Source: an optimization exercise on an open RTL-to-GDS flow (aim: small area and a short achievable clock period). Production flows keep margins and buffers that such runs may drop. Function was checked by simulation only, so behaviour that the tests miss may differ from the original. Not every run is shown, and edits may drop behaviour that the tests do not exercise.

--- flow/config.mk ---
export PLATFORM = sky130hd
export DESIGN_NAME = mproc
export DESIGN_NICKNAME = mproc
export VERILOG_FILES = /design/flow/design.v
export SDC_FILE = /design/flow/constraint.sdc
export NUM_CORES = 4
export LEC_CHECK = 0
export CAP_MARGIN = 20
export CORE_MARGIN = 2
export CORE_UTILIZATION = 40
export SLEW_MARGIN = 20
--- flow/design.v ---
module invert (input wire i, output wire o);
   assign o = !i;
endmodule
module and2 (input wire i0, i1, output wire o);
  assign o = i0 & i1;
endmodule
module or2 (input wire i0, i1, output wire o);
  assign o = i0 | i1;
endmodule
module xor2 (input wire i0, i1, output wire o);
  assign o = i0 ^ i1;
endmodule
module nand2 (input wire i0, i1, output wire o);
   wire t;
   and2 and2_0 (i0, i1, t);
   invert invert_0 (t, o);
endmodule
module nor2 (input wire i0, i1, output wire o);
   wire t;
   or2 or2_0 (i0, i1, t);
   invert invert_0 (t, o);
endmodule
module xnor2 (input wire i0, i1, output wire o);
   wire t;
   xor2 xor2_0 (i0, i1, t);
   invert invert_0 (t, o);
endmodule
module and3 (input wire i0, i1, i2, output wire o);
   wire t;
   and2 and2_0 (i0, i1, t);
   and2 and2_1 (i2, t, o);
endmodule
module or3 (input wire i0, i1, i2, output wire o);
   wire t;
   or2 or2_0 (i0, i1, t);
   or2 or2_1 (i2, t, o);
endmodule
module nor3 (input wire i0, i1, i2, output wire o);
   wire t;
   or2 or2_0 (i0, i1, t);
   nor2 nor2_0 (i2, t, o);
endmodule
module nand3 (input wire i0, i1, i2, output wire o);
   wire t;
   and2 and2_0 (i0, i1, t);
   nand2 nand2_1 (i2, t, o);
endmodule
module xor3 (input wire i0, i1, i2, output wire o);
   wire t;
   xor2 xor2_0 (i0, i1, t);
   xor2 xor2_1 (i2, t, o);
endmodule
module xnor3 (input wire i0, i1, i2, output wire o);
   wire t;
   xor2 xor2_0 (i0, i1, t);
   xnor2 xnor2_0 (i2, t, o);
endmodule
module mux2 (input wire i0, i1, j, output wire o);
  assign o = (j==0)?i0:i1;
endmodule
module mux3 (input wire [0:2] i, input wire j1, j0, output wire o);
  wire  t;
  mux2 mux2_0 (i[0], i[1], j0, t);
  mux2 mux2_1 (t, i[2], j1, o);
endmodule
module mux4 (input wire [0:3] i, input wire j1, j0, output wire o);
  wire  t0, t1;
  mux2 mux2_0 (i[0], i[1], j1, t0);
  mux2 mux2_1 (i[2], i[3], j1, t1);
  mux2 mux2_2 (t0, t1, j0, o);
endmodule
module mux8 (input wire [0:7] i, input wire j2, j1, j0, output wire o);
  wire  t0, t1;
  mux4 mux4_0 (i[0:3], j2, j1, t0);
  mux4 mux4_1 (i[4:7], j2, j1, t1);
  mux2 mux2_0 (t0, t1, j0, o);
endmodule
module demux2 (input wire i, j, output wire o0, o1);
  assign o0 = (j==0)?i:1'b0;
  assign o1 = (j==1)?i:1'b0;
endmodule
module demux4 (input wire i, j1, j0, output wire [0:3] o);
  wire  t0, t1;
  demux2 demux2_0 (i, j1, t0, t1);
  demux2 demux2_1 (t0, j0, o[0], o[1]);
  demux2 demux2_2 (t1, j0, o[2], o[3]);
endmodule
module demux8 (input wire i, j2, j1, j0, output wire [0:7] o);
  wire  t0, t1;
  demux2 demux2_0 (i, j2, t0, t1);
  demux4 demux4_0 (t0, j1, j0, o[0:3]);
  demux4 demux4_1 (t1, j1, j0, o[4:7]);
endmodule
module df (input wire clk, in, output wire out);
  reg df_out;
  always@(posedge clk) df_out <= in;
  assign out = df_out;
endmodule
module dfr (input wire clk, reset, in, output wire out);
  wire reset_, df_in;
  invert invert_0 (reset, reset_);
  and2 and2_0 (in, reset_, df_in);
  df df_0 (clk, df_in, out);
endmodule
module dfrl (input wire clk, reset, load, in, output wire out);
  wire _in;
  mux2 mux2_0(out, in, load, _in);
  dfr dfr_1(clk, reset, _in, out);
endmodule
module dfs (input wire clk, set, in, output wire out);
  wire dfr_in,dfr_out;
  invert invert_0(in, dfr_in);
  invert invert_1(dfr_out, out);
  dfr dfr_2(clk, set, dfr_in, dfr_out);
endmodule
module dfsl (input wire clk, set, load, in, output wire out);
  wire _in;
  mux2 mux2_0(out, in, load, _in);
  dfs dfs_1(clk, set, _in, out);
endmodule
module fa (input wire i0, i1, cin, output wire sum, cout);
   wire t0, t1, t2;
   xor3 _i0 (i0, i1, cin, sum);
   and2 _i1 (i0, i1, t0);
   and2 _i2 (i1, cin, t1);
   and2 _i3 (cin, i0, t2);
   or3 _i4 (t0, t1, t2, cout);
endmodule
module addsub (input wire addsub, i0, i1, cin, output wire sumdiff, cout);
  wire t;
  fa _i0 (i0, t, cin, sumdiff, cout);
  xor2 _i1 (i1, addsub, t);
endmodule
module alu_slice (input wire [1:0] op, input wire i0, i1, cin, output wire o, cout);
   wire t_sumdiff, t_and, t_or, t_andor;
   addsub _i0 (op[0], i0, i1, cin, t_sumdiff, cout);
   and2 _i1 (i0, i1, t_and);
   or2 _i2 (i0, i1, t_or);
   mux2 _i3 (t_and, t_or, op[0], t_andor);
   mux2 _i4 (t_sumdiff, t_andor, op[1], o);
endmodule
module alu (input wire [1:0] op, input wire [15:0] i0, i1,
    output wire [15:0] o, output wire cout);
   wire	[14:0] c;
   alu_slice _i0 (op, i0[0], i1[0], op[0] , o[0], c[0]);
   alu_slice _i1 (op, i0[1], i1[1], c[0], o[1], c[1]);
   alu_slice _i2 (op, i0[2], i1[2], c[1], o[2], c[2]);
   alu_slice _i3 (op, i0[3], i1[3], c[2], o[3], c[3]);
   alu_slice _i4 (op, i0[4], i1[4], c[3], o[4], c[4]);
   alu_slice _i5 (op, i0[5], i1[5], c[4], o[5], c[5]);
   alu_slice _i6 (op, i0[6], i1[6], c[5], o[6], c[6]);
   alu_slice _i7 (op, i0[7], i1[7], c[6], o[7], c[7]);
   alu_slice _i8 (op, i0[8], i1[8], c[7], o[8], c[8]);
   alu_slice _i9 (op, i0[9], i1[9], c[8], o[9], c[9]);
   alu_slice _i10 (op, i0[10], i1[10], c[9] , o[10], c[10]);
   alu_slice _i11 (op, i0[11], i1[11], c[10], o[11], c[11]);
   alu_slice _i12 (op, i0[12], i1[12], c[11], o[12], c[12]);
   alu_slice _i13 (op, i0[13], i1[13], c[12], o[13], c[13]);
   alu_slice _i14 (op, i0[14], i1[14], c[13], o[14], c[14]);
   alu_slice _i15 (op, i0[15], i1[15], c[14], o[15], cout);
endmodule
module pc_slice (input wire clk, reset, cin, load, inc, sub, offset,
  output wire cout, pc);
  wire in, inc_;
  invert invert_0 (inc, inc_);
  and2 and2_0 (offset, inc_, t);
  addsub addsub_0 (sub, pc, t, cin, in, cout);
  dfrl dfrl_0 (clk, reset, load, in, pc);
endmodule
module pc_slice0 (input wire clk, reset, cin, load, inc, sub, offset,
  output wire cout, pc);
  wire in;
  or2 or2_0 (offset, inc, t);
  addsub addsub_0 (sub, pc, t, cin, in, cout);
  dfrl dfrl_0 (clk, reset, load, in, pc);
endmodule
module pc (input wire clk, reset, inc, add, sub, input wire [15:0] offset,
  output wire [15:0] pc);
  wire load; wire [15:0] c;
  or3 or3_0 (inc, add, sub, load);
  pc_slice0 pc_slice_0 (clk, reset, sub, load, inc, sub, offset[0], c[0], pc[0]);
  pc_slice pc_slice_1 (clk, reset, c[0], load, inc, sub, offset[1], c[1], pc[1]);
  pc_slice pc_slice_2 (clk, reset, c[1], load, inc, sub, offset[2], c[2], pc[2]);
  pc_slice pc_slice_3 (clk, reset, c[2], load, inc, sub, offset[3], c[3], pc[3]);
  pc_slice pc_slice_4 (clk, reset, c[3], load, inc, sub, offset[4], c[4], pc[4]);
  pc_slice pc_slice_5 (clk, reset, c[4], load, inc, sub, offset[5], c[5], pc[5]);
  pc_slice pc_slice_6 (clk, reset, c[5], load, inc, sub, offset[6], c[6], pc[6]);
  pc_slice pc_slice_7 (clk, reset, c[6], load, inc, sub, offset[7], c[7], pc[7]);
  pc_slice pc_slice_8 (clk, reset, c[7], load, inc, sub, offset[8], c[8], pc[8]);
  pc_slice pc_slice_9 (clk, reset, c[8], load, inc, sub, offset[9], c[9], pc[9]);
  pc_slice pc_slice_10 (clk, reset, c[9], load, inc, sub, offset[10], c[10], pc[10]);
  pc_slice pc_slice_11 (clk, reset, c[10], load, inc, sub, offset[11], c[11], pc[11]);
  pc_slice pc_slice_12 (clk, reset, c[11], load, inc, sub, offset[12], c[12], pc[12]);
  pc_slice pc_slice_13 (clk, reset, c[12], load, inc, sub, offset[13], c[13], pc[13]);
  pc_slice pc_slice_14 (clk, reset, c[13], load, inc, sub, offset[14], c[14], pc[14]);
  pc_slice pc_slice_15 (clk, reset, c[14], load, inc, sub, offset[15], c[15], pc[15]);
endmodule
module dfrl_16 (input wire  clk, reset, load, input wire [0:15] in, output wire [0:15] out);
  dfrl dfrl_0(clk, reset, load, in[0], out[0]);
  dfrl dfrl_1(clk, reset, load, in[1], out[1]);
  dfrl dfrl_2(clk, reset, load, in[2], out[2]);
  dfrl dfrl_3(clk, reset, load, in[3], out[3]);
  dfrl dfrl_4(clk, reset, load, in[4], out[4]);
  dfrl dfrl_5(clk, reset, load, in[5], out[5]);
  dfrl dfrl_6(clk, reset, load, in[6], out[6]);
  dfrl dfrl_7(clk, reset, load, in[7], out[7]);
  dfrl dfrl_8(clk, reset, load, in[8], out[8]);
  dfrl dfrl_9(clk, reset, load, in[9], out[9]);
  dfrl dfrl_10(clk, reset, load, in[10], out[10]);
  dfrl dfrl_11(clk, reset, load, in[11], out[11]);
  dfrl dfrl_12(clk, reset, load, in[12], out[12]);
  dfrl dfrl_13(clk, reset, load, in[13], out[13]);
  dfrl dfrl_14(clk, reset, load, in[14], out[14]);
  dfrl dfrl_15(clk, reset, load, in[15], out[15]);
endmodule
module mux2_16 (input wire [15:0] i0, i1, input wire j, output wire [15:0] o);
  mux2 mux2_0 (i0[0], i1[0], j, o[0]);
  mux2 mux2_1 (i0[1], i1[1], j, o[1]);
  mux2 mux2_2 (i0[2], i1[2], j, o[2]);
  mux2 mux2_3 (i0[3], i1[3], j, o[3]);
  mux2 mux2_4 (i0[4], i1[4], j, o[4]);
  mux2 mux2_5 (i0[5], i1[5], j, o[5]);
  mux2 mux2_6 (i0[6], i1[6], j, o[6]);
  mux2 mux2_7 (i0[7], i1[7], j, o[7]);
  mux2 mux2_8 (i0[8], i1[8], j, o[8]);
  mux2 mux2_9 (i0[9], i1[9], j, o[9]);
  mux2 mux2_10 (i0[10], i1[10], j, o[10]);
  mux2 mux2_11 (i0[11], i1[11], j, o[11]);
  mux2 mux2_12 (i0[12], i1[12], j, o[12]);
  mux2 mux2_13 (i0[13], i1[13], j, o[13]);
  mux2 mux2_14 (i0[14], i1[14], j, o[14]);
  mux2 mux2_15 (i0[15], i1[15], j, o[15]);
endmodule
module mux8_16 (input wire [0:15] i0, i1, i2, i3, i4, i5, i6, i7, input wire [0:2] j, output wire [0:15] o);
  mux8 mux8_0({i0[0], i1[0], i2[0], i3[0], i4[0], i5[0], i6[0], i7[0]}, j[0], j[1], j[2], o[0]);
  mux8 mux8_1({i0[1], i1[1], i2[1], i3[1], i4[1], i5[1], i6[1], i7[1]}, j[0], j[1], j[2], o[1]);
  mux8 mux8_2({i0[2], i1[2], i2[2], i3[2], i4[2], i5[2], i6[2], i7[2]}, j[0], j[1], j[2], o[2]);
  mux8 mux8_3({i0[3], i1[3], i2[3], i3[3], i4[3], i5[3], i6[3], i7[3]}, j[0], j[1], j[2], o[3]);
  mux8 mux8_4({i0[4], i1[4], i2[4], i3[4], i4[4], i5[4], i6[4], i7[4]}, j[0], j[1], j[2], o[4]);
  mux8 mux8_5({i0[5], i1[5], i2[5], i3[5], i4[5], i5[5], i6[5], i7[5]}, j[0], j[1], j[2], o[5]);
  mux8 mux8_6({i0[6], i1[6], i2[6], i3[6], i4[6], i5[6], i6[6], i7[6]}, j[0], j[1], j[2], o[6]);
  mux8 mux8_7({i0[7], i1[7], i2[7], i3[7], i4[7], i5[7], i6[7], i7[7]}, j[0], j[1], j[2], o[7]);
  mux8 mux8_8({i0[8], i1[8], i2[8], i3[8], i4[8], i5[8], i6[8], i7[8]}, j[0], j[1], j[2], o[8]);
  mux8 mux8_9({i0[9], i1[9], i2[9], i3[9], i4[9], i5[9], i6[9], i7[9]}, j[0], j[1], j[2], o[9]);
  mux8 mux8_10({i0[10], i1[10], i2[10], i3[10], i4[10], i5[10], i6[10], i7[10]}, j[0], j[1], j[2], o[10]);
  mux8 mux8_11({i0[11], i1[11], i2[11], i3[11], i4[11], i5[11], i6[11], i7[11]}, j[0], j[1], j[2], o[11]);
  mux8 mux8_12({i0[12], i1[12], i2[12], i3[12], i4[12], i5[12], i6[12], i7[12]}, j[0], j[1], j[2], o[12]);
  mux8 mux8_13({i0[13], i1[13], i2[13], i3[13], i4[13], i5[13], i6[13], i7[13]}, j[0], j[1], j[2], o[13]);
  mux8 mux8_14({i0[14], i1[14], i2[14], i3[14], i4[14], i5[14], i6[14], i7[14]}, j[0], j[1], j[2], o[14]);
  mux8 mux8_15({i0[15], i1[15], i2[15], i3[15], i4[15], i5[15], i6[15], i7[15]}, j[0], j[1], j[2], o[15]);
endmodule
module reg_file (input wire  clk, reset, wr, input wire [0:2] rd_addr_a, rd_addr_b, wr_addr, input wire [0:15] d_in, output wire [0:15] d_out_a, d_out_b);
  wire [0:7] load;
  wire [0:15] dout_0, dout_1, dout_2, dout_3, dout_4, dout_5, dout_6, dout_7;
  dfrl_16 dfrl_16_0(clk, reset, load[0], d_in, dout_0);
  dfrl_16 dfrl_16_1(clk, reset, load[1], d_in, dout_1);
  dfrl_16 dfrl_16_2(clk, reset, load[2], d_in, dout_2);
  dfrl_16 dfrl_16_3(clk, reset, load[3], d_in, dout_3);
  dfrl_16 dfrl_16_4(clk, reset, load[4], d_in, dout_4);
  dfrl_16 dfrl_16_5(clk, reset, load[5], d_in, dout_5);
  dfrl_16 dfrl_16_6(clk, reset, load[6], d_in, dout_6);
  dfrl_16 dfrl_16_7(clk, reset, load[7], d_in, dout_7);
  demux8 demux8_0(wr, wr_addr[2], wr_addr[1], wr_addr[0], load);
  mux8_16 mux8_16_9(dout_0, dout_1, dout_2, dout_3, dout_4, dout_5, dout_6, dout_7, rd_addr_a, d_out_a);
  mux8_16 mux8_16_10(dout_0, dout_1, dout_2, dout_3, dout_4, dout_5, dout_6, dout_7, rd_addr_b, d_out_b);
endmodule
module reg_alu (input wire clk, reset, sel, wr,   input wire [1:0] op, input wire [2:0] rd_addr_a,
  rd_addr_b, wr_addr, input wire [15:0] d_in, output wire [15:0] d_out_a, d_out_b, output wire cout);
  wire [15:0] d_in_alu, d_in_reg, pc_in, pc_out, alu_in_a, alu_in_b;
  wire cout_0;
  reg_file reg_file_0 (clk, reset, wr, rd_addr_a, rd_addr_b, wr_addr, d_in_reg,  alu_in_a, alu_in_b);
  mux2_16 mux2_16_0 (d_in, d_in_alu, sel, d_in_reg);
  alu alu_0 (op, alu_in_a, alu_in_b, d_in_alu, cout_0);
  dfrl dfrl_0 (clk, reset,  1'b1, cout_0, cout);
  assign d_out_a = alu_in_a;
  assign d_out_b = alu_in_b;
endmodule
module nor5 (input wire [0:4] i, output wire o);
  wire t;
  or3 or3_0 (i[0], i[1], i[2], t);
  nor3 nor3_0 (t, i[3], i[4], o);
endmodule
module ir (input wire clk, reset, load, input wire [15:0] din, output wire [15:0] dout);
  dfrl dfrl_0 (clk, reset, load, din['h0], dout['h0]);
  dfrl dfrl_1 (clk, reset, load, din['h1], dout['h1]);
  dfrl dfrl_2 (clk, reset, load, din['h2], dout['h2]);
  dfrl dfrl_3 (clk, reset, load, din['h3], dout['h3]);
  dfrl dfrl_4 (clk, reset, load, din['h4], dout['h4]);
  dfrl dfrl_5 (clk, reset, load, din['h5], dout['h5]);
  dfrl dfrl_6 (clk, reset, load, din['h6], dout['h6]);
  dfrl dfrl_7 (clk, reset, load, din['h7], dout['h7]);
  dfrl dfrl_8 (clk, reset, load, din['h8], dout['h8]);
  dfrl dfrl_9 (clk, reset, load, din['h9], dout['h9]);
  dfrl dfrl_a (clk, reset, load, din['ha], dout['ha]);
  dfrl dfrl_b (clk, reset, load, din['hb], dout['hb]);
  dfrl dfrl_c (clk, reset, load, din['hc], dout['hc]);
  dfrl dfrl_d (clk, reset, load, din['hd], dout['hd]);
  dfrl dfrl_e (clk, reset, load, din['he], dout['he]);
  dfrl dfrl_f (clk, reset, load, din['hf], dout['hf]);
endmodule
module control_logic (input wire clk, reset, input wire [15:0] cur_ins, output wire [2:0] rd_addr_a, rd_addr_b, wr_addr,
  output wire [1:0] op, output wire sel, jump, pc_inc, load_ir, wr_reg);
  wire ld_ins_, alu_ins, s, ld_ins, w, u, el, ef, eo, fi, fo,lo, wr_reg1, wr_reg2;
  invert invert_0(ld_ins,ld_ins_);
  nor5 nor5_11({cur_ins[11],cur_ins[12],cur_ins[13],cur_ins[14],cur_ins[15]}, alu_ins);
  invert invert_1(cur_ins[14],s);
  and2 and2_0(cur_ins[15], s, ld_ins);
  invert invert_2(cur_ins[10],w);
  invert invert_3(cur_ins[15],u);
  and3 and3_0(cur_ins[14], u, ef, jump);
  dfrl dfrl_0(clk, reset, 1'b1, fo, eo);
  or2 or2_0(el, fo, pc_inc);
  assign load_ir = fo;
  dfsl dfsl_0(clk, reset, 1'b1, fi, fo);
  and2 and2_1(eo, ld_ins_, ef);
  and2 and2_2(eo, ld_ins, el);
  and2 and2_3(ef, alu_ins, wr_reg1);
  and2 and2_4(el, ld_ins, wr_reg2);
  or2 or2_1(wr_reg1, wr_reg2, wr_reg);
  nand2 nand2_0(el, ld_ins, sel);
  dfrl dfrl_1(clk, reset, 1'b1, el, lo);
  or2 or2_3(lo, ef, fi);
  assign rd_addr_a = cur_ins[2:0];
  assign rd_addr_b = cur_ins[5:3];
  assign wr_addr = cur_ins[8:6];
  assign op = cur_ins[10:9];
endmodule
module mproc (input wire clk, reset, input wire [15:0] d_in, output wire [6:0] addr, output wire [15:0] d_out);
  wire pc_inc, cout, cout_, sub, sel, sel_addr; wire [2:0] rd_addr_a, rd_addr_b, wr_addr; wire [1:0] op; wire [8:0] _addr;
  wire [15:0] cur_ins, d_out_a, d_out_b;
  and2 and2_0 (jump, cout, sub);
  pc pc_0 (clk, reset, pc_inc, 1'b0, sub, {8'b0, cur_ins[7:0]}, {_addr, addr});
  ir ir_0 (clk, reset, load_ir, d_in, cur_ins);
  control_logic control_logic_0 (clk, reset, cur_ins, rd_addr_a, rd_addr_b, wr_addr, op, sel, jump, pc_inc, load_ir, wr_reg);
  reg_alu reg_alu_0 (clk, reset, sel, wr_reg, op, rd_addr_a, rd_addr_b, wr_addr, d_in, d_out_a, d_out_b, cout);
  assign d_out = d_out_a;
endmodule
--- flow/run.sh ---
#!/bin/bash
# synth_recipe.tcl (not shown) runs the flow's synth.tcl, then flattens the netlist and writes it again
# the make line also repeats each setting of config.mk as NAME=value (left out here)
make -C /OpenROAD-flow-scripts/flow DESIGN_CONFIG=/design/flow/config.mk WORK_HOME=/design/flow/orfs CLKGATE_MAP_FILE= SYNTH_SCRIPT=/design/flow/synth_recipe.tcl finish
--- flow/constraint.sdc ---
create_clock -name core_clock -period 8.5 [get_ports {clk}]
set_input_delay 1.7000 -clock core_clock [delete_from_list [all_inputs] [get_ports {clk}]]
set_output_delay 1.7000 -clock core_clock [all_outputs]
set_load 0.01 [all_outputs]
**Run 1: the metal 1 layer**

Scale: 3 px per um. Supply wires on this layer in grey. Cells faint in the background.
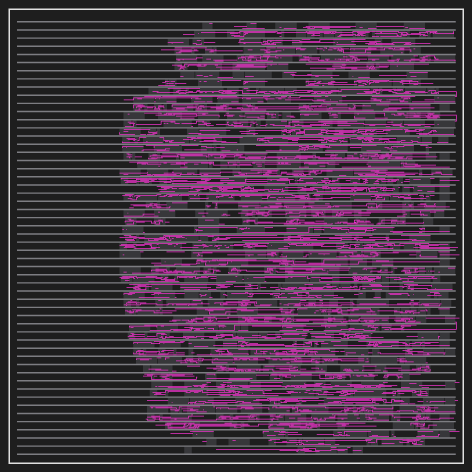
longest straight run: 53.8 um
nets with wire on the layer: 790
via count: 6,072
wirelength, routed: 21,500 um
M1 GR Usage: 28.2%

**Run 1: M2 wires**

Scale: 3 px per um.
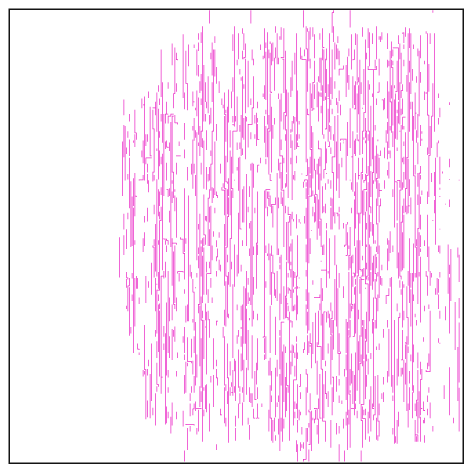
wire length on this layer: 10,200 um
longest straight run: 54.4 um
nets with wire on the layer: 639
grt met2 use: 31.5%

==> flow_metrics.env, run 1 <==
export IMPL_post_cts_setup_buffer_count=0
export IMPL_tightest_slew_ns=1.13
export IMPL_cp_start_kind="flop"
export IMPL_synth_yosys_seq_area_share_pct=36.0
export IMPL_hold_viol_final=0
export IMPL_slowest_delay_ns=0.55
export IMPL_ant_nets=0
export IMPL_slew_viol_final=0
export IMPL_final_common_cell="dfxtp_1"
export IMPL_cts_htree_levels=4
export IMPL_fillCellCount=1935
export IMPL_insertion_delay_ns=0.42
export IMPL_grt_start_max_net_pins=86
export IMPL_hp_class="reg -> reg"
export IMPL_skew_ns=0.00859
export IMPL_synth_nets=844
export IMPL_place_congestion=0.832
export IMPL_mostFrequentLayoutCells="dfxtp_1, nor2_1, a211oi_1"
export IMPL_slowest_stage="mux4_1"
export IMPL_synthArstFlopShare_pct=0
export IMPL_finalSetupViolCount=0
export IMPL_initial_core_util_pct=40.9
export IMPL_clkTransAtPathRegs_ns=0.06
export IMPL_cp_end_kind="flop"
export IMPL_grt_pass1_vias=5884
export IMPL_grt_remaining_overflow=0
export IMPL_cap_violations=0
export IMPL_grt_pass1_wl_um=34100
export IMPL_yosys_cell_types_count=39
export IMPL_worstSetupPathType="reg -> reg"
export IMPL_root_buffer="clkbuf_16"
export IMPL_firstDrtPassIters=4
export IMPL_finalWorstSetupSlack_ns=0.388
export IMPL_routed_via_density=5.60
export IMPL_cp_cell_sequence="mux4_1 -> mux2_2 -> xnor2_2 -> fa_2 -> fa_1 -> inv_1 -> fa_1 -> fa_2 -> fa_2 -> fa_2 -> fa_1 -> fa_1 -> fa_1 -> fa_1 -> fa_1 -> fa_2 -> fa_1 -> fa_1 -> inv_1 -> fa_1 -> nor3b_1 -> a221oi_2 -> buf_4 -> a211oi_1"
export IMPL_synth_area_sq_um=8620
export IMPL_grt_total_usage_pct=19.7
export IMPL_worstPathArrival_ns=8.38
export IMPL_synth_seq_cells=155
export IMPL_rsz0062_at_grt="no"
export IMPL_path_common_cell="fa_1"
export IMPL_critical_path_required_ns=8.77
export IMPL_drc=0
export IMPL_antenna_found_initial=0
export IMPL_finalNetCount=834
export IMPL_wl_per_cell_um=19.8
export IMPL_layout_drive_gt1_share_pct=23.0
export IMPL_setup_tns_ns=0
export IMPL_die_height_um=151
export IMPL_status="timing/DRC/antenna clean"
export IMPL_io_pins=41
export IMPL_clock_path_buffers=2
**Run 1: the metal 3 layer**

Scale: 4 px per um. Cells faint in the background.
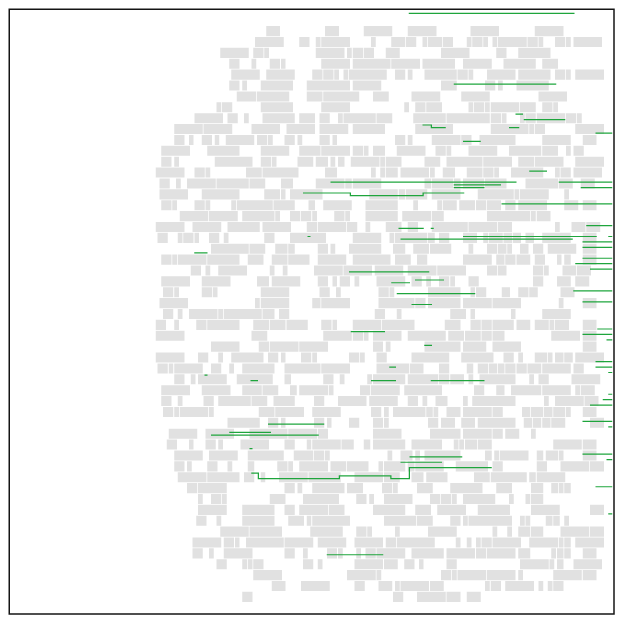
wire length on this layer: 687 um
longest straight run: 46.2 um
main direction: horizontal
met3 usage: 3.16%

==> run 1: routing by layer <==
layer | share of wire [%] | track usage, %
met1 | 48 | 28.2
met2 | 47 | 31.5
met3 | 3.2 | 3.16
met4 | 0.98 | 4.63
met5 | 0 | 0
==> run 1: Yosys cell counts (all sizes together) (2+ instances only) <==
library cell	instances	share of area [%]
fa	20	4.6
and2	3	0.22
nand2b	3	0.22
mux4	64	17
maj3	15	1.9
xnor2	22	2.2
mux2i	18	2.1
nor3b	3	0.26
nor3	15	0.87
o211ai	3	0.26
nand3	4	0.23
buf	42	3.4
o21ai	2	0.12
mux2	30	3.9
clkbuf	56	2.6
nand2	13	0.57
a211oi	130	11
nor2b	4	0.29
a21oi	6	0.35
nor2	155	6.7
inv	19	0.83
dfxtp	155	36
a221oi	15	2.7
==> run 1: timing repair <==
| action | CTS | global route |
|---|---|---|
| hold buffers | 0 | 0 |
| endpoints found under the setup margin | 0 | 16 |
| resized for setup | 0 | 8 |
| hold endpoints to repair | 0 | 0 |
==> run 1: per-stage QoR <==
stage / util, % / area, sq um
after floorplan: - / 8620
after global placement: 43.1 / 9090
after detailed placement: 43.1 / 9090
after CTS: 46.3 / 9750
after global routing: 46.4 / 9780
final: 46.4 / 9780
==> run 1: cells by family (layout without fill, tap and decap cells) <==
family	Yosys count	after routing	synth area share, %
AND/OR/NAND/NOR	203	203	9.67
AO/OA/AOI/OAI	160	160	15.1
flip-flops	155	155	36.0
buffers and inverters	118	121	6.86
multiplexers	112	112	23.4
adder cells (fa/ha/maj)	35	35	6.59
XOR/XNOR	23	23	2.34
==> run 1: cell type report <==
cell class	count	area, sq um	share of cell area, %
multi-input cells	533	4970	50.8
flip-flops and latches	155	3110	31.8
repair buffers	69	619	6.33
clock buffers	21	470	4.81
well taps	275	344	3.52
clock inverters	11	190	1.94
inverters	20	75.1	0.768
==> run 1: worst max-delay path, delay by kind of cell (launching register included) <==
kind	cells	cell delay, ns
and+or+nand+nor	1	0.15
DFF	1	0.38
xor gates and xnor gates	1	0.16
muxes	2	0.86
AOI/OAI and AO/OA	2	0.29
adders and majority gates	15	5.77
buffers and inverters	3	0.34
==> run 1: worst paths after layout <==
kind / start / to / slack, ns / cells after the start
worst max-delay path: ir_0.dfrl_3.dfr_1.df_0.df_out$_DFF_P_ / flop / 0.39 / 24
worst max register to register: ir_0.dfrl_3.dfr_1.df_0.df_out$_DFF_P_ / flop / 0.39 / 24
worst min-delay path: control_logic_0.dfrl_1.dfr_1.df_0.df_out$_DFF_P_ / control_logic_0.dfsl_0.dfs_1.dfr_2.df_0.df_out$_DFF_P_ / 0.39 / 1
worst min register to register: control_logic_0.dfrl_1.dfr_1.df_0.df_out$_DFF_P_ / control_logic_0.dfsl_0.dfs_1.dfr_2.df_0.df_out$_DFF_P_ / 0.39 / 1
--- run 2 (changed files replaced; the others as in run 1) ---
==> flow/design.v <==
module mproc (input wire clk, reset, input wire [15:0] d_in, output wire [6:0] addr, output wire [15:0] d_out);
  reg  [6:0]   pc;
  reg  [10:0]  ir;       
  reg  [1:0]   cls;      
  reg  [127:0] rf;       
  reg          f, l, c;  
  wire e   = ~f & ~l;
  wire ld  = cls == 2'b10;
  wire ef  = e & ~ld;
  wire el  = e & ld;
  wire jmp = (cls == 2'b01) & ef;
  wire wr  = el | (ef & (cls == 2'b00));
  wire [15:0] a = rf[16*ir[2:0] +: 16];
  wire [15:0] b = rf[16*ir[5:3] +: 16];
  wire [1:0]  op = ir[10:9];
  wire [16:0] s  = {1'b0, a} + {1'b0, b ^ {16{op[0]}}} + {16'b0, op[0]};
  wire [15:0] res = op[1] ? (op[0] ? (a | b) : (a & b)) : s[15:0];
  wire nz = |d_in[13:11];
  wire [1:0] cls_in = {d_in[15] | (~d_in[14] & nz), d_in[14] | (~d_in[15] & nz)};
  wire [15:0] wd = reset ? 16'd0 : (el ? d_in : res);
  wire [2:0]  wa = ir[8:6];
  integer i;
  always @(posedge clk) begin
    c <= s[16];
    for (i = 0; i < 8; i = i + 1)
      if (reset | (wr & (wa == i))) rf[16*i +: 16] <= wd;
    if (reset) begin
      pc <= 7'd0; ir <= 11'd0; cls <= 2'b00; f <= 1'b1; l <= 1'b0; c <= 1'b0;
    end else begin
      if (el | f) pc <= pc + 7'd1;
      else if (jmp & c) pc <= pc - ir[6:0];
      if (f) begin ir <= d_in[10:0]; cls <= cls_in; end
      f <= l | ef;
      l <= el;
    end
  end
  assign addr  = pc;
  assign d_out = a;
endmodule
**Run 2: the metal 3 layer**

Scale: 4 px per um. Cells faint in the background.
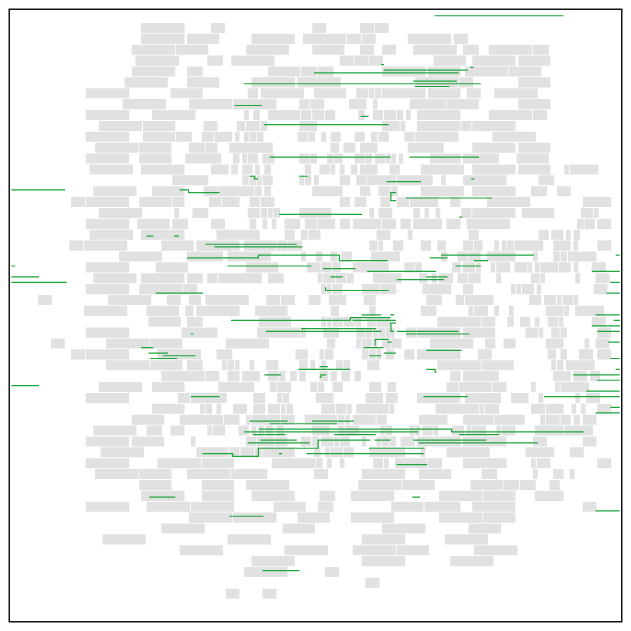
wire length on this layer: 1,290 um
longest straight run: 58.9 um
nets with wire on the layer: 82
met3 usage: 4.01%
wirelength, routed: 23,100 um
via count: 5,909

**Run 2: the metal 1 layer**

Scale: 3 px per um. Supply wires on this layer in grey. Cells faint in the background.
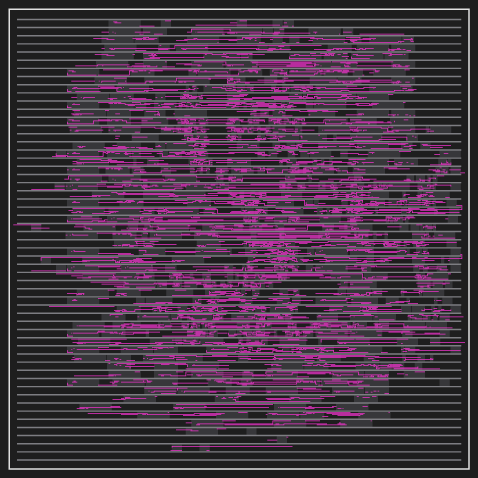
share of all routed wire: 44%
nets with wire on the layer: 686
M1 GR Usage: 27.1%

==> flow_metrics.env, run 2 <==
export IMPL_critical_path_top_delay_family="multiplexers"
export IMPL_worstPathArrival_ns=5.10
export IMPL_finalSetupViolCount=0
export IMPL_hold_buffers=0
export IMPL_postPlaceCellArea_sq_um=9490
export IMPL_cp_start_kind="flop"
export IMPL_fin_area_sq_um=10100
export IMPL_wl_met2_um=11100
export IMPL_cap_violations=0
export IMPL_hold_viol_final=0
export IMPL_routed_via_density=5.98
export IMPL_synth_nets=707
export IMPL_post_cts_setup_buffer_count=0
export IMPL_initial_core_util_pct=40.7
export IMPL_ant_nets=0
export IMPL_insertion_delay_ns=0.43
export IMPL_setup_tns_ns=0
export IMPL_clock_path_buffers=2
export IMPL_mostFrequentLayoutCells="edfxtp_1, nor2_1, mux4_2"
export IMPL_rsz0062_at_grt="no"
export IMPL_slew_viol_final=0
export IMPL_cts_resized=0
export IMPL_critical_path_required_ns=8.62
export IMPL_top_layer="met4"
export IMPL_cts_htree_levels=4
export IMPL_slowest_stage="dfxtp_2"
export IMPL_synth_top_area_share_pct=43.4
export IMPL_hp_class="reg -> reg"
export IMPL_io_pins=41
export IMPL_slowest_delay_ns=1.03
export IMPL_place_congestion=0.905
export IMPL_finalNetCount=738
export IMPL_drc=0
export IMPL_wl_met3_um=1290
export IMPL_regArea_sq_um=4310
export IMPL_status="timing/DRC/antenna clean"
export IMPL_firstDrtPassIters=5
export IMPL_clkTransAtPathRegs_ns=0.06
export IMPL_critPathBufInv=0
export IMPL_layout_drive_gt1_share_pct=20.2
export IMPL_synth_area_leader_cell="edfxtp_1"
export IMPL_skew_ns=0.0120
export IMPL_grt_pass1_wl_um=35200
export IMPL_die_height_um=153
export IMPL_grt_remaining_overflow=0
export IMPL_yosys_cell_types_count=67
export IMPL_drt_met1_wl_um=10200
export IMPL_synth_area_sq_um=8850
export IMPL_worstSetupPathType="reg -> reg"
export IMPL_tightest_slew_ns=1.12
export IMPL_synthArstFlopShare_pct=0
export IMPL_synth_area_top_cells="edfxtp_1, mux4_2, dfxtp_1, mux2i_1, ha_1"
**Run 2: congestion heat map**

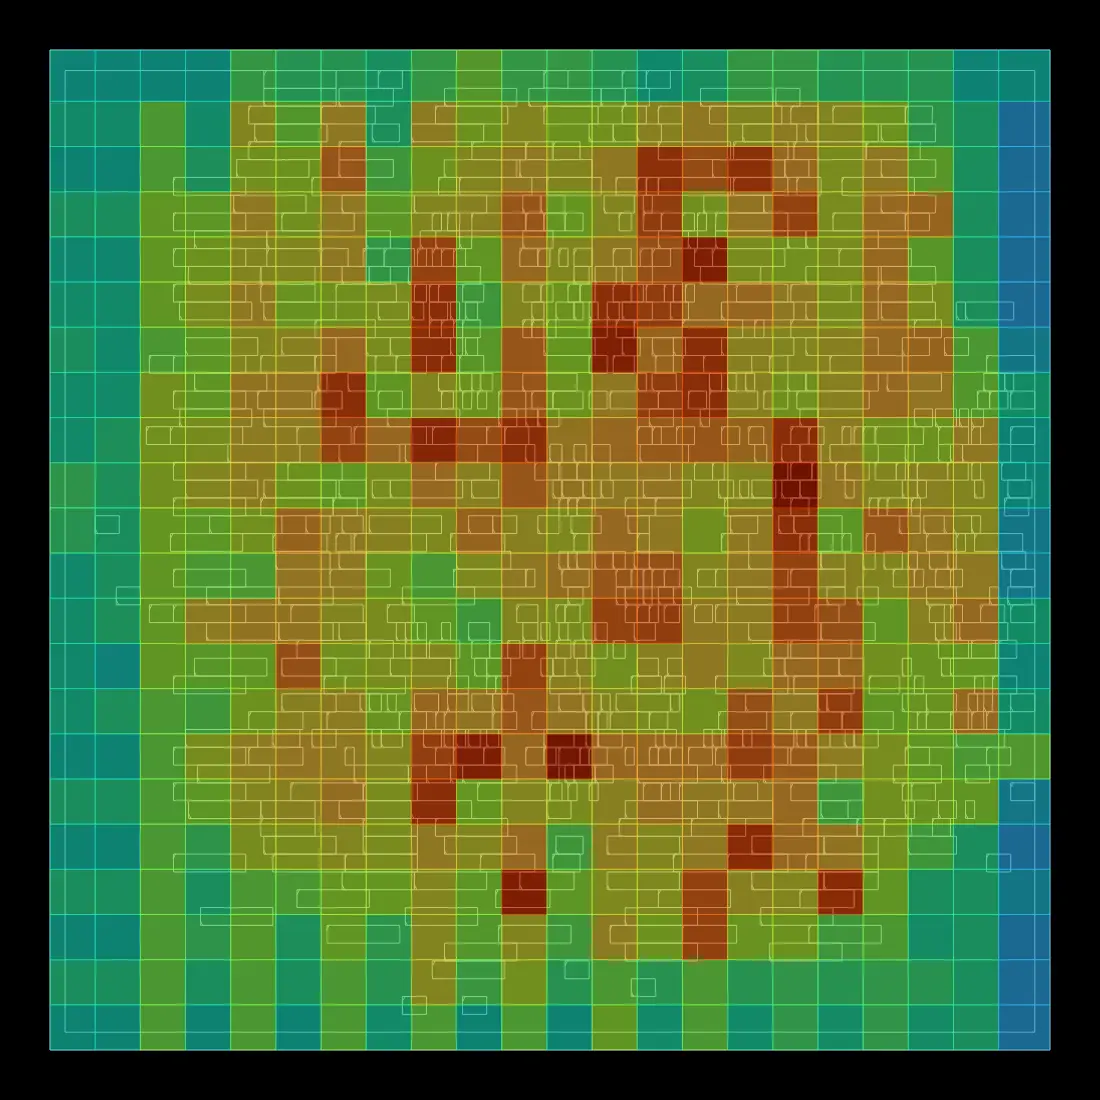
busiest grt layer: met2
grt met2 use: 33.0%
Total Routing Usage GR: 20.0%
Final Util: 46.3%
Avg WL per Cell: 23.4 um

-- run 2: cell types whose count changed after synthesis, moves of 23 or more --
cell,change
edfxtp_1,+128
nor2_1,-93
ha_1,+23
dfxtp_1,-132
clkbuf_1,-41
a211oi_1,-121
-- run 2: cell families after synthesis --
kind of cell / after synthesis / share of synthesized area (%)
and+or+nand+nor: 158 / 8.47
DFF: 151 / 48.6
muxes: 122 / 23.1
AOI/OAI and AO/OA: 115 / 8.86
buffers and inverters: 55 / 2.87
xor gates and xnor gates: 32 / 3.72
adders and majority gates: 31 / 4.38
-- run 2: final cells by class --
type | count | area share, %
well taps | 280 | 3.48
clock buffers | 19 | 4.30
repair buffers | 50 | 4.72
clock inverters | 13 | 1.48
multi-input cells | 458 | 42.6
flip-flops and latches | 151 | 42.8
inverters | 17 | 0.633
-- run 2: final timing paths --
check | from | end | slack [ns] | depth (start not counted)
hold reg to reg | cls[1]$_SDFFE_PP0P_ | cls[1]$_SDFFE_PP0P_ | 0.51 | 2
setup reg to reg | ir[4]$_SDFFE_PP0P_ | rf[7]$_DFFE_PP_ | 3.51 | 11
hold / removal | cls[1]$_SDFFE_PP0P_ | cls[1]$_SDFFE_PP0P_ | 0.51 | 2
setup / recovery | ir[4]$_SDFFE_PP0P_ | rf[7]$_DFFE_PP_ | 3.51 | 11
-- run 2: layer usage --
layer,global-route usage (%),vias to the layer above
met4,5.73,0
met5,0,-
met3,4.01,32
met1,27.1,3031
li1,-,2659
met2,33.0,187
-- run 2: worst min-delay path, delay by kind of cell, from the launching register on --
family / cells / cell delay, ns
AND/OR/NAND/NOR: 1 / 0.08
flip-flops: 1 / 0.32
AO/OA/AOI/OAI: 1 / 0.05
-- run 2: metrics by stage --
stage / utilization, % / hold slack [ns] / instances
floorplan: - / 0.471 / 664
global placement: 43.6 / 0.492 / 956
detailed placement: 43.6 / 0.504 / 956
CTS: 46.3 / 0.514 / 988
global route: 46.3 / 0.551 / 988
finish: 46.3 / 0.509 / 988
==> run 3, diff against run 2 <==
--- a/flow/design.v
+++ b/flow/design.v
@@ -12,6 +12,16 @@
   wire wr  = el | (ef & (cls == 2'b00));
-  wire [15:0] a = rf[16*ir[2:0] +: 16];
-  wire [15:0] b = rf[16*ir[5:3] +: 16];
+  wire [7:0] sa = 8'd1 << ir[2:0];
+  wire [7:0] sb = 8'd1 << ir[5:3];
+  reg [15:0] a, b;
+  integer k;
+  always @* begin
+    a = 16'd0; b = 16'd0;
+    for (k = 0; k < 8; k = k + 1) begin
+      a = a | (rf[16*k +: 16] & {16{sa[k]}});
+      b = b | (rf[16*k +: 16] & {16{sb[k]}});
+    end
+  end
   wire [1:0]  op = ir[10:9];
-  wire [16:0] s  = {1'b0, a} + {1'b0, b ^ {16{op[0]}}} + {16'b0, op[0]};
+  wire [17:0] s2 = {1'b0, a, 1'b1} + {1'b0, b ^ {16{op[0]}}, op[0]};
+  wire [16:0] s  = s2[17:1];
   wire [15:0] res = op[1] ? (op[0] ? (a | b) : (a & b)) : s[15:0];
--- a/flow/config.mk
+++ b/flow/config.mk
@@ -10,2 +10,3 @@
 export CORE_UTILIZATION = 40
+export SETUP_SLACK_MARGIN = 5.0
 export SLEW_MARGIN = 20
**Run 3: met4 routing**

Scale: 3 px per um. Supply wires on this layer in grey.
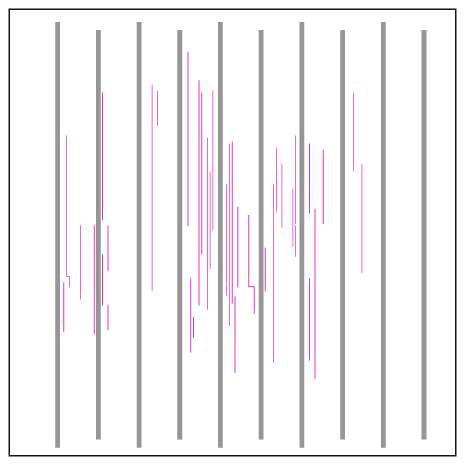
wire length on this layer: 1,250 um
longest straight run: 74.8 um
share of all routed wire: 4.5%
main direction: vertical
wirelength, routed: 28,000 um
via count: 6,750

**Run 3: the metal 1 layer**

Scale: 3 px per um. Supply wires on this layer in grey. Cells faint in the background.
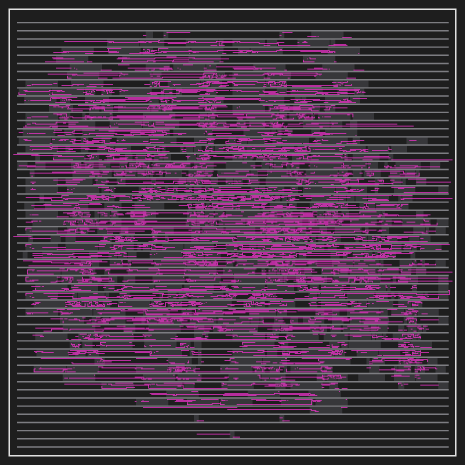
nets with wire on the layer: 766
longest straight run: 47.4 um
M1 GR Usage: 33.7%

==> flow_metrics.env, run 3 <==
export IMPL_status="timing/DRC/antenna clean"
export IMPL_tightest_slew_ns=1.14
export IMPL_worstPathArrival_ns=2.30
export IMPL_rr_startpoint="ir[1]$_SDFFE_PP0P_"
export IMPL_drc=0
export IMPL_insertion_delay_ns=0.43
export IMPL_mostFrequentLayoutCells="edfxtp_1, nor2_1, buf_4"
export IMPL_hp_class="reg -> reg"
export IMPL_layout_drive_gt1_share_pct=30.3
export IMPL_setup_tns_ns=0
export IMPL_clock_path_buffers=2
export IMPL_hold_viol_final=0
export IMPL_routed_via_density=6.36
export IMPL_startpoint="ir[1]$_SDFFE_PP0P_"
export IMPL_cap_violations=0
export IMPL_grt_total_usage_pct=25.0
export IMPL_critical_path_required_ns=6.80
export IMPL_slew_viol_final=0
export IMPL_clock_sinks=151
export IMPL_min_delay_start="pc[3]$_SDFFE_PP0P_"
export IMPL_synth_area_leader_cell="edfxtp_1"
export IMPL_finalSetupViolCount=0
export IMPL_synth_area_sq_um=8340
export IMPL_top_usage_layer="met2"
export IMPL_place_congestion=0.883
export IMPL_initial_core_util_pct=40.9
export IMPL_grt_start_max_net_pins=35
export IMPL_grt_pass1_wl_um=40000
export IMPL_wl_per_cell_um=26.3
export IMPL_yosys_cell_types_count=62
export IMPL_firstDrtPassIters=9
export IMPL_cts_htree_levels=4
export IMPL_io_pins=41
export IMPL_cp_start_kind="flop"
export IMPL_synth_nets=731
export IMPL_synth_area_top_cells="edfxtp_1, dfxtp_1, mux4_2, mux2i_1, ha_1"
export IMPL_clkTransAtPathRegs_ns=0.06
export IMPL_ant_nets=0
export IMPL_synthArstFlopShare_pct=0
export IMPL_synth_top_area_share_pct=46.1
export IMPL_rsz0062_at_grt="yes"
export IMPL_worstSetupPathType="reg -> out"
**Run 3: M2 wires**

Scale: 3 px per um.
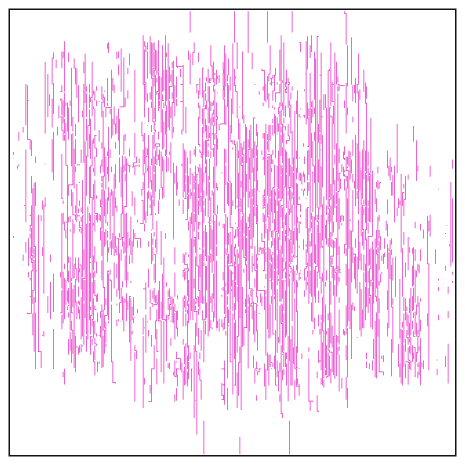
main direction: vertical
nets with wire on the layer: 746
grt met2 use: 38.4%

-- run 3: area by class of cell --
type | instances | area [sq um]
Fill cell | 1687 | 9490
Sequential cell | 151 | 4320
Multi-Input combinational cell | 469 | 4270
Timing Repair Buffer | 118 | 1240
Clock buffer | 19 | 433
Tap cell | 270 | 338
Clock inverter | 13 | 179
Inverter | 20 | 92.6
Antenna cell | 1 | 2.50
-- run 3: worst max-delay path, cell delays in order, from the launching register on --
cell      delay [ns]
dfxtp_4         0.39
inv_4           0.05
ha_4            0.22
buf_12          0.17
a222oi_1        0.46
nand2_1         0.16
nand2_2         0.11
and2_4          0.17
inv_4           0.04
buf_6           0.11
-- run 3: kinds of logic after synthesis --
| family | Yosys count | share of synthesized area (%) |
|---|---|---|
| fa+ha+maj | 41 | 5.88 |
| mux | 67 | 11.1 |
| flops | 151 | 51.6 |
| xor+xnor | 34 | 3.57 |
| simple gates | 154 | 8.49 |
| buf+inv | 64 | 3.05 |
| compound gates | 173 | 16.3 |
-- run 3: routing by layer --
metal | vias to the layer above | part of all wire [%]
met3 | 87 | 11
met5 | - | 0
met2 | 439 | 45
met1 | 3342 | 40
met4 | 0 | 4.5
li1 | 2882 | -
-- run 3: repair_timing --
action | in CTS | in global routing
buffers inserted | 38 | 22
pin swaps | 53 | 52
cloned | 8 | 0
setup endpoints to repair | 137 | 129
gates resized for setup | 151 | 45
hold endpoints to repair | 0 | 0
-- run 3: worst paths after layout --
check             cells after the start  slack, ns                 end
hold / removal                        2       0.54  pc[3]$_SDFFE_PP0P_
hold reg to reg                       2       0.54  pc[3]$_SDFFE_PP0P_
setup / recovery                      9       4.50            d_out[5]
setup reg to reg                     18       4.69     rf[8]$_DFFE_PP_
-- run 3: through the flow --
step                util [%]  hold WS, ns  std cells  area (sq um)
floorplan                  -        0.486        684          8420
global placement        44.4        0.499        960          9040
detailed placement      44.4        0.524        960          9040
CTS                     51.4        0.532       1038         10500
global route            53.4        0.588       1060         10900
finish                  53.4        0.544       1061         10900
==> run 4, diff against run 3 <==
--- a/flow/config.mk
+++ b/flow/config.mk
@@ -7,2 +7,3 @@
 export LEC_CHECK = 0
+export ABC_AREA = 1
 export CAP_MARGIN = 20
**Run 4: congestion heat map**

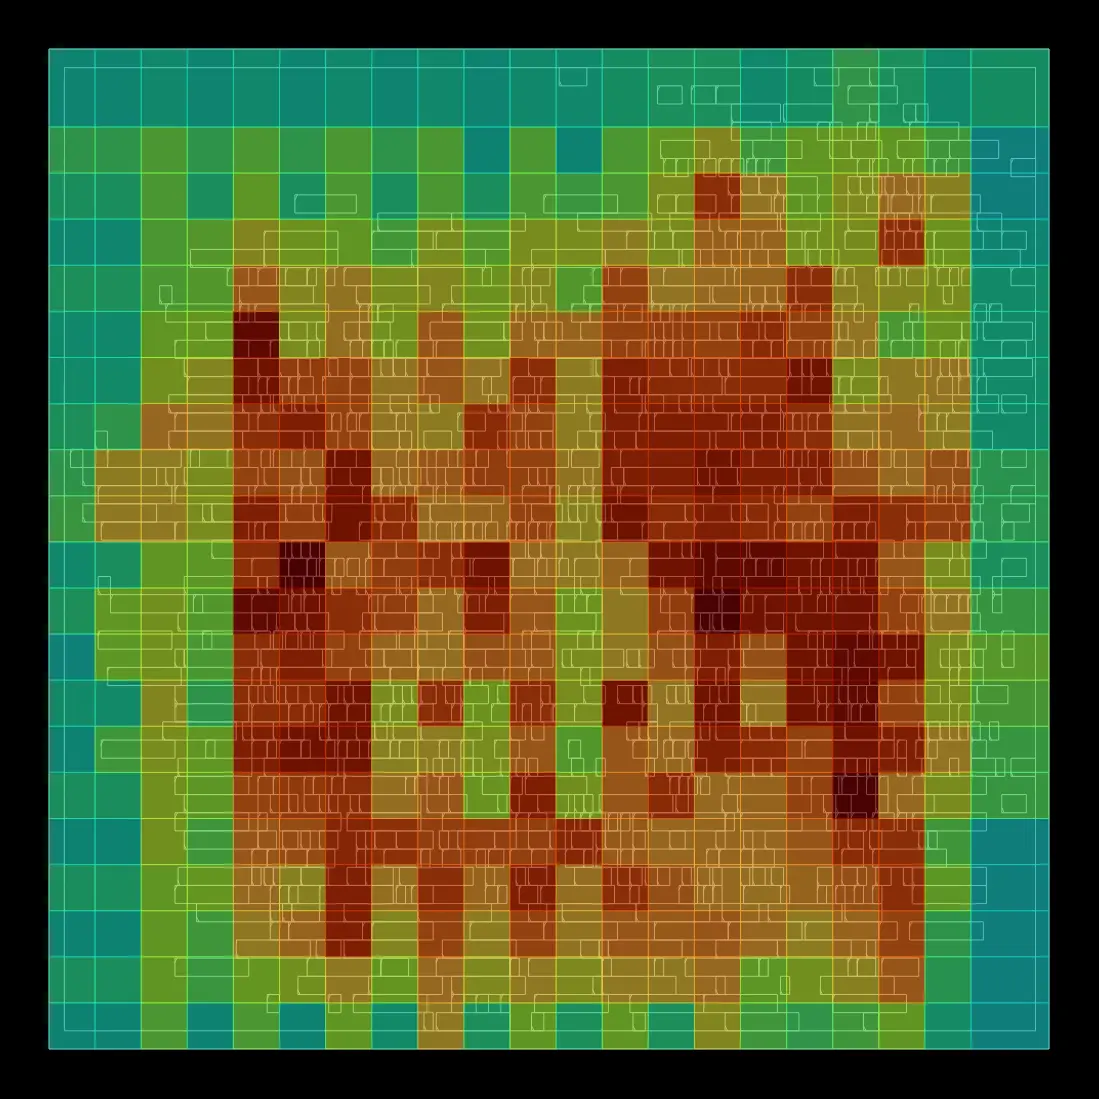
Total Routing Usage GR: 28.3%
Avg WL per Cell: 23.3 um
Final Util: 54.8%
M1 GR Usage: 37.2%

**Run 4: the metal 1 layer**

Scale: 3 px per um. Supply wires on this layer in grey. Cells faint in the background.
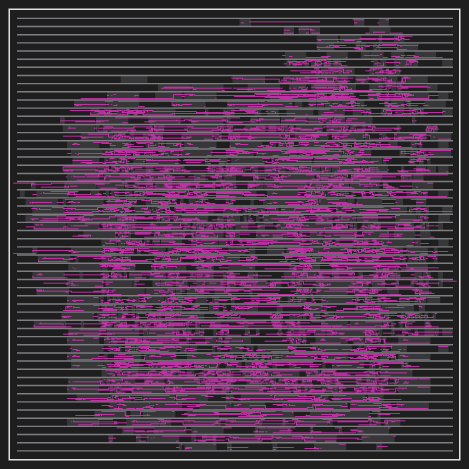
main direction: horizontal
longest straight run: 51.1 um
share of all routed wire: 39%
wire length on this layer: 12,500 um
via count: 8,038
wirelength, routed: 31,600 um

==> flow_metrics.env, run 4 <==
export IMPL_clock_path_buffers=2
export IMPL_tightest_slew_ns=0.944
export IMPL_synth_adder_area_share_pct=4.36
export IMPL_drc=0
export IMPL_ant_nets=0
export IMPL_antenna_found_initial=0
export IMPL_synthArstFlopShare_pct=0
export IMPL_synth_nets=995
export IMPL_synth_area_top_cells="edfxtp_1, nand2_1, dfxtp_1, inv_1, ha_1"
export IMPL_grt_pass1_wl_um=45700
export IMPL_place_congestion=0.977
export IMPL_slowest_delay_ns=0.39
export IMPL_rr_startpoint="ir[1]$_SDFFE_PP0P_"
export IMPL_clock_sinks=151
export IMPL_firstDrtPassIters=6
export IMPL_grt_start_max_net_pins=29
export IMPL_min_delay_start="pc[6]$_SDFFE_PP0P_"
export IMPL_startpoint="ir[1]$_SDFFE_PP0P_"
export IMPL_worstPathArrival_ns=2.14
export IMPL_slowest_stage="dfxtp_4"
export IMPL_synth_top_area_share_pct=45.3
export IMPL_n_antenna_cell=0
export IMPL_setup_tns_ns=0
export IMPL_cts_htree_levels=4
export IMPL_yosys_cell_types_count=53
export IMPL_io_pins=41
export IMPL_hp_class="reg -> reg"
export IMPL_yosys_area_share_simple_pct=20.4
export IMPL_synth_top_family_by_area="simple AND/OR/NAND/NOR gates"
export IMPL_critical_path_required_ns=6.80
export IMPL_synth_xor_area_share_pct=0.825
export IMPL_routed_via_density=5.91
export IMPL_cp_start_kind="flop"
export IMPL_muxShareOfSynthArea_pct=0
export IMPL_slew_viol_final=0
export IMPL_clkTransAtPathRegs_ns=0.07
export IMPL_hold_viol_final=0
export IMPL_cp_cell_sequence="inv_4 -> ha_4 -> ha_4 -> buf_12 -> buf_4 -> a221oi_2 -> o2111ai_2 -> buf_2"
export IMPL_synth_compound_area_share_pct=16.0
export IMPL_status="timing/DRC/antenna clean"
export IMPL_worstSetupPathType="reg -> out"
export IMPL_mostFrequentLayoutCells="nand2_1, edfxtp_1, inv_1"
export IMPL_cap_violations=0
export IMPL_path_common_cell="ha_4"
export IMPL_insertion_delay_ns=0.45
export IMPL_finalSetupViolCount=0
**Run 4: the metal 3 layer**

Scale: 4 px per um. Cells faint in the background.
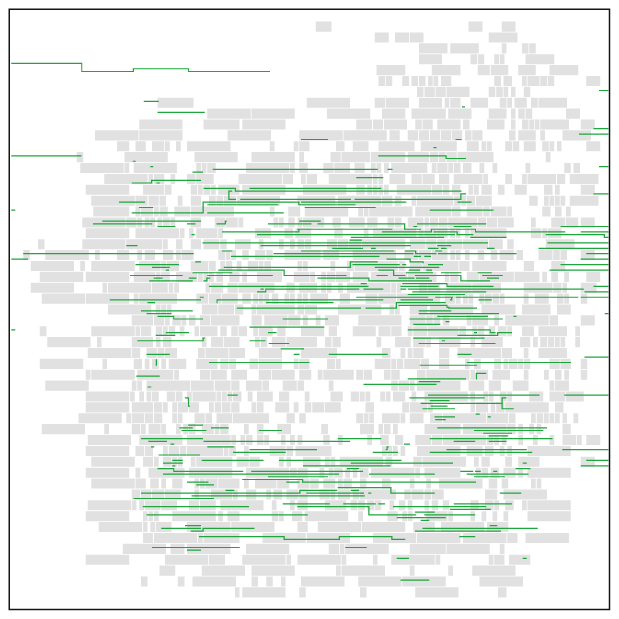
longest straight run: 71.1 um
share of all routed wire: 11%
main direction: horizontal
nets with wire on the layer: 153
wire length on this layer: 3,610 um
met3 usage: 7.13%

-- run 4: final timing paths --
path	end	slack, ns	cells past startpoint
hold reg to reg	pc[6]$_SDFFE_PP0P_	0.46	1
setup / recovery	d_out[3]	4.66	8
setup reg to reg	rf[14]$_DFFE_PP_	4.73	23
hold / removal	pc[6]$_SDFFE_PP0P_	0.46	1
-- run 4: area by class of cell --
type | count | area (sq um)
clock buffer | 17 | 425
tap | 275 | 344
inverter | 136 | 599
fill | 1873 | 9470
timing repair buffer | 131 | 1150
sequential | 151 | 4330
multi-input combinational | 636 | 4460
clock inverter | 15 | 176
-- run 4: through the flow --
step | setup slack, ns | area (sq um) | cells | hold slack [ns]
2_1_floorplan | 5.02 | 8490 | 948 | 0.416
3_3_place_gp | 3.89 | 9250 | 1250 | 0.437
3_5_place_dp | 3.83 | 9250 | 1250 | 0.439
4_1_cts | 4.67 | 10900 | 1338 | 0.451
5_1_grt | 4.59 | 11500 | 1361 | 0.471
6_report | 4.66 | 11500 | 1361 | 0.456
-- run 4: timing repair --
action | 4_1_cts | 5_1_grt
pin swaps | 43 | 48
hold buffers | 0 | 0
cloned | 0 | 1
resized for setup | 225 | 102
setup buffers | 56 | 22
setup endpoints to repair | 185 | 136
-- run 4: per-layer routing --
metal / up-vias / part of all wire (%) / GRT usage (%)
met3: 105 / 11 / 7.13
met2: 505 / 45 / 43.0
met5: - / 0 / 0
met1: 3836 / 39 / 37.2
li1: 3592 / - / -
met4: 0 / 4.5 / 15.3
-- run 4: critical path: cells and delay by family (launching register included) --
| family | cells | cell delay (ns) |
|---|---|---|
| buffers and inverters | 4 | 0.51 |
| flip-flops | 1 | 0.39 |
| AO/OA/AOI/OAI | 2 | 0.41 |
| adder cells (fa/ha/maj) | 2 | 0.38 |
-- run 4: kinds of logic after synthesis --
logic type               count (synthesis)
AO/OA/AOI/OAI                          215
AND/OR/NAND/NOR                        384
flip-flops                             151
buffers and inverters                  161
adder cells (fa/ha/maj)                 29
XOR/XNOR                                 8
==> run 5, diff against run 4 <==
--- a/flow/design.v
+++ b/flow/design.v
@@ -5,2 +5,3 @@
   reg  [127:0] rf;       
+  reg  [15:0]  opa, opb; 
   reg          f, l, c;  
@@ -12,13 +13,14 @@
   wire wr  = el | (ef & (cls == 2'b00));
-  wire [7:0] sa = 8'd1 << ir[2:0];
-  wire [7:0] sb = 8'd1 << ir[5:3];
-  reg [15:0] a, b;
+  wire [7:0] sa = 8'd1 << d_in[2:0];
+  wire [7:0] sb = 8'd1 << d_in[5:3];
+  reg [15:0] ra, rb;
   integer k;
   always @* begin
-    a = 16'd0; b = 16'd0;
+    ra = 16'd0; rb = 16'd0;
     for (k = 0; k < 8; k = k + 1) begin
-      a = a | (rf[16*k +: 16] & {16{sa[k]}});
-      b = b | (rf[16*k +: 16] & {16{sb[k]}});
+      ra = ra | (rf[16*k +: 16] & {16{sa[k]}});
+      rb = rb | (rf[16*k +: 16] & {16{sb[k]}});
     end
   end
+  wire [15:0] a = opa, b = opb;
   wire [1:0]  op = ir[10:9];
@@ -31,2 +33,5 @@
   wire [2:0]  wa = ir[8:6];
+  wire        fs = f & ~reset;
+  wire        ua = reset | f | (wr & (wa == ir[2:0]));
+  wire        ub = reset | f | (wr & (wa == ir[5:3]));
   integer i;
@@ -36,2 +41,4 @@
       if (reset | (wr & (wa == i))) rf[16*i +: 16] <= wd;
+    if (ua) opa <= fs ? ra : wd;
+    if (ub) opb <= fs ? rb : wd;
     if (reset) begin
@@ -47,3 +54,3 @@
   assign addr  = pc;
-  assign d_out = a;
+  assign d_out = opa;
 endmodule
--- a/flow/config.mk
+++ b/flow/config.mk
@@ -10,3 +10,4 @@
 export CORE_MARGIN = 2
-export CORE_UTILIZATION = 40
+export CORE_UTILIZATION = 70
+export CTS_BUF_LIST = sky130_fd_sc_hd__clkbuf_8
 export SETUP_SLACK_MARGIN = 5.0
**Run 5: met4 routing**

Scale: 4 px per um. Supply wires on this layer in grey.
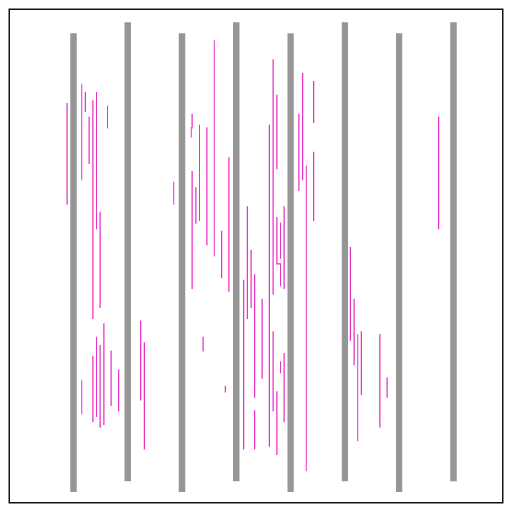
wire length on this layer: 1,240 um
longest straight run: 80.2 um
main direction: vertical
share of all routed wire: 4.4%
nets with wire on the layer: 40
wirelength, routed: 28,400 um
via count: 8,513

**Run 5: the metal 3 layer**

Scale: 6 px per um. Cells faint in the background.
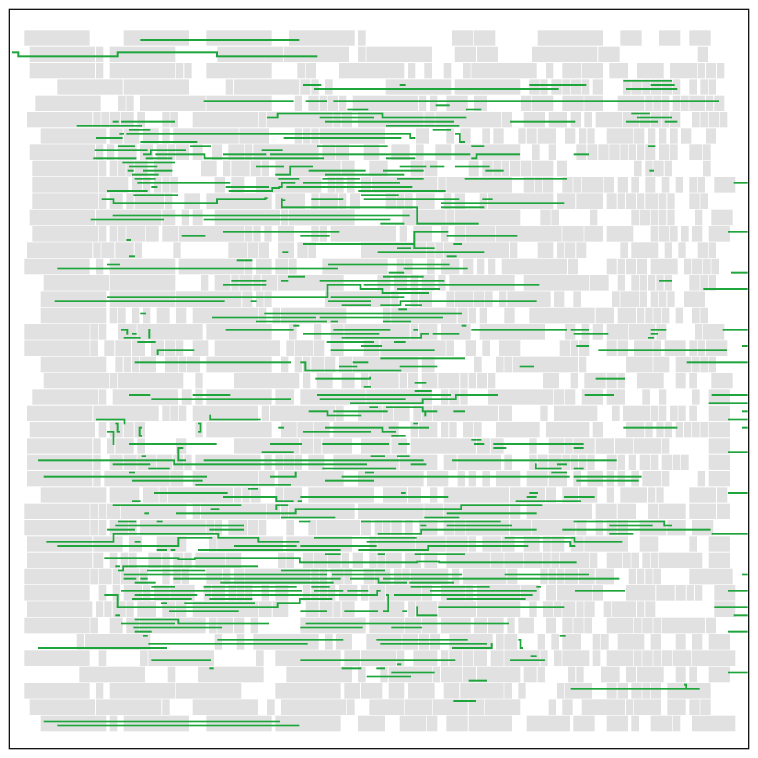
wire length on this layer: 3,890 um
main direction: horizontal
nets with wire on the layer: 193
met3 usage: 8.30%

==> flow_metrics.env, run 5 <==
export IMPL_synth_area_leader_cell="edfxtp_1"
export IMPL_cts_htree_levels=4
export IMPL_largestRegisters="rf x128, opa x16, opb x16"
export IMPL_synth_yosys_seq_area_share_pct=53.1
export IMPL_cap_violations=0
export IMPL_synthArstFlopShare_pct=0
export IMPL_synth_nets=1124
export IMPL_multi_input_area_sq_um=3890
export IMPL_postPlaceCellArea_sq_um=10500
export IMPL_initial_core_util_pct=71.4
export IMPL_ant_nets=0
export IMPL_synth_edff_count=160
export IMPL_yosys_cell_types_count=45
export IMPL_grt_remaining_overflow=0
export IMPL_worstPathArrival_ns=3.79
export IMPL_tightest_slew_ns=0.788
export IMPL_status="timing/DRC/antenna clean"
export IMPL_firstDrtPassIters=6
export IMPL_fin_hold_ws_ns=0.512
export IMPL_grt_pass1_wl_um=42000
export IMPL_slew_viol_final=0
export IMPL_hold_buffers=0
export IMPL_fillCellCount=902
export IMPL_fmax_mhz=281
export IMPL_routed_via_density=6.47
export IMPL_finalWorstSetupSlack_ns=4.94
export IMPL_antenna_found_initial=0
export IMPL_worstSetupPathType="in -> reg"
export IMPL_grt_total_usage_pct=38.1
export IMPL_insertion_delay_ns=0.47
export IMPL_n_antenna_cell=0
export IMPL_hp_class="reg -> reg"
export IMPL_place_congestion=0.908
export IMPL_io_pins=41
export IMPL_critical_path_required_ns=8.73
export IMPL_die_w_um=123
export IMPL_setup_tns_ns=0
export IMPL_synth_top_area_share_pct=48.5
export IMPL_drc=0
export IMPL_wl_per_cell_um=21.6
export IMPL_regArea_sq_um=5270
export IMPL_place_ws_ns=4.32
export IMPL_finalSetupViolCount=0
export IMPL_hold_viol_final=0
export IMPL_grt_start_max_net_pins=35
export IMPL_clock_path_buffers=2
export IMPL_synth_area_top_cells="edfxtp_1, nand2_1, inv_1, dfxtp_1, o22ai_1"
**Run 5: M2 wires**

Scale: 4 px per um.
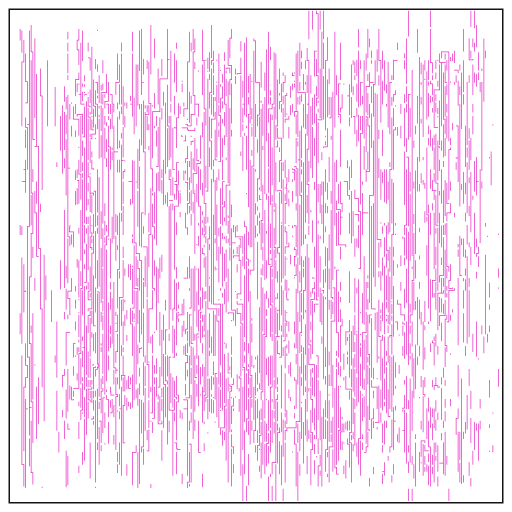
wire length on this layer: 12,700 um
main direction: vertical
grt met2 use: 59.9%

[run 5: cell type report]
type                            instances  area share, %
Sequential cell                       183           47.3
Multi-Input combinational cell        669           34.9
Inverter                              187           6.51
Timing Repair Buffer                   66           5.81
Clock buffer                           17           2.10
Tap cell                              180           2.02
Clock inverter                         14           1.29
[run 5: metrics by stage]
stage	util (%)	std cells
finish	80.2	1316
global route	80.2	1316
CTS	78.7	1305
detailed placement	75.9	1274
global placement	75.9	1274
floorplan	-	1079
[run 5: worst paths after layout]
kind,startpoint,end,slack (ns),depth (start not counted)
worst max-delay path,d_in[1],opa[15]$_DFFE_PP_,4.94,9
worst min-delay path,pc[6]$_SDFFE_PP0P_,pc[6]$_SDFFE_PP0P_,0.51,2
worst max register to register,ir[9]$_SDFFE_PP0P_,rf[111]$_DFFE_PP_,5.28,14
worst min register to register,pc[6]$_SDFFE_PP0P_,pc[6]$_SDFFE_PP0P_,0.51,2
[run 5: worst max-delay path, stage by stage]
cell and delay (ns):
clkdlybuf4s50_1 0.71, nor2_1 0.15, nand2_1 0.23, clkinvlp_4 0.16, buf_12 0.17, nand2_1 0.06, o2111ai_1 0.10, o31ai_1 0.40
nand2_1 0.09
[run 5: what timing repair did]
item / CTS / global route
endpoints found under the hold margin: 0 / 0
pin swaps: 0 / 1
resized for setup: 5 / 18
endpoints found under the setup margin: 24 / 20
gates cloned: 0 / 0
setup buffers: 0 / 11
[run 5: logic make-up after synthesis]
| group | count (synthesis) | synth area share (%) |
|---|---|---|
| AND/OR/NAND/NOR | 340 | 14.3 |
| AO/OA/AOI/OAI | 258 | 15.9 |
| buffers and inverters | 227 | 9.04 |
| flip-flops | 183 | 53.1 |
| adder cells (fa/ha/maj) | 42 | 5.00 |
| XOR/XNOR | 29 | 2.56 |
[run 5: layer usage]
layer  routed length [um]  GRT usage (%)  share of wire (%)
met3                 3890           8.30                 14
met5                    0              0                  0
met4                 1240           16.4                4.4
met2                12700           59.9                 45
met1                10600           51.5                 37
==> run 6, diff against run 5 <==
--- a/flow/config.mk
+++ b/flow/config.mk
@@ -11,3 +11,2 @@
 export CORE_UTILIZATION = 70
-export CTS_BUF_LIST = sky130_fd_sc_hd__clkbuf_8
 export SETUP_SLACK_MARGIN = 5.0
**Run 6: the metal 3 layer**

Scale: 6 px per um. Cells faint in the background.
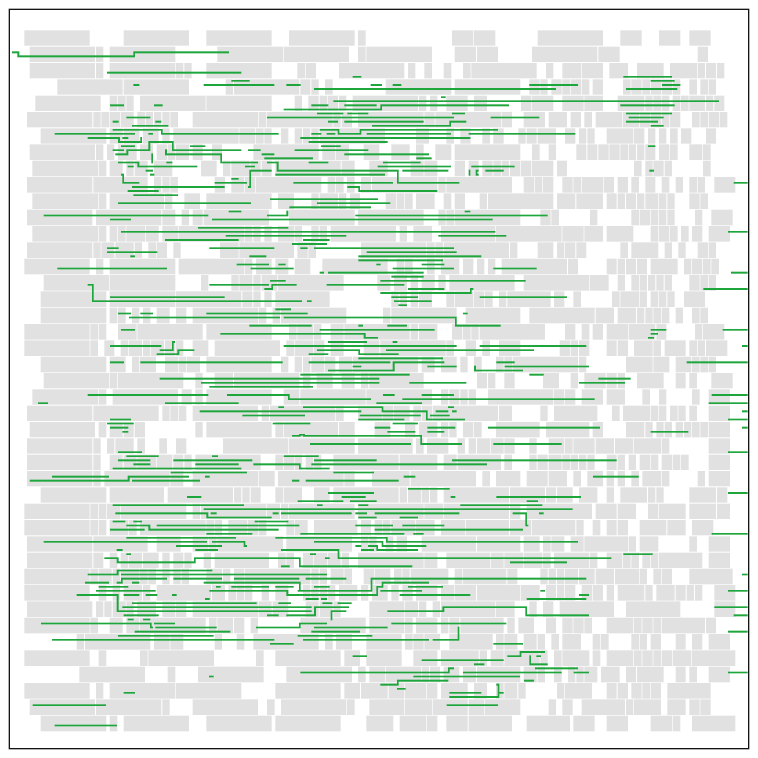
nets with wire on the layer: 199
share of all routed wire: 14%
longest straight run: 63.9 um
wire length on this layer: 3,950 um
main direction: horizontal
via count: 8,599
met3 usage: 8.63%
wirelength, routed: 28,800 um

**Run 6: M2 wires**

Scale: 4 px per um.
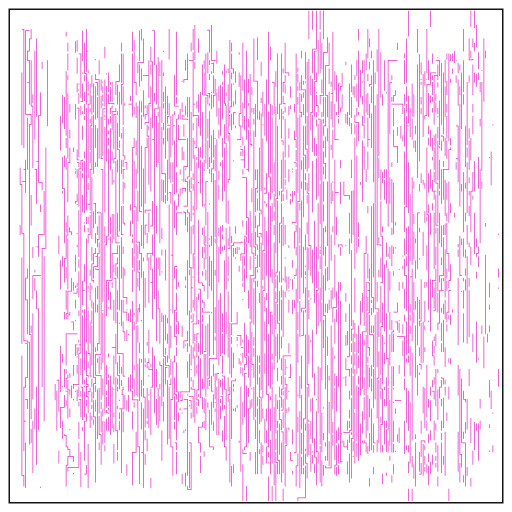
nets with wire on the layer: 955
main direction: vertical
share of all routed wire: 45%
longest straight run: 54.7 um
grt met2 use: 61.5%

==> flow_metrics.env, run 6 <==
export IMPL_io_pins=41
export IMPL_synthArstFlopShare_pct=0
export IMPL_yosys_cell_types_count=45
export IMPL_status="timing/DRC/antenna clean"
export IMPL_cap_violations=0
export IMPL_yosys_area_share_simple_pct=14.3
export IMPL_synth_xor_area_share_pct=2.56
export IMPL_min_delay_start="l$_SDFF_PP0_"
export IMPL_setup_tns_ns=0
export IMPL_synth_edff_count=160
export IMPL_stdcell_count=1312
export IMPL_rr_endpoint="rf[127]$_DFFE_PP_"
export IMPL_finalSetupViolCount=0
export IMPL_r2r_cells=14
export IMPL_synth_adder_area_share_pct=5.00
export IMPL_place_ws_ns=4.32
export IMPL_fin_hold_ws_ns=0.502
export IMPL_hp_class="reg -> reg"
export IMPL_largestRegisters="rf x128, opa x16, opb x16"
export IMPL_rr_startpoint="ir[9]$_SDFFE_PP0P_"
export IMPL_synth_top_area_share_pct=48.5
export IMPL_routed_via_density=6.55
export IMPL_finalWorstSetupSlack_ns=5.07
export IMPL_antenna_found_initial=0
export IMPL_hold_end="f$_SDFF_PP1_"
export IMPL_cts_htree_levels=4
export IMPL_fmax_mhz=291
export IMPL_placedCellCount=1274
export IMPL_grt_start_max_net_pins=35
**Run 6: congestion heat map**

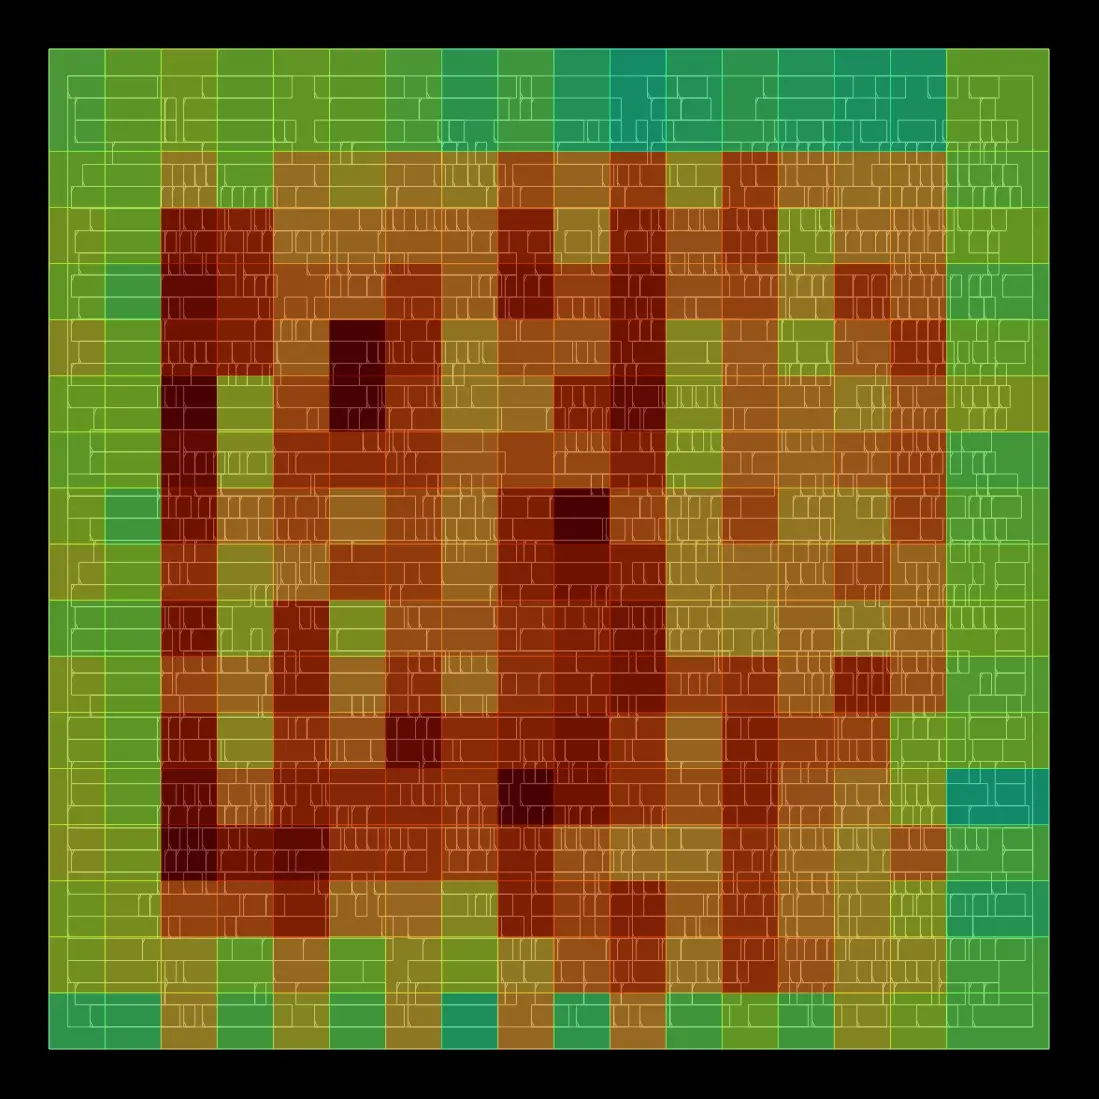
Final Util: 81.1%
M1 GR Usage: 52.0%

run 6: cell counts after synthesis:
No cell type changed its count.
run 6: area by class of cell:
type	count	area (sq um)
clock buffers	18	429
well taps	180	225
repair buffers	62	594
flip-flops and latches	183	5270
fillers	882	2620
multi-input cells	669	3890
clock inverters	13	140
inverters	187	717
run 6: repair_timing:
action,in CTS,in global routing
setup endpoints to repair,32,17
setup buffers,6,1
pin swaps,0,0
gates resized for setup,14,10
endpoints found under the hold margin,0,0
hold buffers,0,0
run 6: kinds of logic (layout without fill, tap and decap cells):
family | after synthesis | in the layout
AOI/OAI and AO/OA | 258 | 258
xor gates and xnor gates | 29 | 29
adders and majority gates | 42 | 42
buffers and inverters | 227 | 280
DFF | 183 | 183
and+or+nand+nor | 340 | 340
run 6: per-layer routing:
layer / global-route usage [%] / wire, um
met5: 0 / 0
met4: 18.6 / 1390
met3: 8.63 / 3950
met2: 61.5 / 12900
met1: 52.0 / 10600
run 6: critical path: stages:
cell and delay, ns:
clkdlybuf4s15_1 0.46, inv_1 0.19, nand3_1 0.11, inv_1 0.31
nand2_1 0.15, o21ai_0 0.09, nor4_1 0.41, o21ai_0 0.16
run 6: worst max path at each step:
stage / start / end / slack (ns)
after floorplan: reset / rf[112]$_DFFE_PP_ / 5.44
after global placement: reset / opa[3]$_DFFE_PP_ / 4.44
after detailed placement: reset / opa[3]$_DFFE_PP_ / 4.32
after CTS: d_in[2] / opa[13]$_DFFE_PP_ / 4.97
after global routing: d_in[4] / opb[6]$_DFFE_PP_ / 5.00
final: d_in[4] / opb[6]$_DFFE_PP_ / 5.07
==> run 7, diff against run 6 <==
--- a/flow/config.mk
+++ b/flow/config.mk
@@ -10,3 +10,3 @@
 export CORE_MARGIN = 2
-export CORE_UTILIZATION = 70
+export CORE_UTILIZATION = 40
 export SETUP_SLACK_MARGIN = 5.0
**Run 7: the metal 3 layer**

Scale: 4 px per um. Cells faint in the background.
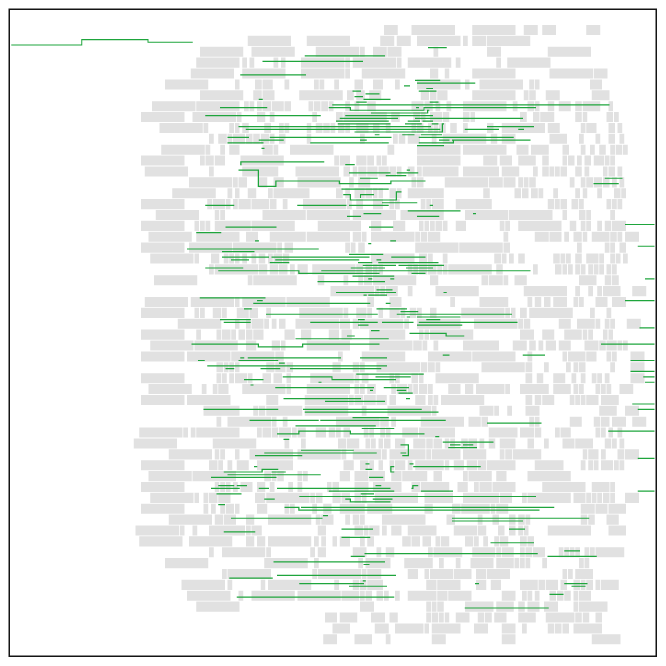
nets with wire on the layer: 143
wire length on this layer: 2,920 um
share of all routed wire: 9.6%
wirelength, routed: 30,300 um
met3 usage: 5.11%
via count: 8,183

**Run 7: M2 wires**

Scale: 3 px per um.
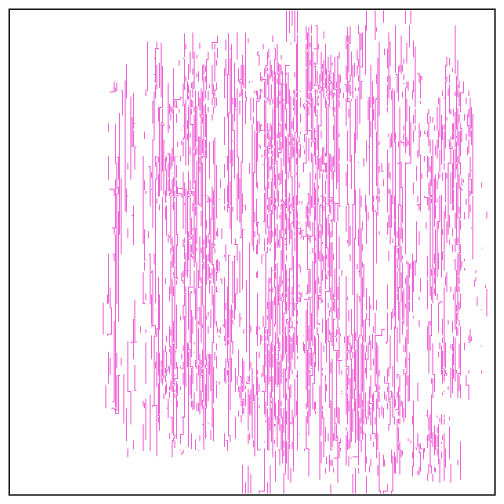
wire length on this layer: 13,700 um
main direction: vertical
longest straight run: 67.5 um
share of all routed wire: 45%
grt met2 use: 37.6%

==> flow_metrics.env, run 7 <==
export IMPL_cts_tree="built"
export IMPL_synth_flop_cell="edfxtp_1"
export IMPL_rr_startpoint="f$_SDFF_PP1_"
export IMPL_r2r_setup_slack_ns=5.29
export IMPL_cp_cell_sequence="clkdlybuf4s50_1 -> inv_2 -> nand3_4 -> o22ai_1 -> nor2_1 -> o2111ai_1 -> o21ai_0 -> nand2_1"
export IMPL_rr_endpoint="pc[6]$_SDFFE_PP0P_"
export IMPL_hold_buffers=0
export IMPL_io_pins=41
export IMPL_status="timing/DRC/antenna clean"
export IMPL_synth_edff_count=160
export IMPL_routed_via_density=5.60
export IMPL_synth_top_area_share_pct=48.5
export IMPL_hp_class="reg -> reg"
export IMPL_min_period_over_period_pct=40.6
export IMPL_r2r_cells=16
export IMPL_synthArstFlopShare_pct=0
export IMPL_setup_tns_ns=0
export IMPL_min_delay_start="cls[0]$_SDFFE_PP0P_"
export IMPL_clock_sinks=183
export IMPL_largestRegisters="rf x128, opa x16, opb x16"
export IMPL_hold_end="cls[0]$_SDFFE_PP0P_"
export IMPL_slowest_stage="clkdlybuf4s50_1"
export IMPL_finalSetupViolCount=0
export IMPL_slowest_delay_ns=0.66
export IMPL_fmax_mhz=289
**Run 7: the metal 1 layer**

Scale: 3 px per um. Supply wires on this layer in grey. Cells faint in the background.
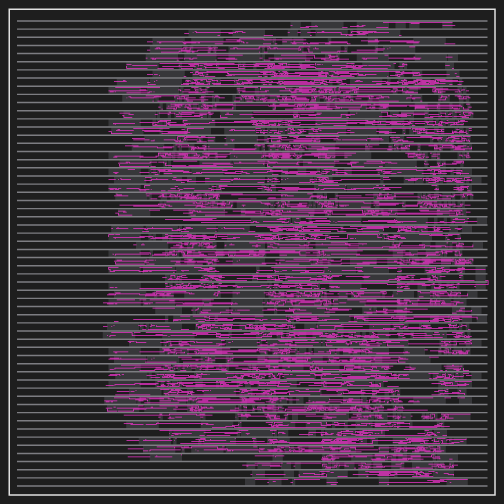
nets with wire on the layer: 1,115
main direction: horizontal
longest straight run: 55.7 um
M1 GR Usage: 31.5%

-- run 7: how the worst max path moves through the flow --
| stage | endpoint | slack (ns) | start | cells past startpoint |
|---|---|---|---|---|
| global placement | opb[3]$_DFFE_PP_ | 4.20 | reset | 6 |
| CTS | opb[15]$_DFFE_PP_ | 4.99 | d_in[5] | 8 |
| detailed placement | opa[4]$_DFFE_PP_ | 4.36 | d_in[0] | 8 |
| global route | opb[5]$_DFFE_PP_ | 4.94 | d_in[5] | 8 |
| floorplan | rf[112]$_DFFE_PP_ | 5.44 | reset | 4 |
| finish | opb[5]$_DFFE_PP_ | 5.04 | d_in[5] | 8 |
-- run 7: metal layers --
metal / wire length, um / part of all wire, % / GRT usage [%] / up-vias
li1: - / - / - / 3837
met1: 12800 / 42 / 31.5 / 3819
met2: 13700 / 45 / 37.6 / 460
met3: 2920 / 9.6 / 5.11 / 67
met4: 923 / 3.0 / 8.16 / 0
met5: 0 / 0 / 0 / -
-- run 7: cell families after synthesis --
| group | after synthesis | share of synthesized area, % |
|---|---|---|
| AOI/OAI and AO/OA | 258 | 15.9 |
| xor gates and xnor gates | 29 | 2.56 |
| adders and majority gates | 42 | 5.00 |
| buffers and inverters | 227 | 9.04 |
| DFF | 183 | 53.1 |
| and+or+nand+nor | 340 | 14.3 |
-- run 7: area by class of cell --
| class | count | area [sq um] |
|---|---|---|
| Clock buffer | 18 | 429 |
| Clock inverter | 14 | 124 |
| Fill cell | 2287 | 12800 |
| Inverter | 187 | 723 |
| Multi-Input combinational cell | 669 | 3900 |
| Sequential cell | 183 | 5270 |
| Tap cell | 324 | 405 |
| Timing Repair Buffer | 66 | 633 |
-- run 7: worst max-delay path, delay by kind of cell --
kind	cells	cell delay, ns
compound gates	3	0.56
buf+inv	2	0.85
simple gates	3	0.51
-- run 7: through the flow --
step	hold slack, ns	worst slack, ns	util [%]	cells
2_1_floorplan	0.432	5.44	-	1079
3_3_place_gp	0.498	4.20	44.0	1417
3_5_place_dp	0.498	4.36	44.0	1417
4_1_cts	0.507	4.99	46.9	1457
5_1_grt	0.531	4.94	47.2	1461
6_report	0.510	5.04	47.2	1461
-- run 7: what timing repair did --
| item | 4_1_cts | 5_1_grt |
|---|---|---|
| buffers inserted | 8 | 4 |
| gates resized for setup | 16 | 10 |
| endpoints found under the setup margin | 22 | 35 |
==> run 8, diff against run 7 <==
--- a/flow/config.mk
+++ b/flow/config.mk
@@ -7,3 +7,2 @@
 export LEC_CHECK = 0
-export ABC_AREA = 1
 export CAP_MARGIN = 20
**Run 8: M2 wires**

Scale: 3 px per um.
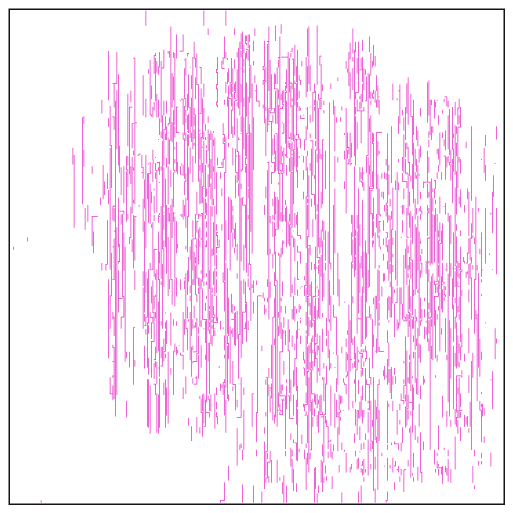
share of all routed wire: 45%
nets with wire on the layer: 790
longest straight run: 105 um
wire length on this layer: 12,900 um
via count: 7,566
wirelength, routed: 28,600 um
grt met2 use: 34.3%

**Run 8: the metal 1 layer**

Scale: 3 px per um. Supply wires on this layer in grey. Cells faint in the background.
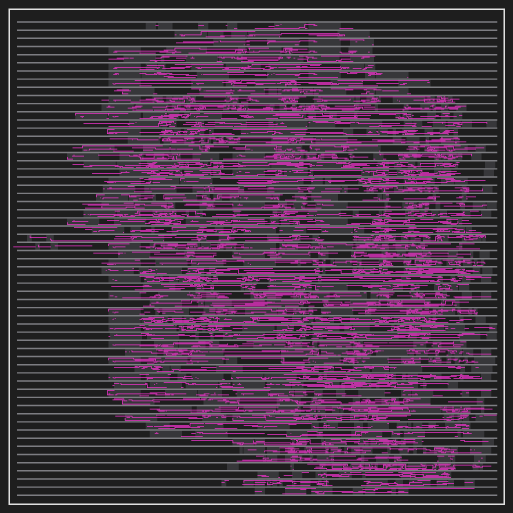
main direction: horizontal
nets with wire on the layer: 880
longest straight run: 39.8 um
wire length on this layer: 13,200 um
share of all routed wire: 46%
M1 GR Usage: 31.5%

==> flow_metrics.env, run 8 <==
export IMPL_r2r_setup_slack_ns=5.18
export IMPL_cts_resized=10
export IMPL_synth_area_sq_um=10300
export IMPL_setup_tns_ns=0
export IMPL_startpoint="d_in[3]"
export IMPL_post_cts_setup_buffer_count=0
export IMPL_clock_sinks=183
export IMPL_grt_remaining_overflow=0
export IMPL_finalSetupViolCount=0
export IMPL_critical_path_required_ns=8.67
export IMPL_die_height_um=164
export IMPL_synthArstFlopShare_pct=0
export IMPL_min_period_over_period_pct=40.5
export IMPL_tightest_slew_ns=1.07
export IMPL_placedCellCount=1207
export IMPL_routed_via_density=6.11
export IMPL_rr_startpoint="f$_SDFF_PP1_"
export IMPL_die_w_um=164
export IMPL_r2r_cells=12
export IMPL_min_delay_start="pc[2]$_SDFFE_PP0P_"
export IMPL_stdcell_count=1239
export IMPL_synth_yosys_seq_area_share_pct=51.1
export IMPL_fin_area_sq_um=11700
export IMPL_cap_violations=0
export IMPL_rows=58
export IMPL_place_congestion=0.891
export IMPL_fmax_mhz=290
export IMPL_endpoint="opb[9]$_DFFE_PP_"
export IMPL_finalWorstSetupSlack_ns=5.05
export IMPL_largestRegisters="rf x128, opa x16, opb x16"
export IMPL_rr_endpoint="pc[6]$_SDFFE_PP0P_"
export IMPL_io_pins=41
export IMPL_worstSetupPathType="in -> reg"
export IMPL_hold_depth=2
export IMPL_grt_total_usage_pct=21.7
export IMPL_hp_class="reg -> reg"
export IMPL_syn_to_final_growth_pct=13.1
export IMPL_grt_pass1_wl_um=43800
export IMPL_cts_tree="built"
export IMPL_hold_buffers=0
export IMPL_n_antenna_cell=0
export IMPL_postSynthCellCount=885
export IMPL_fin_hold_ws_ns=0.543
export IMPL_synth_top_area_share_pct=46.6
export IMPL_status="timing/DRC/antenna clean"
export IMPL_clock_path_buffers=2
export IMPL_synth_edff_count=160
export IMPL_place_ws_ns=4.28
export IMPL_drtIter0Drc=820
export IMPL_synth_flop_cell="edfxtp_1"
**Run 8: the metal 3 layer**

Scale: 4 px per um. Cells faint in the background.
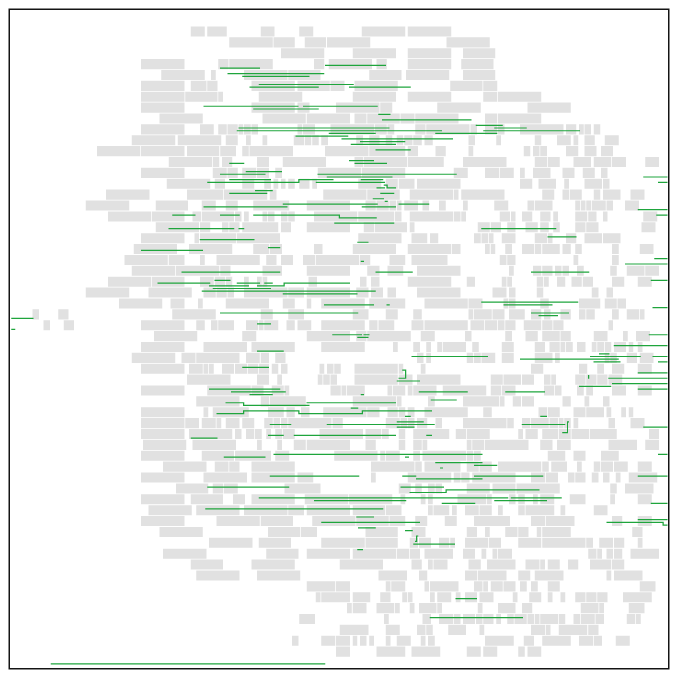
share of all routed wire: 7.4%
nets with wire on the layer: 111
main direction: horizontal
longest straight run: 68.3 um
wire length on this layer: 2,100 um
met3 usage: 3.29%

[run 8: changes by cell type in the layout (fill, tap and decap cells not counted), sizes merged, moves of 17 or more]
| cell | delta |
|---|---|
| a221oi | +21 |
| nand3 | -35 |
| nand2 | -165 |
| a21oi | +17 |
| mux2 | +17 |
| o21ai | -36 |
| mux2i | +39 |
| mux4 | +28 |
| nor2b | +17 |
| o22ai | -57 |
| inv | -163 |
[run 8: final cells by class]
type / instances / area [sq um]
Fill cell: 2279 / 13600
Sequential cell: 183 / 5270
Multi-Input combinational cell: 625 / 4810
Timing Repair Buffer: 54 / 518
Clock buffer: 17 / 425
Tap cell: 330 / 413
Clock inverter: 15 / 159
Inverter: 15 / 56.3
[run 8: logic make-up (layout without fill, tap and decap cells)]
kind of cell             Yosys count  count (layout)  synth area share (%)
AND/OR/NAND/NOR                  216             216                  10.1
XOR/XNOR                          35              35                  2.98
flip-flops                       183             183                  51.1
AO/OA/AOI/OAI                    254             254                  16.8
multiplexers                      84              84                  11.8
buffers and inverters             77             101                  3.04
adder cells (fa/ha/maj)           36              36                  4.23
[run 8: critical path, stage by stage]
cell	delay (ns)
clkdlybuf4s50_1	0.49
buf_8	0.29
mux4_2	0.54
mux2_2	0.28
a21oi_1	0.18
o41ai_1	0.09
[run 8: how the worst min path moves through the flow]
stage	endpoint
global placement	cls[1]$_SDFFE_PP0P_
CTS	pc[2]$_SDFFE_PP0P_
floorplan	cls[1]$_SDFFE_PP0P_
detailed placement	pc[2]$_SDFFE_PP0P_
global route	cls[1]$_SDFFE_PP0P_
finish	pc[2]$_SDFFE_PP0P_
[run 8: stage by stage]
step	util, %
final	46.1
after global routing	46.1
after CTS	45.9
after detailed placement	43.4
after global placement	43.4
after floorplan	-
[run 8: routing by layer]
layer  track usage (%)  vias to the layer above  part of all wire [%]
met5                 0                        -                     0
met4              5.53                        0                   1.7
met3              3.29                       38                   7.3
met2              34.3                      311                    45
met1              31.5                     3750                    46
li1                  -                     3467                     -
==> run 9, diff against run 8 <==
--- a/flow/design.v
+++ b/flow/design.v
@@ -13,13 +13,21 @@
   wire wr  = el | (ef & (cls == 2'b00));
-  wire [7:0] sa = 8'd1 << d_in[2:0];
-  wire [7:0] sb = 8'd1 << d_in[5:3];
-  reg [15:0] ra, rb;
-  integer k;
-  always @* begin
-    ra = 16'd0; rb = 16'd0;
-    for (k = 0; k < 8; k = k + 1) begin
-      ra = ra | (rf[16*k +: 16] & {16{sa[k]}});
-      rb = rb | (rf[16*k +: 16] & {16{sb[k]}});
-    end
-  end
+  wire       fs = f & ~reset;
+  wire [7:0] sa = (8'd1 << d_in[2:0]) & {8{fs}};
+  wire [7:0] sb = (8'd1 << d_in[5:3]) & {8{fs}};
+  wire [15:0] ra = (rf[15:0] & {16{sa[0]}}) |
+                     (rf[31:16] & {16{sa[1]}}) |
+                     (rf[47:32] & {16{sa[2]}}) |
+                     (rf[63:48] & {16{sa[3]}}) |
+                     (rf[79:64] & {16{sa[4]}}) |
+                     (rf[95:80] & {16{sa[5]}}) |
+                     (rf[111:96] & {16{sa[6]}}) |
+                     (rf[127:112] & {16{sa[7]}});
+  wire [15:0] rb = (rf[15:0] & {16{sb[0]}}) |
+                     (rf[31:16] & {16{sb[1]}}) |
+                     (rf[47:32] & {16{sb[2]}}) |
+                     (rf[63:48] & {16{sb[3]}}) |
+                     (rf[79:64] & {16{sb[4]}}) |
+                     (rf[95:80] & {16{sb[5]}}) |
+                     (rf[111:96] & {16{sb[6]}}) |
+                     (rf[127:112] & {16{sb[7]}});
   wire [15:0] a = opa, b = opb;
@@ -33,3 +41,2 @@
   wire [2:0]  wa = ir[8:6];
-  wire        fs = f & ~reset;
   wire        ua = reset | f | (wr & (wa == ir[2:0]));
@@ -41,4 +48,4 @@
       if (reset | (wr & (wa == i))) rf[16*i +: 16] <= wd;
-    if (ua) opa <= fs ? ra : wd;
-    if (ub) opb <= fs ? rb : wd;
+    if (ua) opa <= ra | (wd & {16{~fs}});
+    if (ub) opb <= rb | (wd & {16{~fs}});
     if (reset) begin
--- a/flow/config.mk
+++ b/flow/config.mk
@@ -7,5 +7,6 @@
 export LEC_CHECK = 0
+export ABC_AREA = 1
 export CAP_MARGIN = 20
 export CORE_MARGIN = 2
-export CORE_UTILIZATION = 40
+export CORE_UTILIZATION = 50
 export SETUP_SLACK_MARGIN = 5.0
**Run 9: the metal 3 layer**

Scale: 6 px per um. Cells faint in the background.
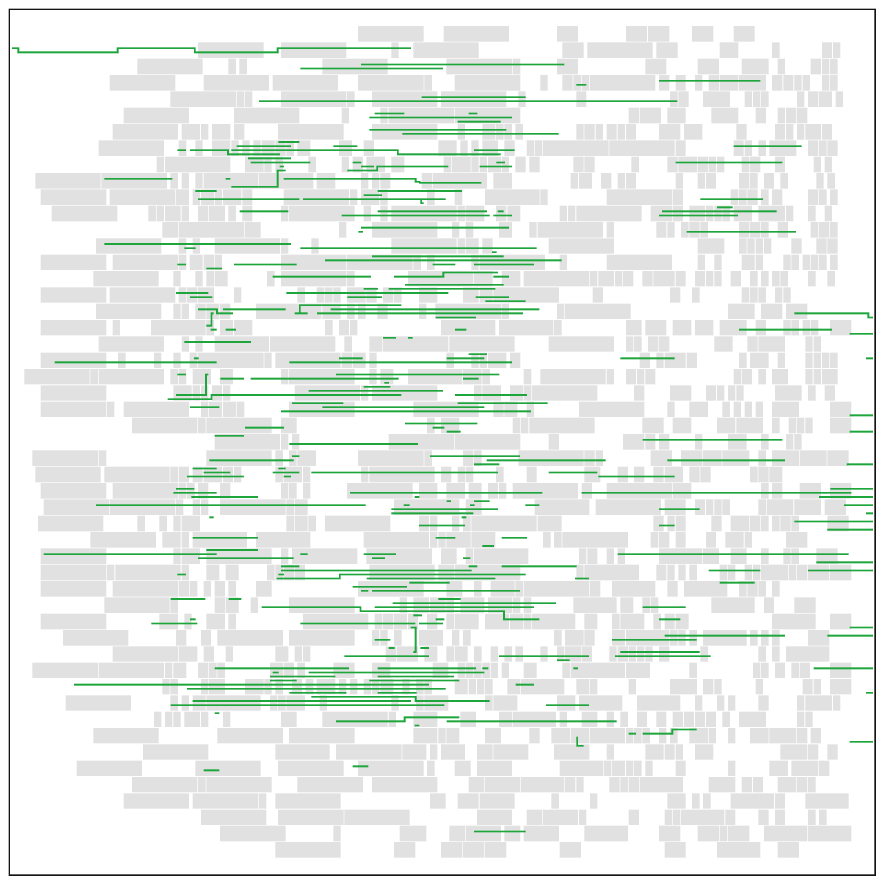
share of all routed wire: 9.9%
nets with wire on the layer: 147
wire length on this layer: 2,980 um
main direction: horizontal
wirelength, routed: 30,100 um
via count: 8,032
met3 usage: 4.67%

**Run 9: M2 wires**

Scale: 3 px per um.
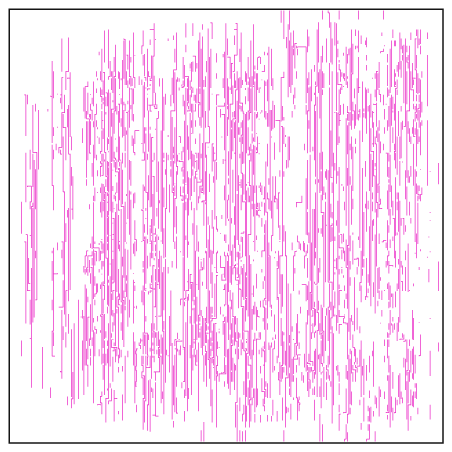
share of all routed wire: 44%
main direction: vertical
nets with wire on the layer: 878
grt met2 use: 46.7%

==> flow_metrics.env, run 9 <==
export IMPL_cts_buffers=17
export IMPL_rsz0062_at_grt="yes"
export IMPL_firstDrtPassIters=5
export IMPL_grt_total_usage_pct=29.9
export IMPL_die_area_sq_um=20800
export IMPL_clock_sinks=183
export IMPL_period_needed_ns=3.47
export IMPL_wl_per_cell_um=21.6
export IMPL_gr_usage_met1_pct=43.0
export IMPL_final_common_cell="nand2_1"
export IMPL_min_period_over_period_pct=40.8
export IMPL_synth_area_sq_um=9810
export IMPL_routed_via_density=5.76
export IMPL_stdcell_count=1395
export IMPL_io_pins=41
export IMPL_fin_area_sq_um=11200
export IMPL_postSynthCellCount=1067
export IMPL_antenna_found_initial=0
export IMPL_syn_to_final_growth_pct=14.3
export IMPL_rows=51
export IMPL_placedCellCount=1357
export IMPL_synth_edff_count=160
export IMPL_status="timing/DRC/antenna clean"
export IMPL_worstSetupPathType="in -> reg"
export IMPL_clkTransAtPathRegs_ns=0.07
export IMPL_grt_start_max_net_pins=37
export IMPL_die_height_um=144
export IMPL_cts_tree="built"
export IMPL_grt_pass1_wl_um=44900
export IMPL_synth_flop_cell="edfxtp_1"
export IMPL_cap_violations=0
export IMPL_n_antenna_cell=0
export IMPL_top_usage_layer="met2"
export IMPL_critical_path_required_ns=8.66
export IMPL_root_buffer="clkbuf_16"
export IMPL_grt_remaining_overflow=0
export IMPL_synth_most_common_cell="nand2_1"
export IMPL_hp_class="reg -> reg"
export IMPL_drtIter0Drc=1011
export IMPL_finalSetupViolCount=0
export IMPL_tightest_slew_ns=0.883
export IMPL_hold_viol_final=0
export IMPL_synthArstFlopShare_pct=0
export IMPL_die_w_um=144
export IMPL_fmax_mhz=289
export IMPL_largestRegisters="rf x128, opa x16, opb x16"
export IMPL_synth_top_area_share_pct=49.0
export IMPL_clock_path_buffers=2
export IMPL_fin_hold_ws_ns=0.445
export IMPL_synthTopCellsByCount="nand2_1, edfxtp_1, inv_1"
export IMPL_synth_yosys_seq_area_share_pct=53.7
export IMPL_place_congestion=0.931
export IMPL_setup_tns_ns=0
export IMPL_fillCellCount=1701
export IMPL_worstPathMaxFanout=10
export IMPL_numPortBuffers=40
**Run 9: met4 routing**

Scale: 3 px per um. Supply wires on this layer in grey.
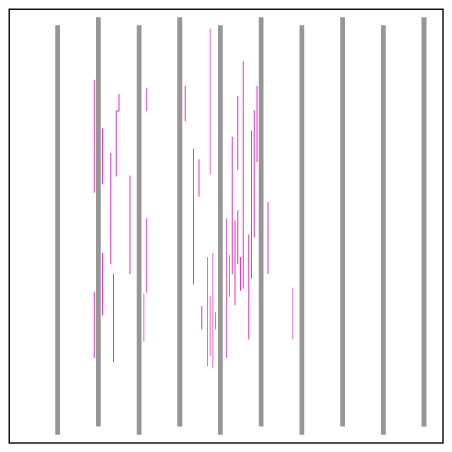
nets with wire on the layer: 25
longest straight run: 75.5 um

run 9: worst max-delay path: stages:
cell	delay [ns]
clkdlybuf4s50_1	0.65
nor2_1	0.11
nand2_2	0.27
inv_2	0.22
a32o_1	0.25
nor3_1	0.31
nand2_1	0.11
run 9: repair_timing:
item / 4_1_cts / 5_1_grt
setup buffers: 3 / 4
hold buffers: 0 / 0
endpoints found under the setup margin: 80 / 14
gates resized for setup: 11 / 8
run 9: cell type report:
class,instances,area (sq um),share of cell area [%]
tap,265,332,2.96
multi-input combinational,709,3970,35.4
clock buffer,17,425,3.79
timing repair buffer,63,571,5.09
clock inverter,14,101,0.904
inverter,144,553,4.93
sequential,183,5270,47.0
run 9: through the flow:
| stage | worst slack, ns | utilization [%] |
|---|---|---|
| final | 5.03 | 58.0 |
| after global routing | 4.97 | 58.0 |
| after CTS | 5.02 | 57.8 |
| after detailed placement | 3.80 | 54.7 |
| after global placement | 3.88 | 54.7 |
| after floorplan | 5.30 | - |
run 9: cells by family (layout without fill, tap and decap cells):
group                    after synthesis  in the layout  synth area share (%)
adder cells (fa/ha/maj)               41             41                  4.95
XOR/XNOR                              28             28                  2.50
buffers and inverters                175            238                  7.05
AO/OA/AOI/OAI                        195            195                  12.4
AND/OR/NAND/NOR                      445            445                  19.5
flip-flops                           183            183                  53.7
run 9: path summary, 6_finish.rpt:
check                          start                 to  slack, ns  cells past startpoint
setup / recovery             d_in[2]  opa[10]$_DFFE_PP_       5.03                      7
hold / removal          l$_SDFF_PP0_       f$_SDFF_PP1_       0.44                      2
setup reg to reg  ir[9]$_SDFFE_PP0P_   rf[20]$_DFFE_PP_       5.20                     11
hold reg to reg         l$_SDFF_PP0_       f$_SDFF_PP1_       0.44                      2
run 9: layer usage:
layer / part of all wire (%) / vias up
met4: 3.1 / 0
met5: 0 / -
met2: 44 / 461
li1: - / 3789
met3: 9.9 / 77
met1: 43 / 3705
==> run 10, diff against run 9 <==
==> flow/flow/run.sh (new file) <==
#!/bin/bash
# The standard layout, with repair_timing aiming for a larger setup margin and
# plain buffers on the ports.
set -euo pipefail
bash standard.sh SETUP_SLACK_MARGIN=5.8 "BUFFER_PORTS_ARGS=-buffer_cell sky130_fd_sc_hd__buf_2" finish > run_standard.log 2>&1
==> flow/standard.sh (new file) <==
#!/bin/bash
# synth_recipe.tcl (not shown) runs the flow's synth.tcl, then flattens the netlist and writes it again
# the make line also repeats each setting of config.mk as NAME=value (left out here)
make -C /OpenROAD-flow-scripts/flow DESIGN_CONFIG=/design/flow/config.mk WORK_HOME=/design/flow/orfs CLKGATE_MAP_FILE= SYNTH_SCRIPT=/design/flow/synth_recipe.tcl "${@:-finish}"
removed: flow/run.sh
**Run 10: M2 wires**

Scale: 3 px per um.
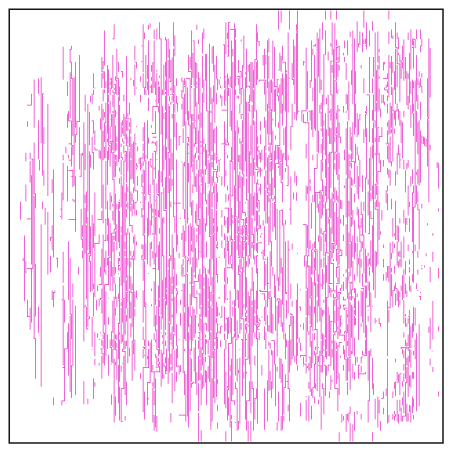
longest straight run: 72.9 um
wire length on this layer: 15,400 um
main direction: vertical
wirelength, routed: 33,500 um
via count: 8,690
grt met2 use: 50.9%

**Run 10: met4 routing**

Scale: 3 px per um. Supply wires on this layer in grey.
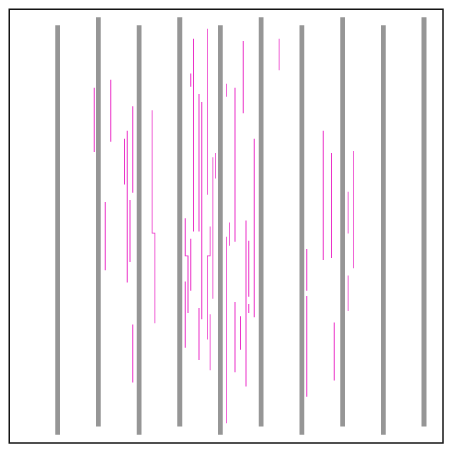
longest straight run: 72.1 um
main direction: vertical
wire length on this layer: 1,240 um
nets with wire on the layer: 36
share of all routed wire: 3.7%

==> flow_metrics.env, run 10 <==
export IMPL_status="timing/DRC/antenna clean"
export IMPL_rows=51
export IMPL_period_needed_ns=2.82
export IMPL_place_congestion=0.905
export IMPL_rr_endpoint="opb[14]$_DFFE_PP_"
export IMPL_wl_met2_um=15400
export IMPL_finalSetupViolCount=0
export IMPL_synth_flop_cell="edfxtp_1"
export IMPL_grt_remaining_overflow=0
export IMPL_finalWorstSetupSlack_ns=5.68
export IMPL_postSynthCellCount=1067
export IMPL_die_w_um=144
export IMPL_place_ws_ns=3.96
export IMPL_regArea_sq_um=5270
export IMPL_r2r_setup_slack_ns=5.88
export IMPL_tightest_slew_ns=0.569
export IMPL_hold_viol_final=0
export IMPL_hold_end="f$_SDFF_PP1_"
export IMPL_min_delay_start="l$_SDFF_PP0_"
export IMPL_worstPathMaxFanout=4
export IMPL_wl_per_cell_um=22.7
export IMPL_stdcell_count=1474
export IMPL_synth_top_area_share_pct=49.0
export IMPL_fmax_mhz=354
export IMPL_drt_met1_wl_um=13100
export IMPL_cts_buffers=17
export IMPL_slowest_stage="edfxtp_1"
export IMPL_synth_yosys_seq_area_share_pct=53.7
export IMPL_firstDrtPassIters=5
**Run 10: the metal 1 layer**

Scale: 3 px per um. Supply wires on this layer in grey. Cells faint in the background.
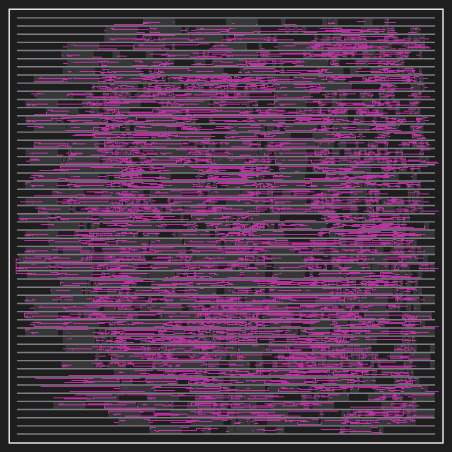
share of all routed wire: 39%
main direction: horizontal
longest straight run: 53.4 um
nets with wire on the layer: 1,165
M1 GR Usage: 43.3%

-- run 10: changes by cell type in the layout (fill, tap and decap cells not counted), moves of 11 or more --
cell / change
nor3_1: -13
nand2_2: +13
buf_2: +33
buf_6: +20
nand2_1: -21
inv_1: -12
o21ai_0: -11
nor2_1: -16
a21oi_1: -17
clkdlybuf4s50_1: -38
buf_4: +47
-- run 10: cell families after synthesis --
logic type | Yosys count | synth area share (%)
adders and majority gates | 41 | 4.95
xor gates and xnor gates | 28 | 2.50
buffers and inverters | 175 | 7.05
AOI/OAI and AO/OA | 195 | 12.4
and+or+nand+nor | 445 | 19.5
DFF | 183 | 53.7
-- run 10: worst max path at each step --
| stage | to | slack [ns] | cells after the start |
|---|---|---|---|
| 2_1_floorplan | opa[0]$_DFFE_PP_ | 5.35 | 4 |
| 6_report | d_out[1] | 5.68 | 1 |
| 3_5_place_dp | opa[0]$_DFFE_PP_ | 3.96 | 10 |
| 4_1_cts | d_out[1] | 5.69 | 1 |
| 5_1_grt | d_out[1] | 5.65 | 1 |
| 3_3_place_gp | opa[0]$_DFFE_PP_ | 4.07 | 10 |
-- run 10: final cells by class --
type                    count  area share, %
multi-input cells         709           37.1
clock inverters            15           1.26
flip-flops and latches    183           41.4
inverters                 144           4.58
clock buffers              17           3.34
well taps                 265           2.61
repair buffers            140           9.64
repair inverters            1         0.0688
-- run 10: timing repair --
| item | in CTS | in global routing |
|---|---|---|
| gates cloned | 1 | 3 |
| hold buffers | 0 | 0 |
| endpoints found under the hold margin | 0 | 0 |
| gates resized for setup | 70 | 142 |
| setup buffers | 61 | 22 |
| pin swaps | 19 | 57 |
| endpoints found under the setup margin | 311 | 146 |
-- run 10: metal layers --
layer  up-vias  GRT usage, %
met5         -             0
met1      4088          43.3
met2       557          50.9
met4         0          12.4
met3        97          6.49
li1       3948             -
==> run 11, diff against run 10 <==
==> flow/flow/run.sh (replaced) <==
#!/bin/bash
# The standard layout, with repair_timing aiming for a larger setup margin and
# plain buffers on the ports.
set -euo pipefail
bash standard.sh SETUP_SLACK_MARGIN=5.6 "BUFFER_PORTS_ARGS=-buffer_cell sky130_fd_sc_hd__buf_2" finish > run_standard.log 2>&1
--- a/flow/config.mk
+++ b/flow/config.mk
@@ -11,2 +11,3 @@
 export CORE_UTILIZATION = 50
+export CTS_CLUSTER_SIZE = 30
 export SETUP_SLACK_MARGIN = 5.0
**Run 11: the metal 1 layer**

Scale: 3 px per um. Supply wires on this layer in grey. Cells faint in the background.
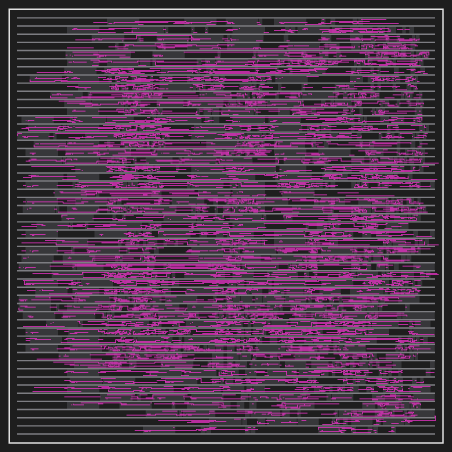
nets with wire on the layer: 1,115
longest straight run: 46.9 um
wire length on this layer: 12,800 um
main direction: horizontal
share of all routed wire: 41%
M1 GR Usage: 42.2%
via count: 8,277
wirelength, routed: 31,100 um

**Run 11: congestion heat map**

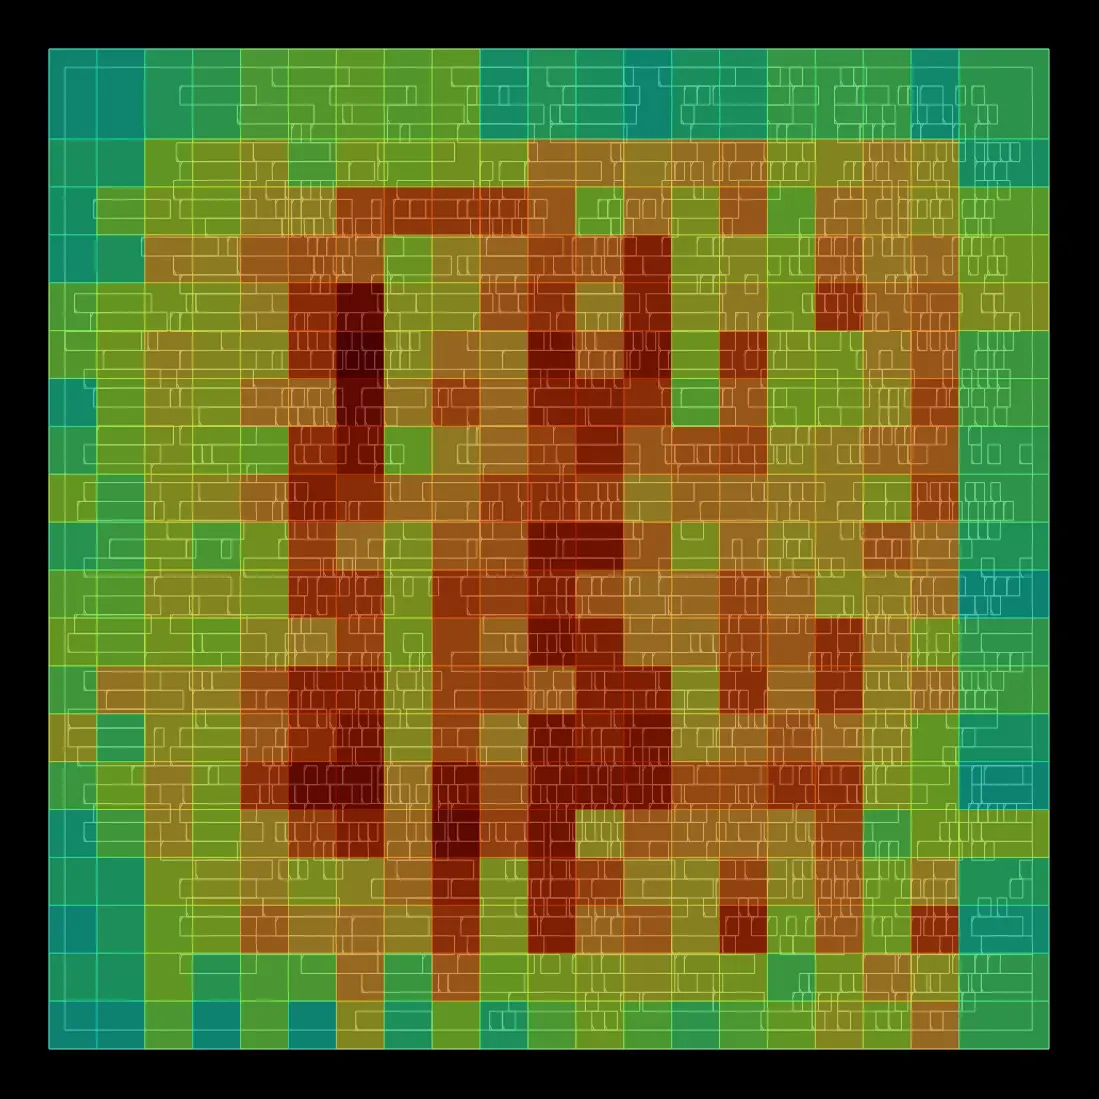
grt met2 use: 48.3%
Final Util: 60.4%
Avg WL per Cell: 21.8 um

==> flow_metrics.env, run 11 <==
export IMPL_slowest_stage="nor3_1"
export IMPL_ant_nets=0
export IMPL_die_height_um=144
export IMPL_n_antenna_cell=0
export IMPL_critPathBufInv=4
export IMPL_grt_remaining_overflow=0
export IMPL_cts_tree="built"
export IMPL_place_hpwl_um=21400
export IMPL_synth_top_area_share_pct=49.0
export IMPL_firstDrtPassIters=6
export IMPL_regMostFlops="rf"
export IMPL_slowest_delay_ns=0.20
export IMPL_cp_end_kind="flop"
export IMPL_rows=51
export IMPL_status="timing/DRC/antenna clean"
export IMPL_place_congestion=0.940
export IMPL_antenna_found_initial=0
export IMPL_layout_drive_gt1_share_pct=16.9
export IMPL_cts_htree_levels=4
export IMPL_regArea_sq_um=5270
export IMPL_slew_viol_final=0
export IMPL_clock_path_buffers=2
export IMPL_rsz0062_at_grt="yes"
export IMPL_synthArstFlopShare_pct=0
export IMPL_ys_warn_count=1
export IMPL_postSynthCellCount=1067
export IMPL_finalSetupViolCount=0
export IMPL_synth_yosys_seq_area_share_pct=53.7
export IMPL_worstSetupPathType="in -> reg"
export IMPL_clkTransAtPathRegs_ns=0.08
export IMPL_worstPathMaxFanout=16
export IMPL_tightest_slew_ns=0.815
export IMPL_hold_viol_final=0
export IMPL_cts_buffers=17
export IMPL_fmax_mhz=344
export IMPL_synth_flop_cell="edfxtp_1"
export IMPL_core_sq_um=19300
export IMPL_period_needed_ns=2.91
export IMPL_synth_area_leader_cell="edfxtp_1"
export IMPL_synth_area_sq_um=9810
export IMPL_drc=0
export IMPL_die_w_um=144
export IMPL_root_buffer="clkbuf_16"
export IMPL_synthTopCellsByCount="nand2_1, edfxtp_1, inv_1"
export IMPL_cp_cell_sequence="buf_8 -> clkinv_16 -> nand2_4 -> nor2_1 -> nand2_2 -> clkinvlp_4 -> buf_4 -> a22o_1 -> nor3_1 -> nand2_1"
**Run 11: met4 routing**

Scale: 3 px per um. Supply wires on this layer in grey.
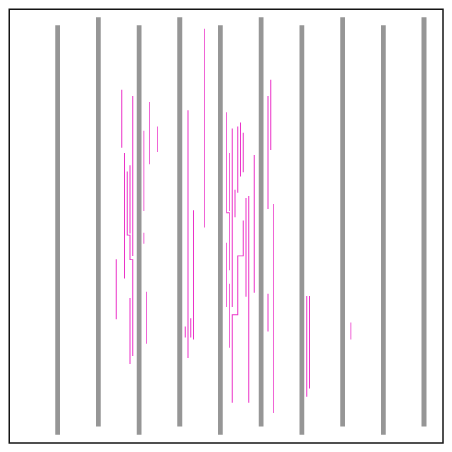
longest straight run: 82.3 um
wire length on this layer: 1,170 um
nets with wire on the layer: 27

==> run 11: worst paths after layout <==
kind	slack [ns]	startpoint	end	depth (start not counted)
max	5.59	reset	opb[2]$_DFFE_PP_	10
min	0.43	l$_SDFF_PP0_	f$_SDFF_PP1_	2
max reg2reg	5.77	ir[9]$_SDFFE_PP0P_	opb[5]$_DFFE_PP_	16
min reg2reg	0.43	l$_SDFF_PP0_	f$_SDFF_PP1_	2
==> run 11: layer usage <==
metal,share of wire [%],global-route usage (%)
met1,41,42.2
met2,45,48.3
met3,9.6,5.30
met4,3.8,11.9
met5,0,0
==> run 11: area by class of cell <==
class | instances | share of cell area (%)
Multi-Input combinational cell | 709 | 36.3
Timing Repair Buffer | 89 | 5.52
Timing Repair inverter | 1 | 0.0964
Sequential cell | 183 | 45.1
Inverter | 144 | 4.97
Tap cell | 265 | 2.84
Clock buffer | 18 | 3.68
Clock inverter | 14 | 1.53
==> run 11: repair_timing <==
action | CTS | global route
hold buffers | 0 | 0
cloned | 0 | 1
buffers inserted | 29 | 6
resized for setup | 40 | 26
endpoints found under the setup margin | 149 | 111
pin swaps | 11 | 6
==> run 11: stage by stage <==
stage / std cells / hold slack [ns] / cell area, sq um / worst slack, ns
final: 1423 / 0.435 / 11700 / 5.59
after CTS: 1416 / 0.433 / 11500 / 5.50
after detailed placement: 1355 / 0.425 / 10500 / 3.99
after floorplan: 1067 / 0.414 / 9890 / 5.35
after global placement: 1355 / 0.429 / 10500 / 4.07
after global routing: 1423 / 0.474 / 11700 / 5.51
==> run 11: cell families (layout without fill, tap and decap cells) <==
kind of cell	count (synthesis)	count (layout)	share of synthesized area (%)
compound gates	195	195	12.4
fa+ha+maj	41	41	4.95
buf+inv	175	266	7.05
flops	183	183	53.7
simple gates	445	445	19.5
xor+xnor	28	28	2.50
==> run 11: worst min-delay path, delay by kind of cell, from the launching register on <==
family | cells | cell delay (ns)
flip-flops | 1 | 0.33
AND/OR/NAND/NOR | 2 | 0.09

==> screenshots <==
M2 wires.
Scale: 3 px per um.
panel A
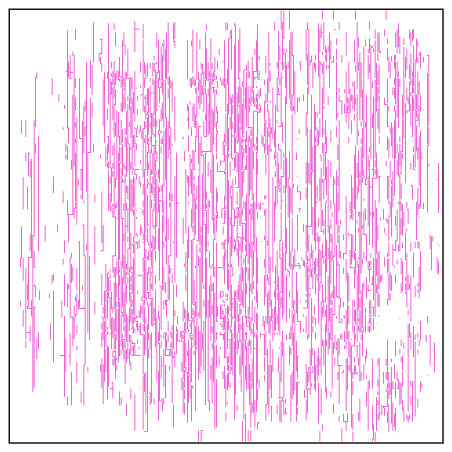
panel B
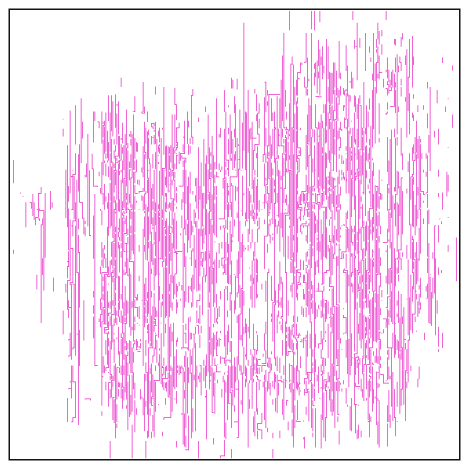
panel C
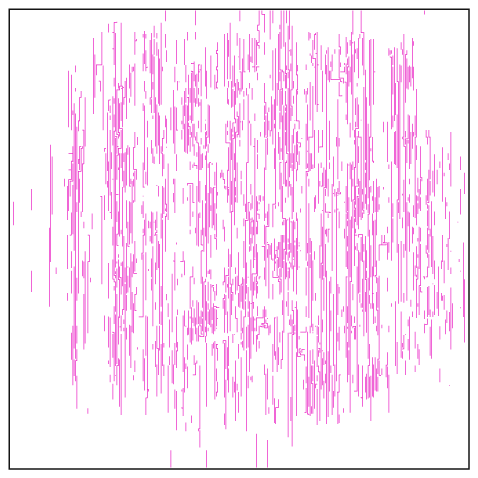
run 11 -> panel A
run 4 -> panel B
run 2 -> panel C


==> screenshots <==
Met4 routing.
picture 1
Scale: 3 px per um. Supply wires on this layer in grey.
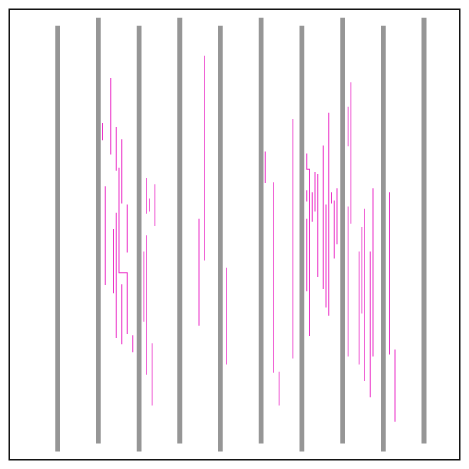
picture 2
Scale: 4 px per um. Supply wires on this layer in grey.
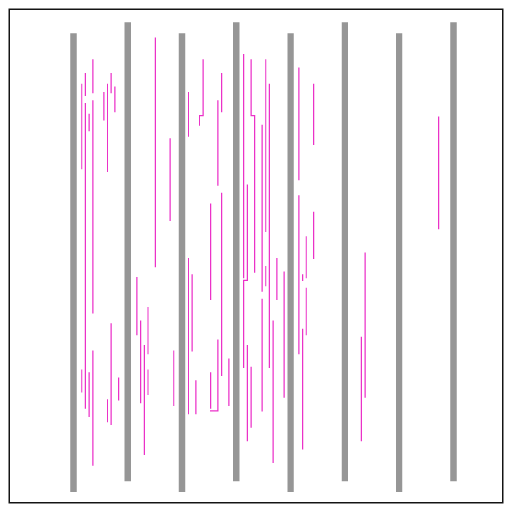
picture 3
Scale: 3 px per um. Supply wires on this layer in grey.
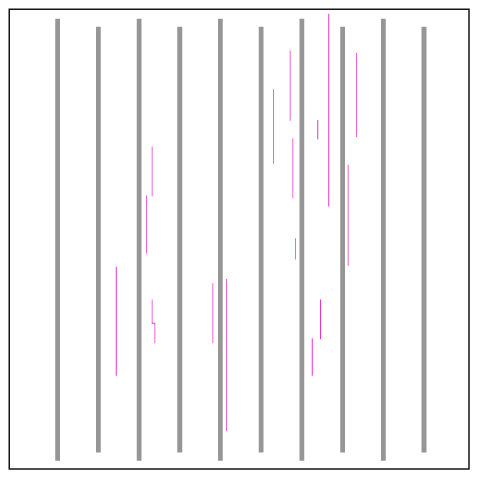
picture 4
Scale: 3 px per um. Supply wires on this layer in grey.
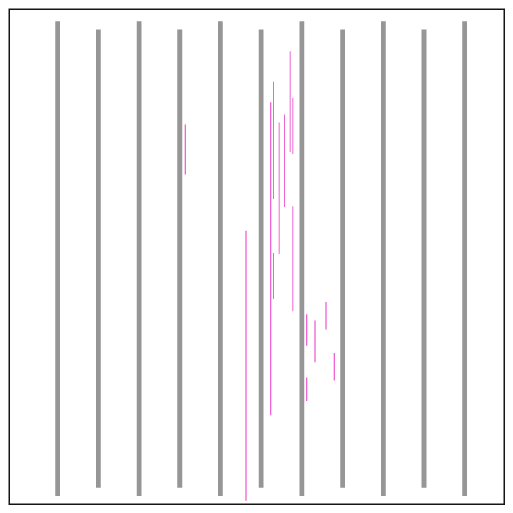
picture 5
Scale: 3 px per um. Supply wires on this layer in grey.
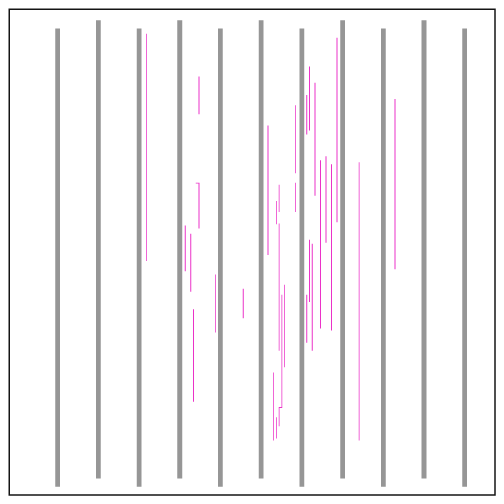
picture 6
Scale: 3 px per um. Supply wires on this layer in grey.
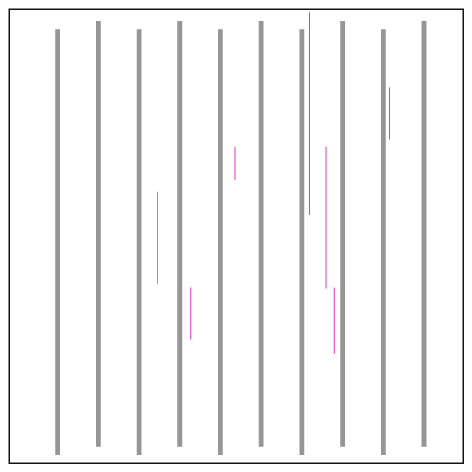
- smallest die: picture 2
picture 1 -> run 4
picture 2 -> run 6
picture 6 -> run 1
picture 5 -> run 7
picture 3 -> run 2
picture 4 -> run 8

Key to picture 4:
share of all routed wire: 1.7%
wire length on this layer: 473 um
nets with wire on the layer: 11
longest straight run: 104 um

==> static timing again, ports no longer ideal <==
The results above use ideal ports. As a check the final layouts listed here were re-extracted and re-timed, cells and wires unchanged. Step 1 (the two cells are an assumption about what drives the block):
set clk [get_ports {clk}]
set_driving_cell -lib_cell sky130_fd_sc_hd__clkbuf_16 $clk
set_driving_cell -lib_cell sky130_fd_sc_hd__buf_2 [delete_from_list [all_inputs] $clk]
Step 2, shift: input delay + t, output delay - t, t = (earliest + latest rising clock arrival at the registers) / 2. This alone moves slack from input paths to output paths. a / b / c = ideal / step 1 / step 2; a / b = the first two.
run	t (ns)	slack for setup (ns)	hold WS [ns]	worst setup path after step 2	pins driven straight from the clock port
run 1	0.461	0.388 / 0.388 / 0.388	0.391 / 0.391 / 0.391	register to register	1
run 2	0.463	3.514 / 3.514 / 3.514	0.509 / 0.509 / 0.509	register to register	1
run 3	0.471	4.499 / 4.454 / 4.627	0.544 / 0.544 / 0.544	input to register	1
run 4	0.486	4.659 / 4.613 / 4.623	0.456 / 0.456 / 0.456	input to register	1
run 5	0.506	4.939 / 4.949 / 4.443	0.512 / 0.512 / 0.512	input to register	1
run 6	0.479	5.068 / 5.087 / 4.608	0.502 / 0.502 / 0.502	input to register	1
run 7	0.480	5.045 / 5.075 / 4.595	0.510 / 0.510 / 0.510	input to register	1
run 8	0.475	5.054 / 5.078 / 4.603	0.543 / 0.543 / 0.543	input to register	1
run 9	0.468	5.034 / 5.051 / 4.583	0.445 / 0.445 / 0.445	input to register	1
run 10	0.476	5.678 / 5.633 / 5.220	0.454 / 0.454 / 0.454	input to register	1
run 11	0.485	5.593 / 5.567 / 5.103	0.435 / 0.435 / 0.435	input to register	1
After both steps setup and hold are still met in every run listed. For run 5, which loses most, drivers alone change the setup slack by +0.010 ns; drivers and shift together by -0.496 ns.
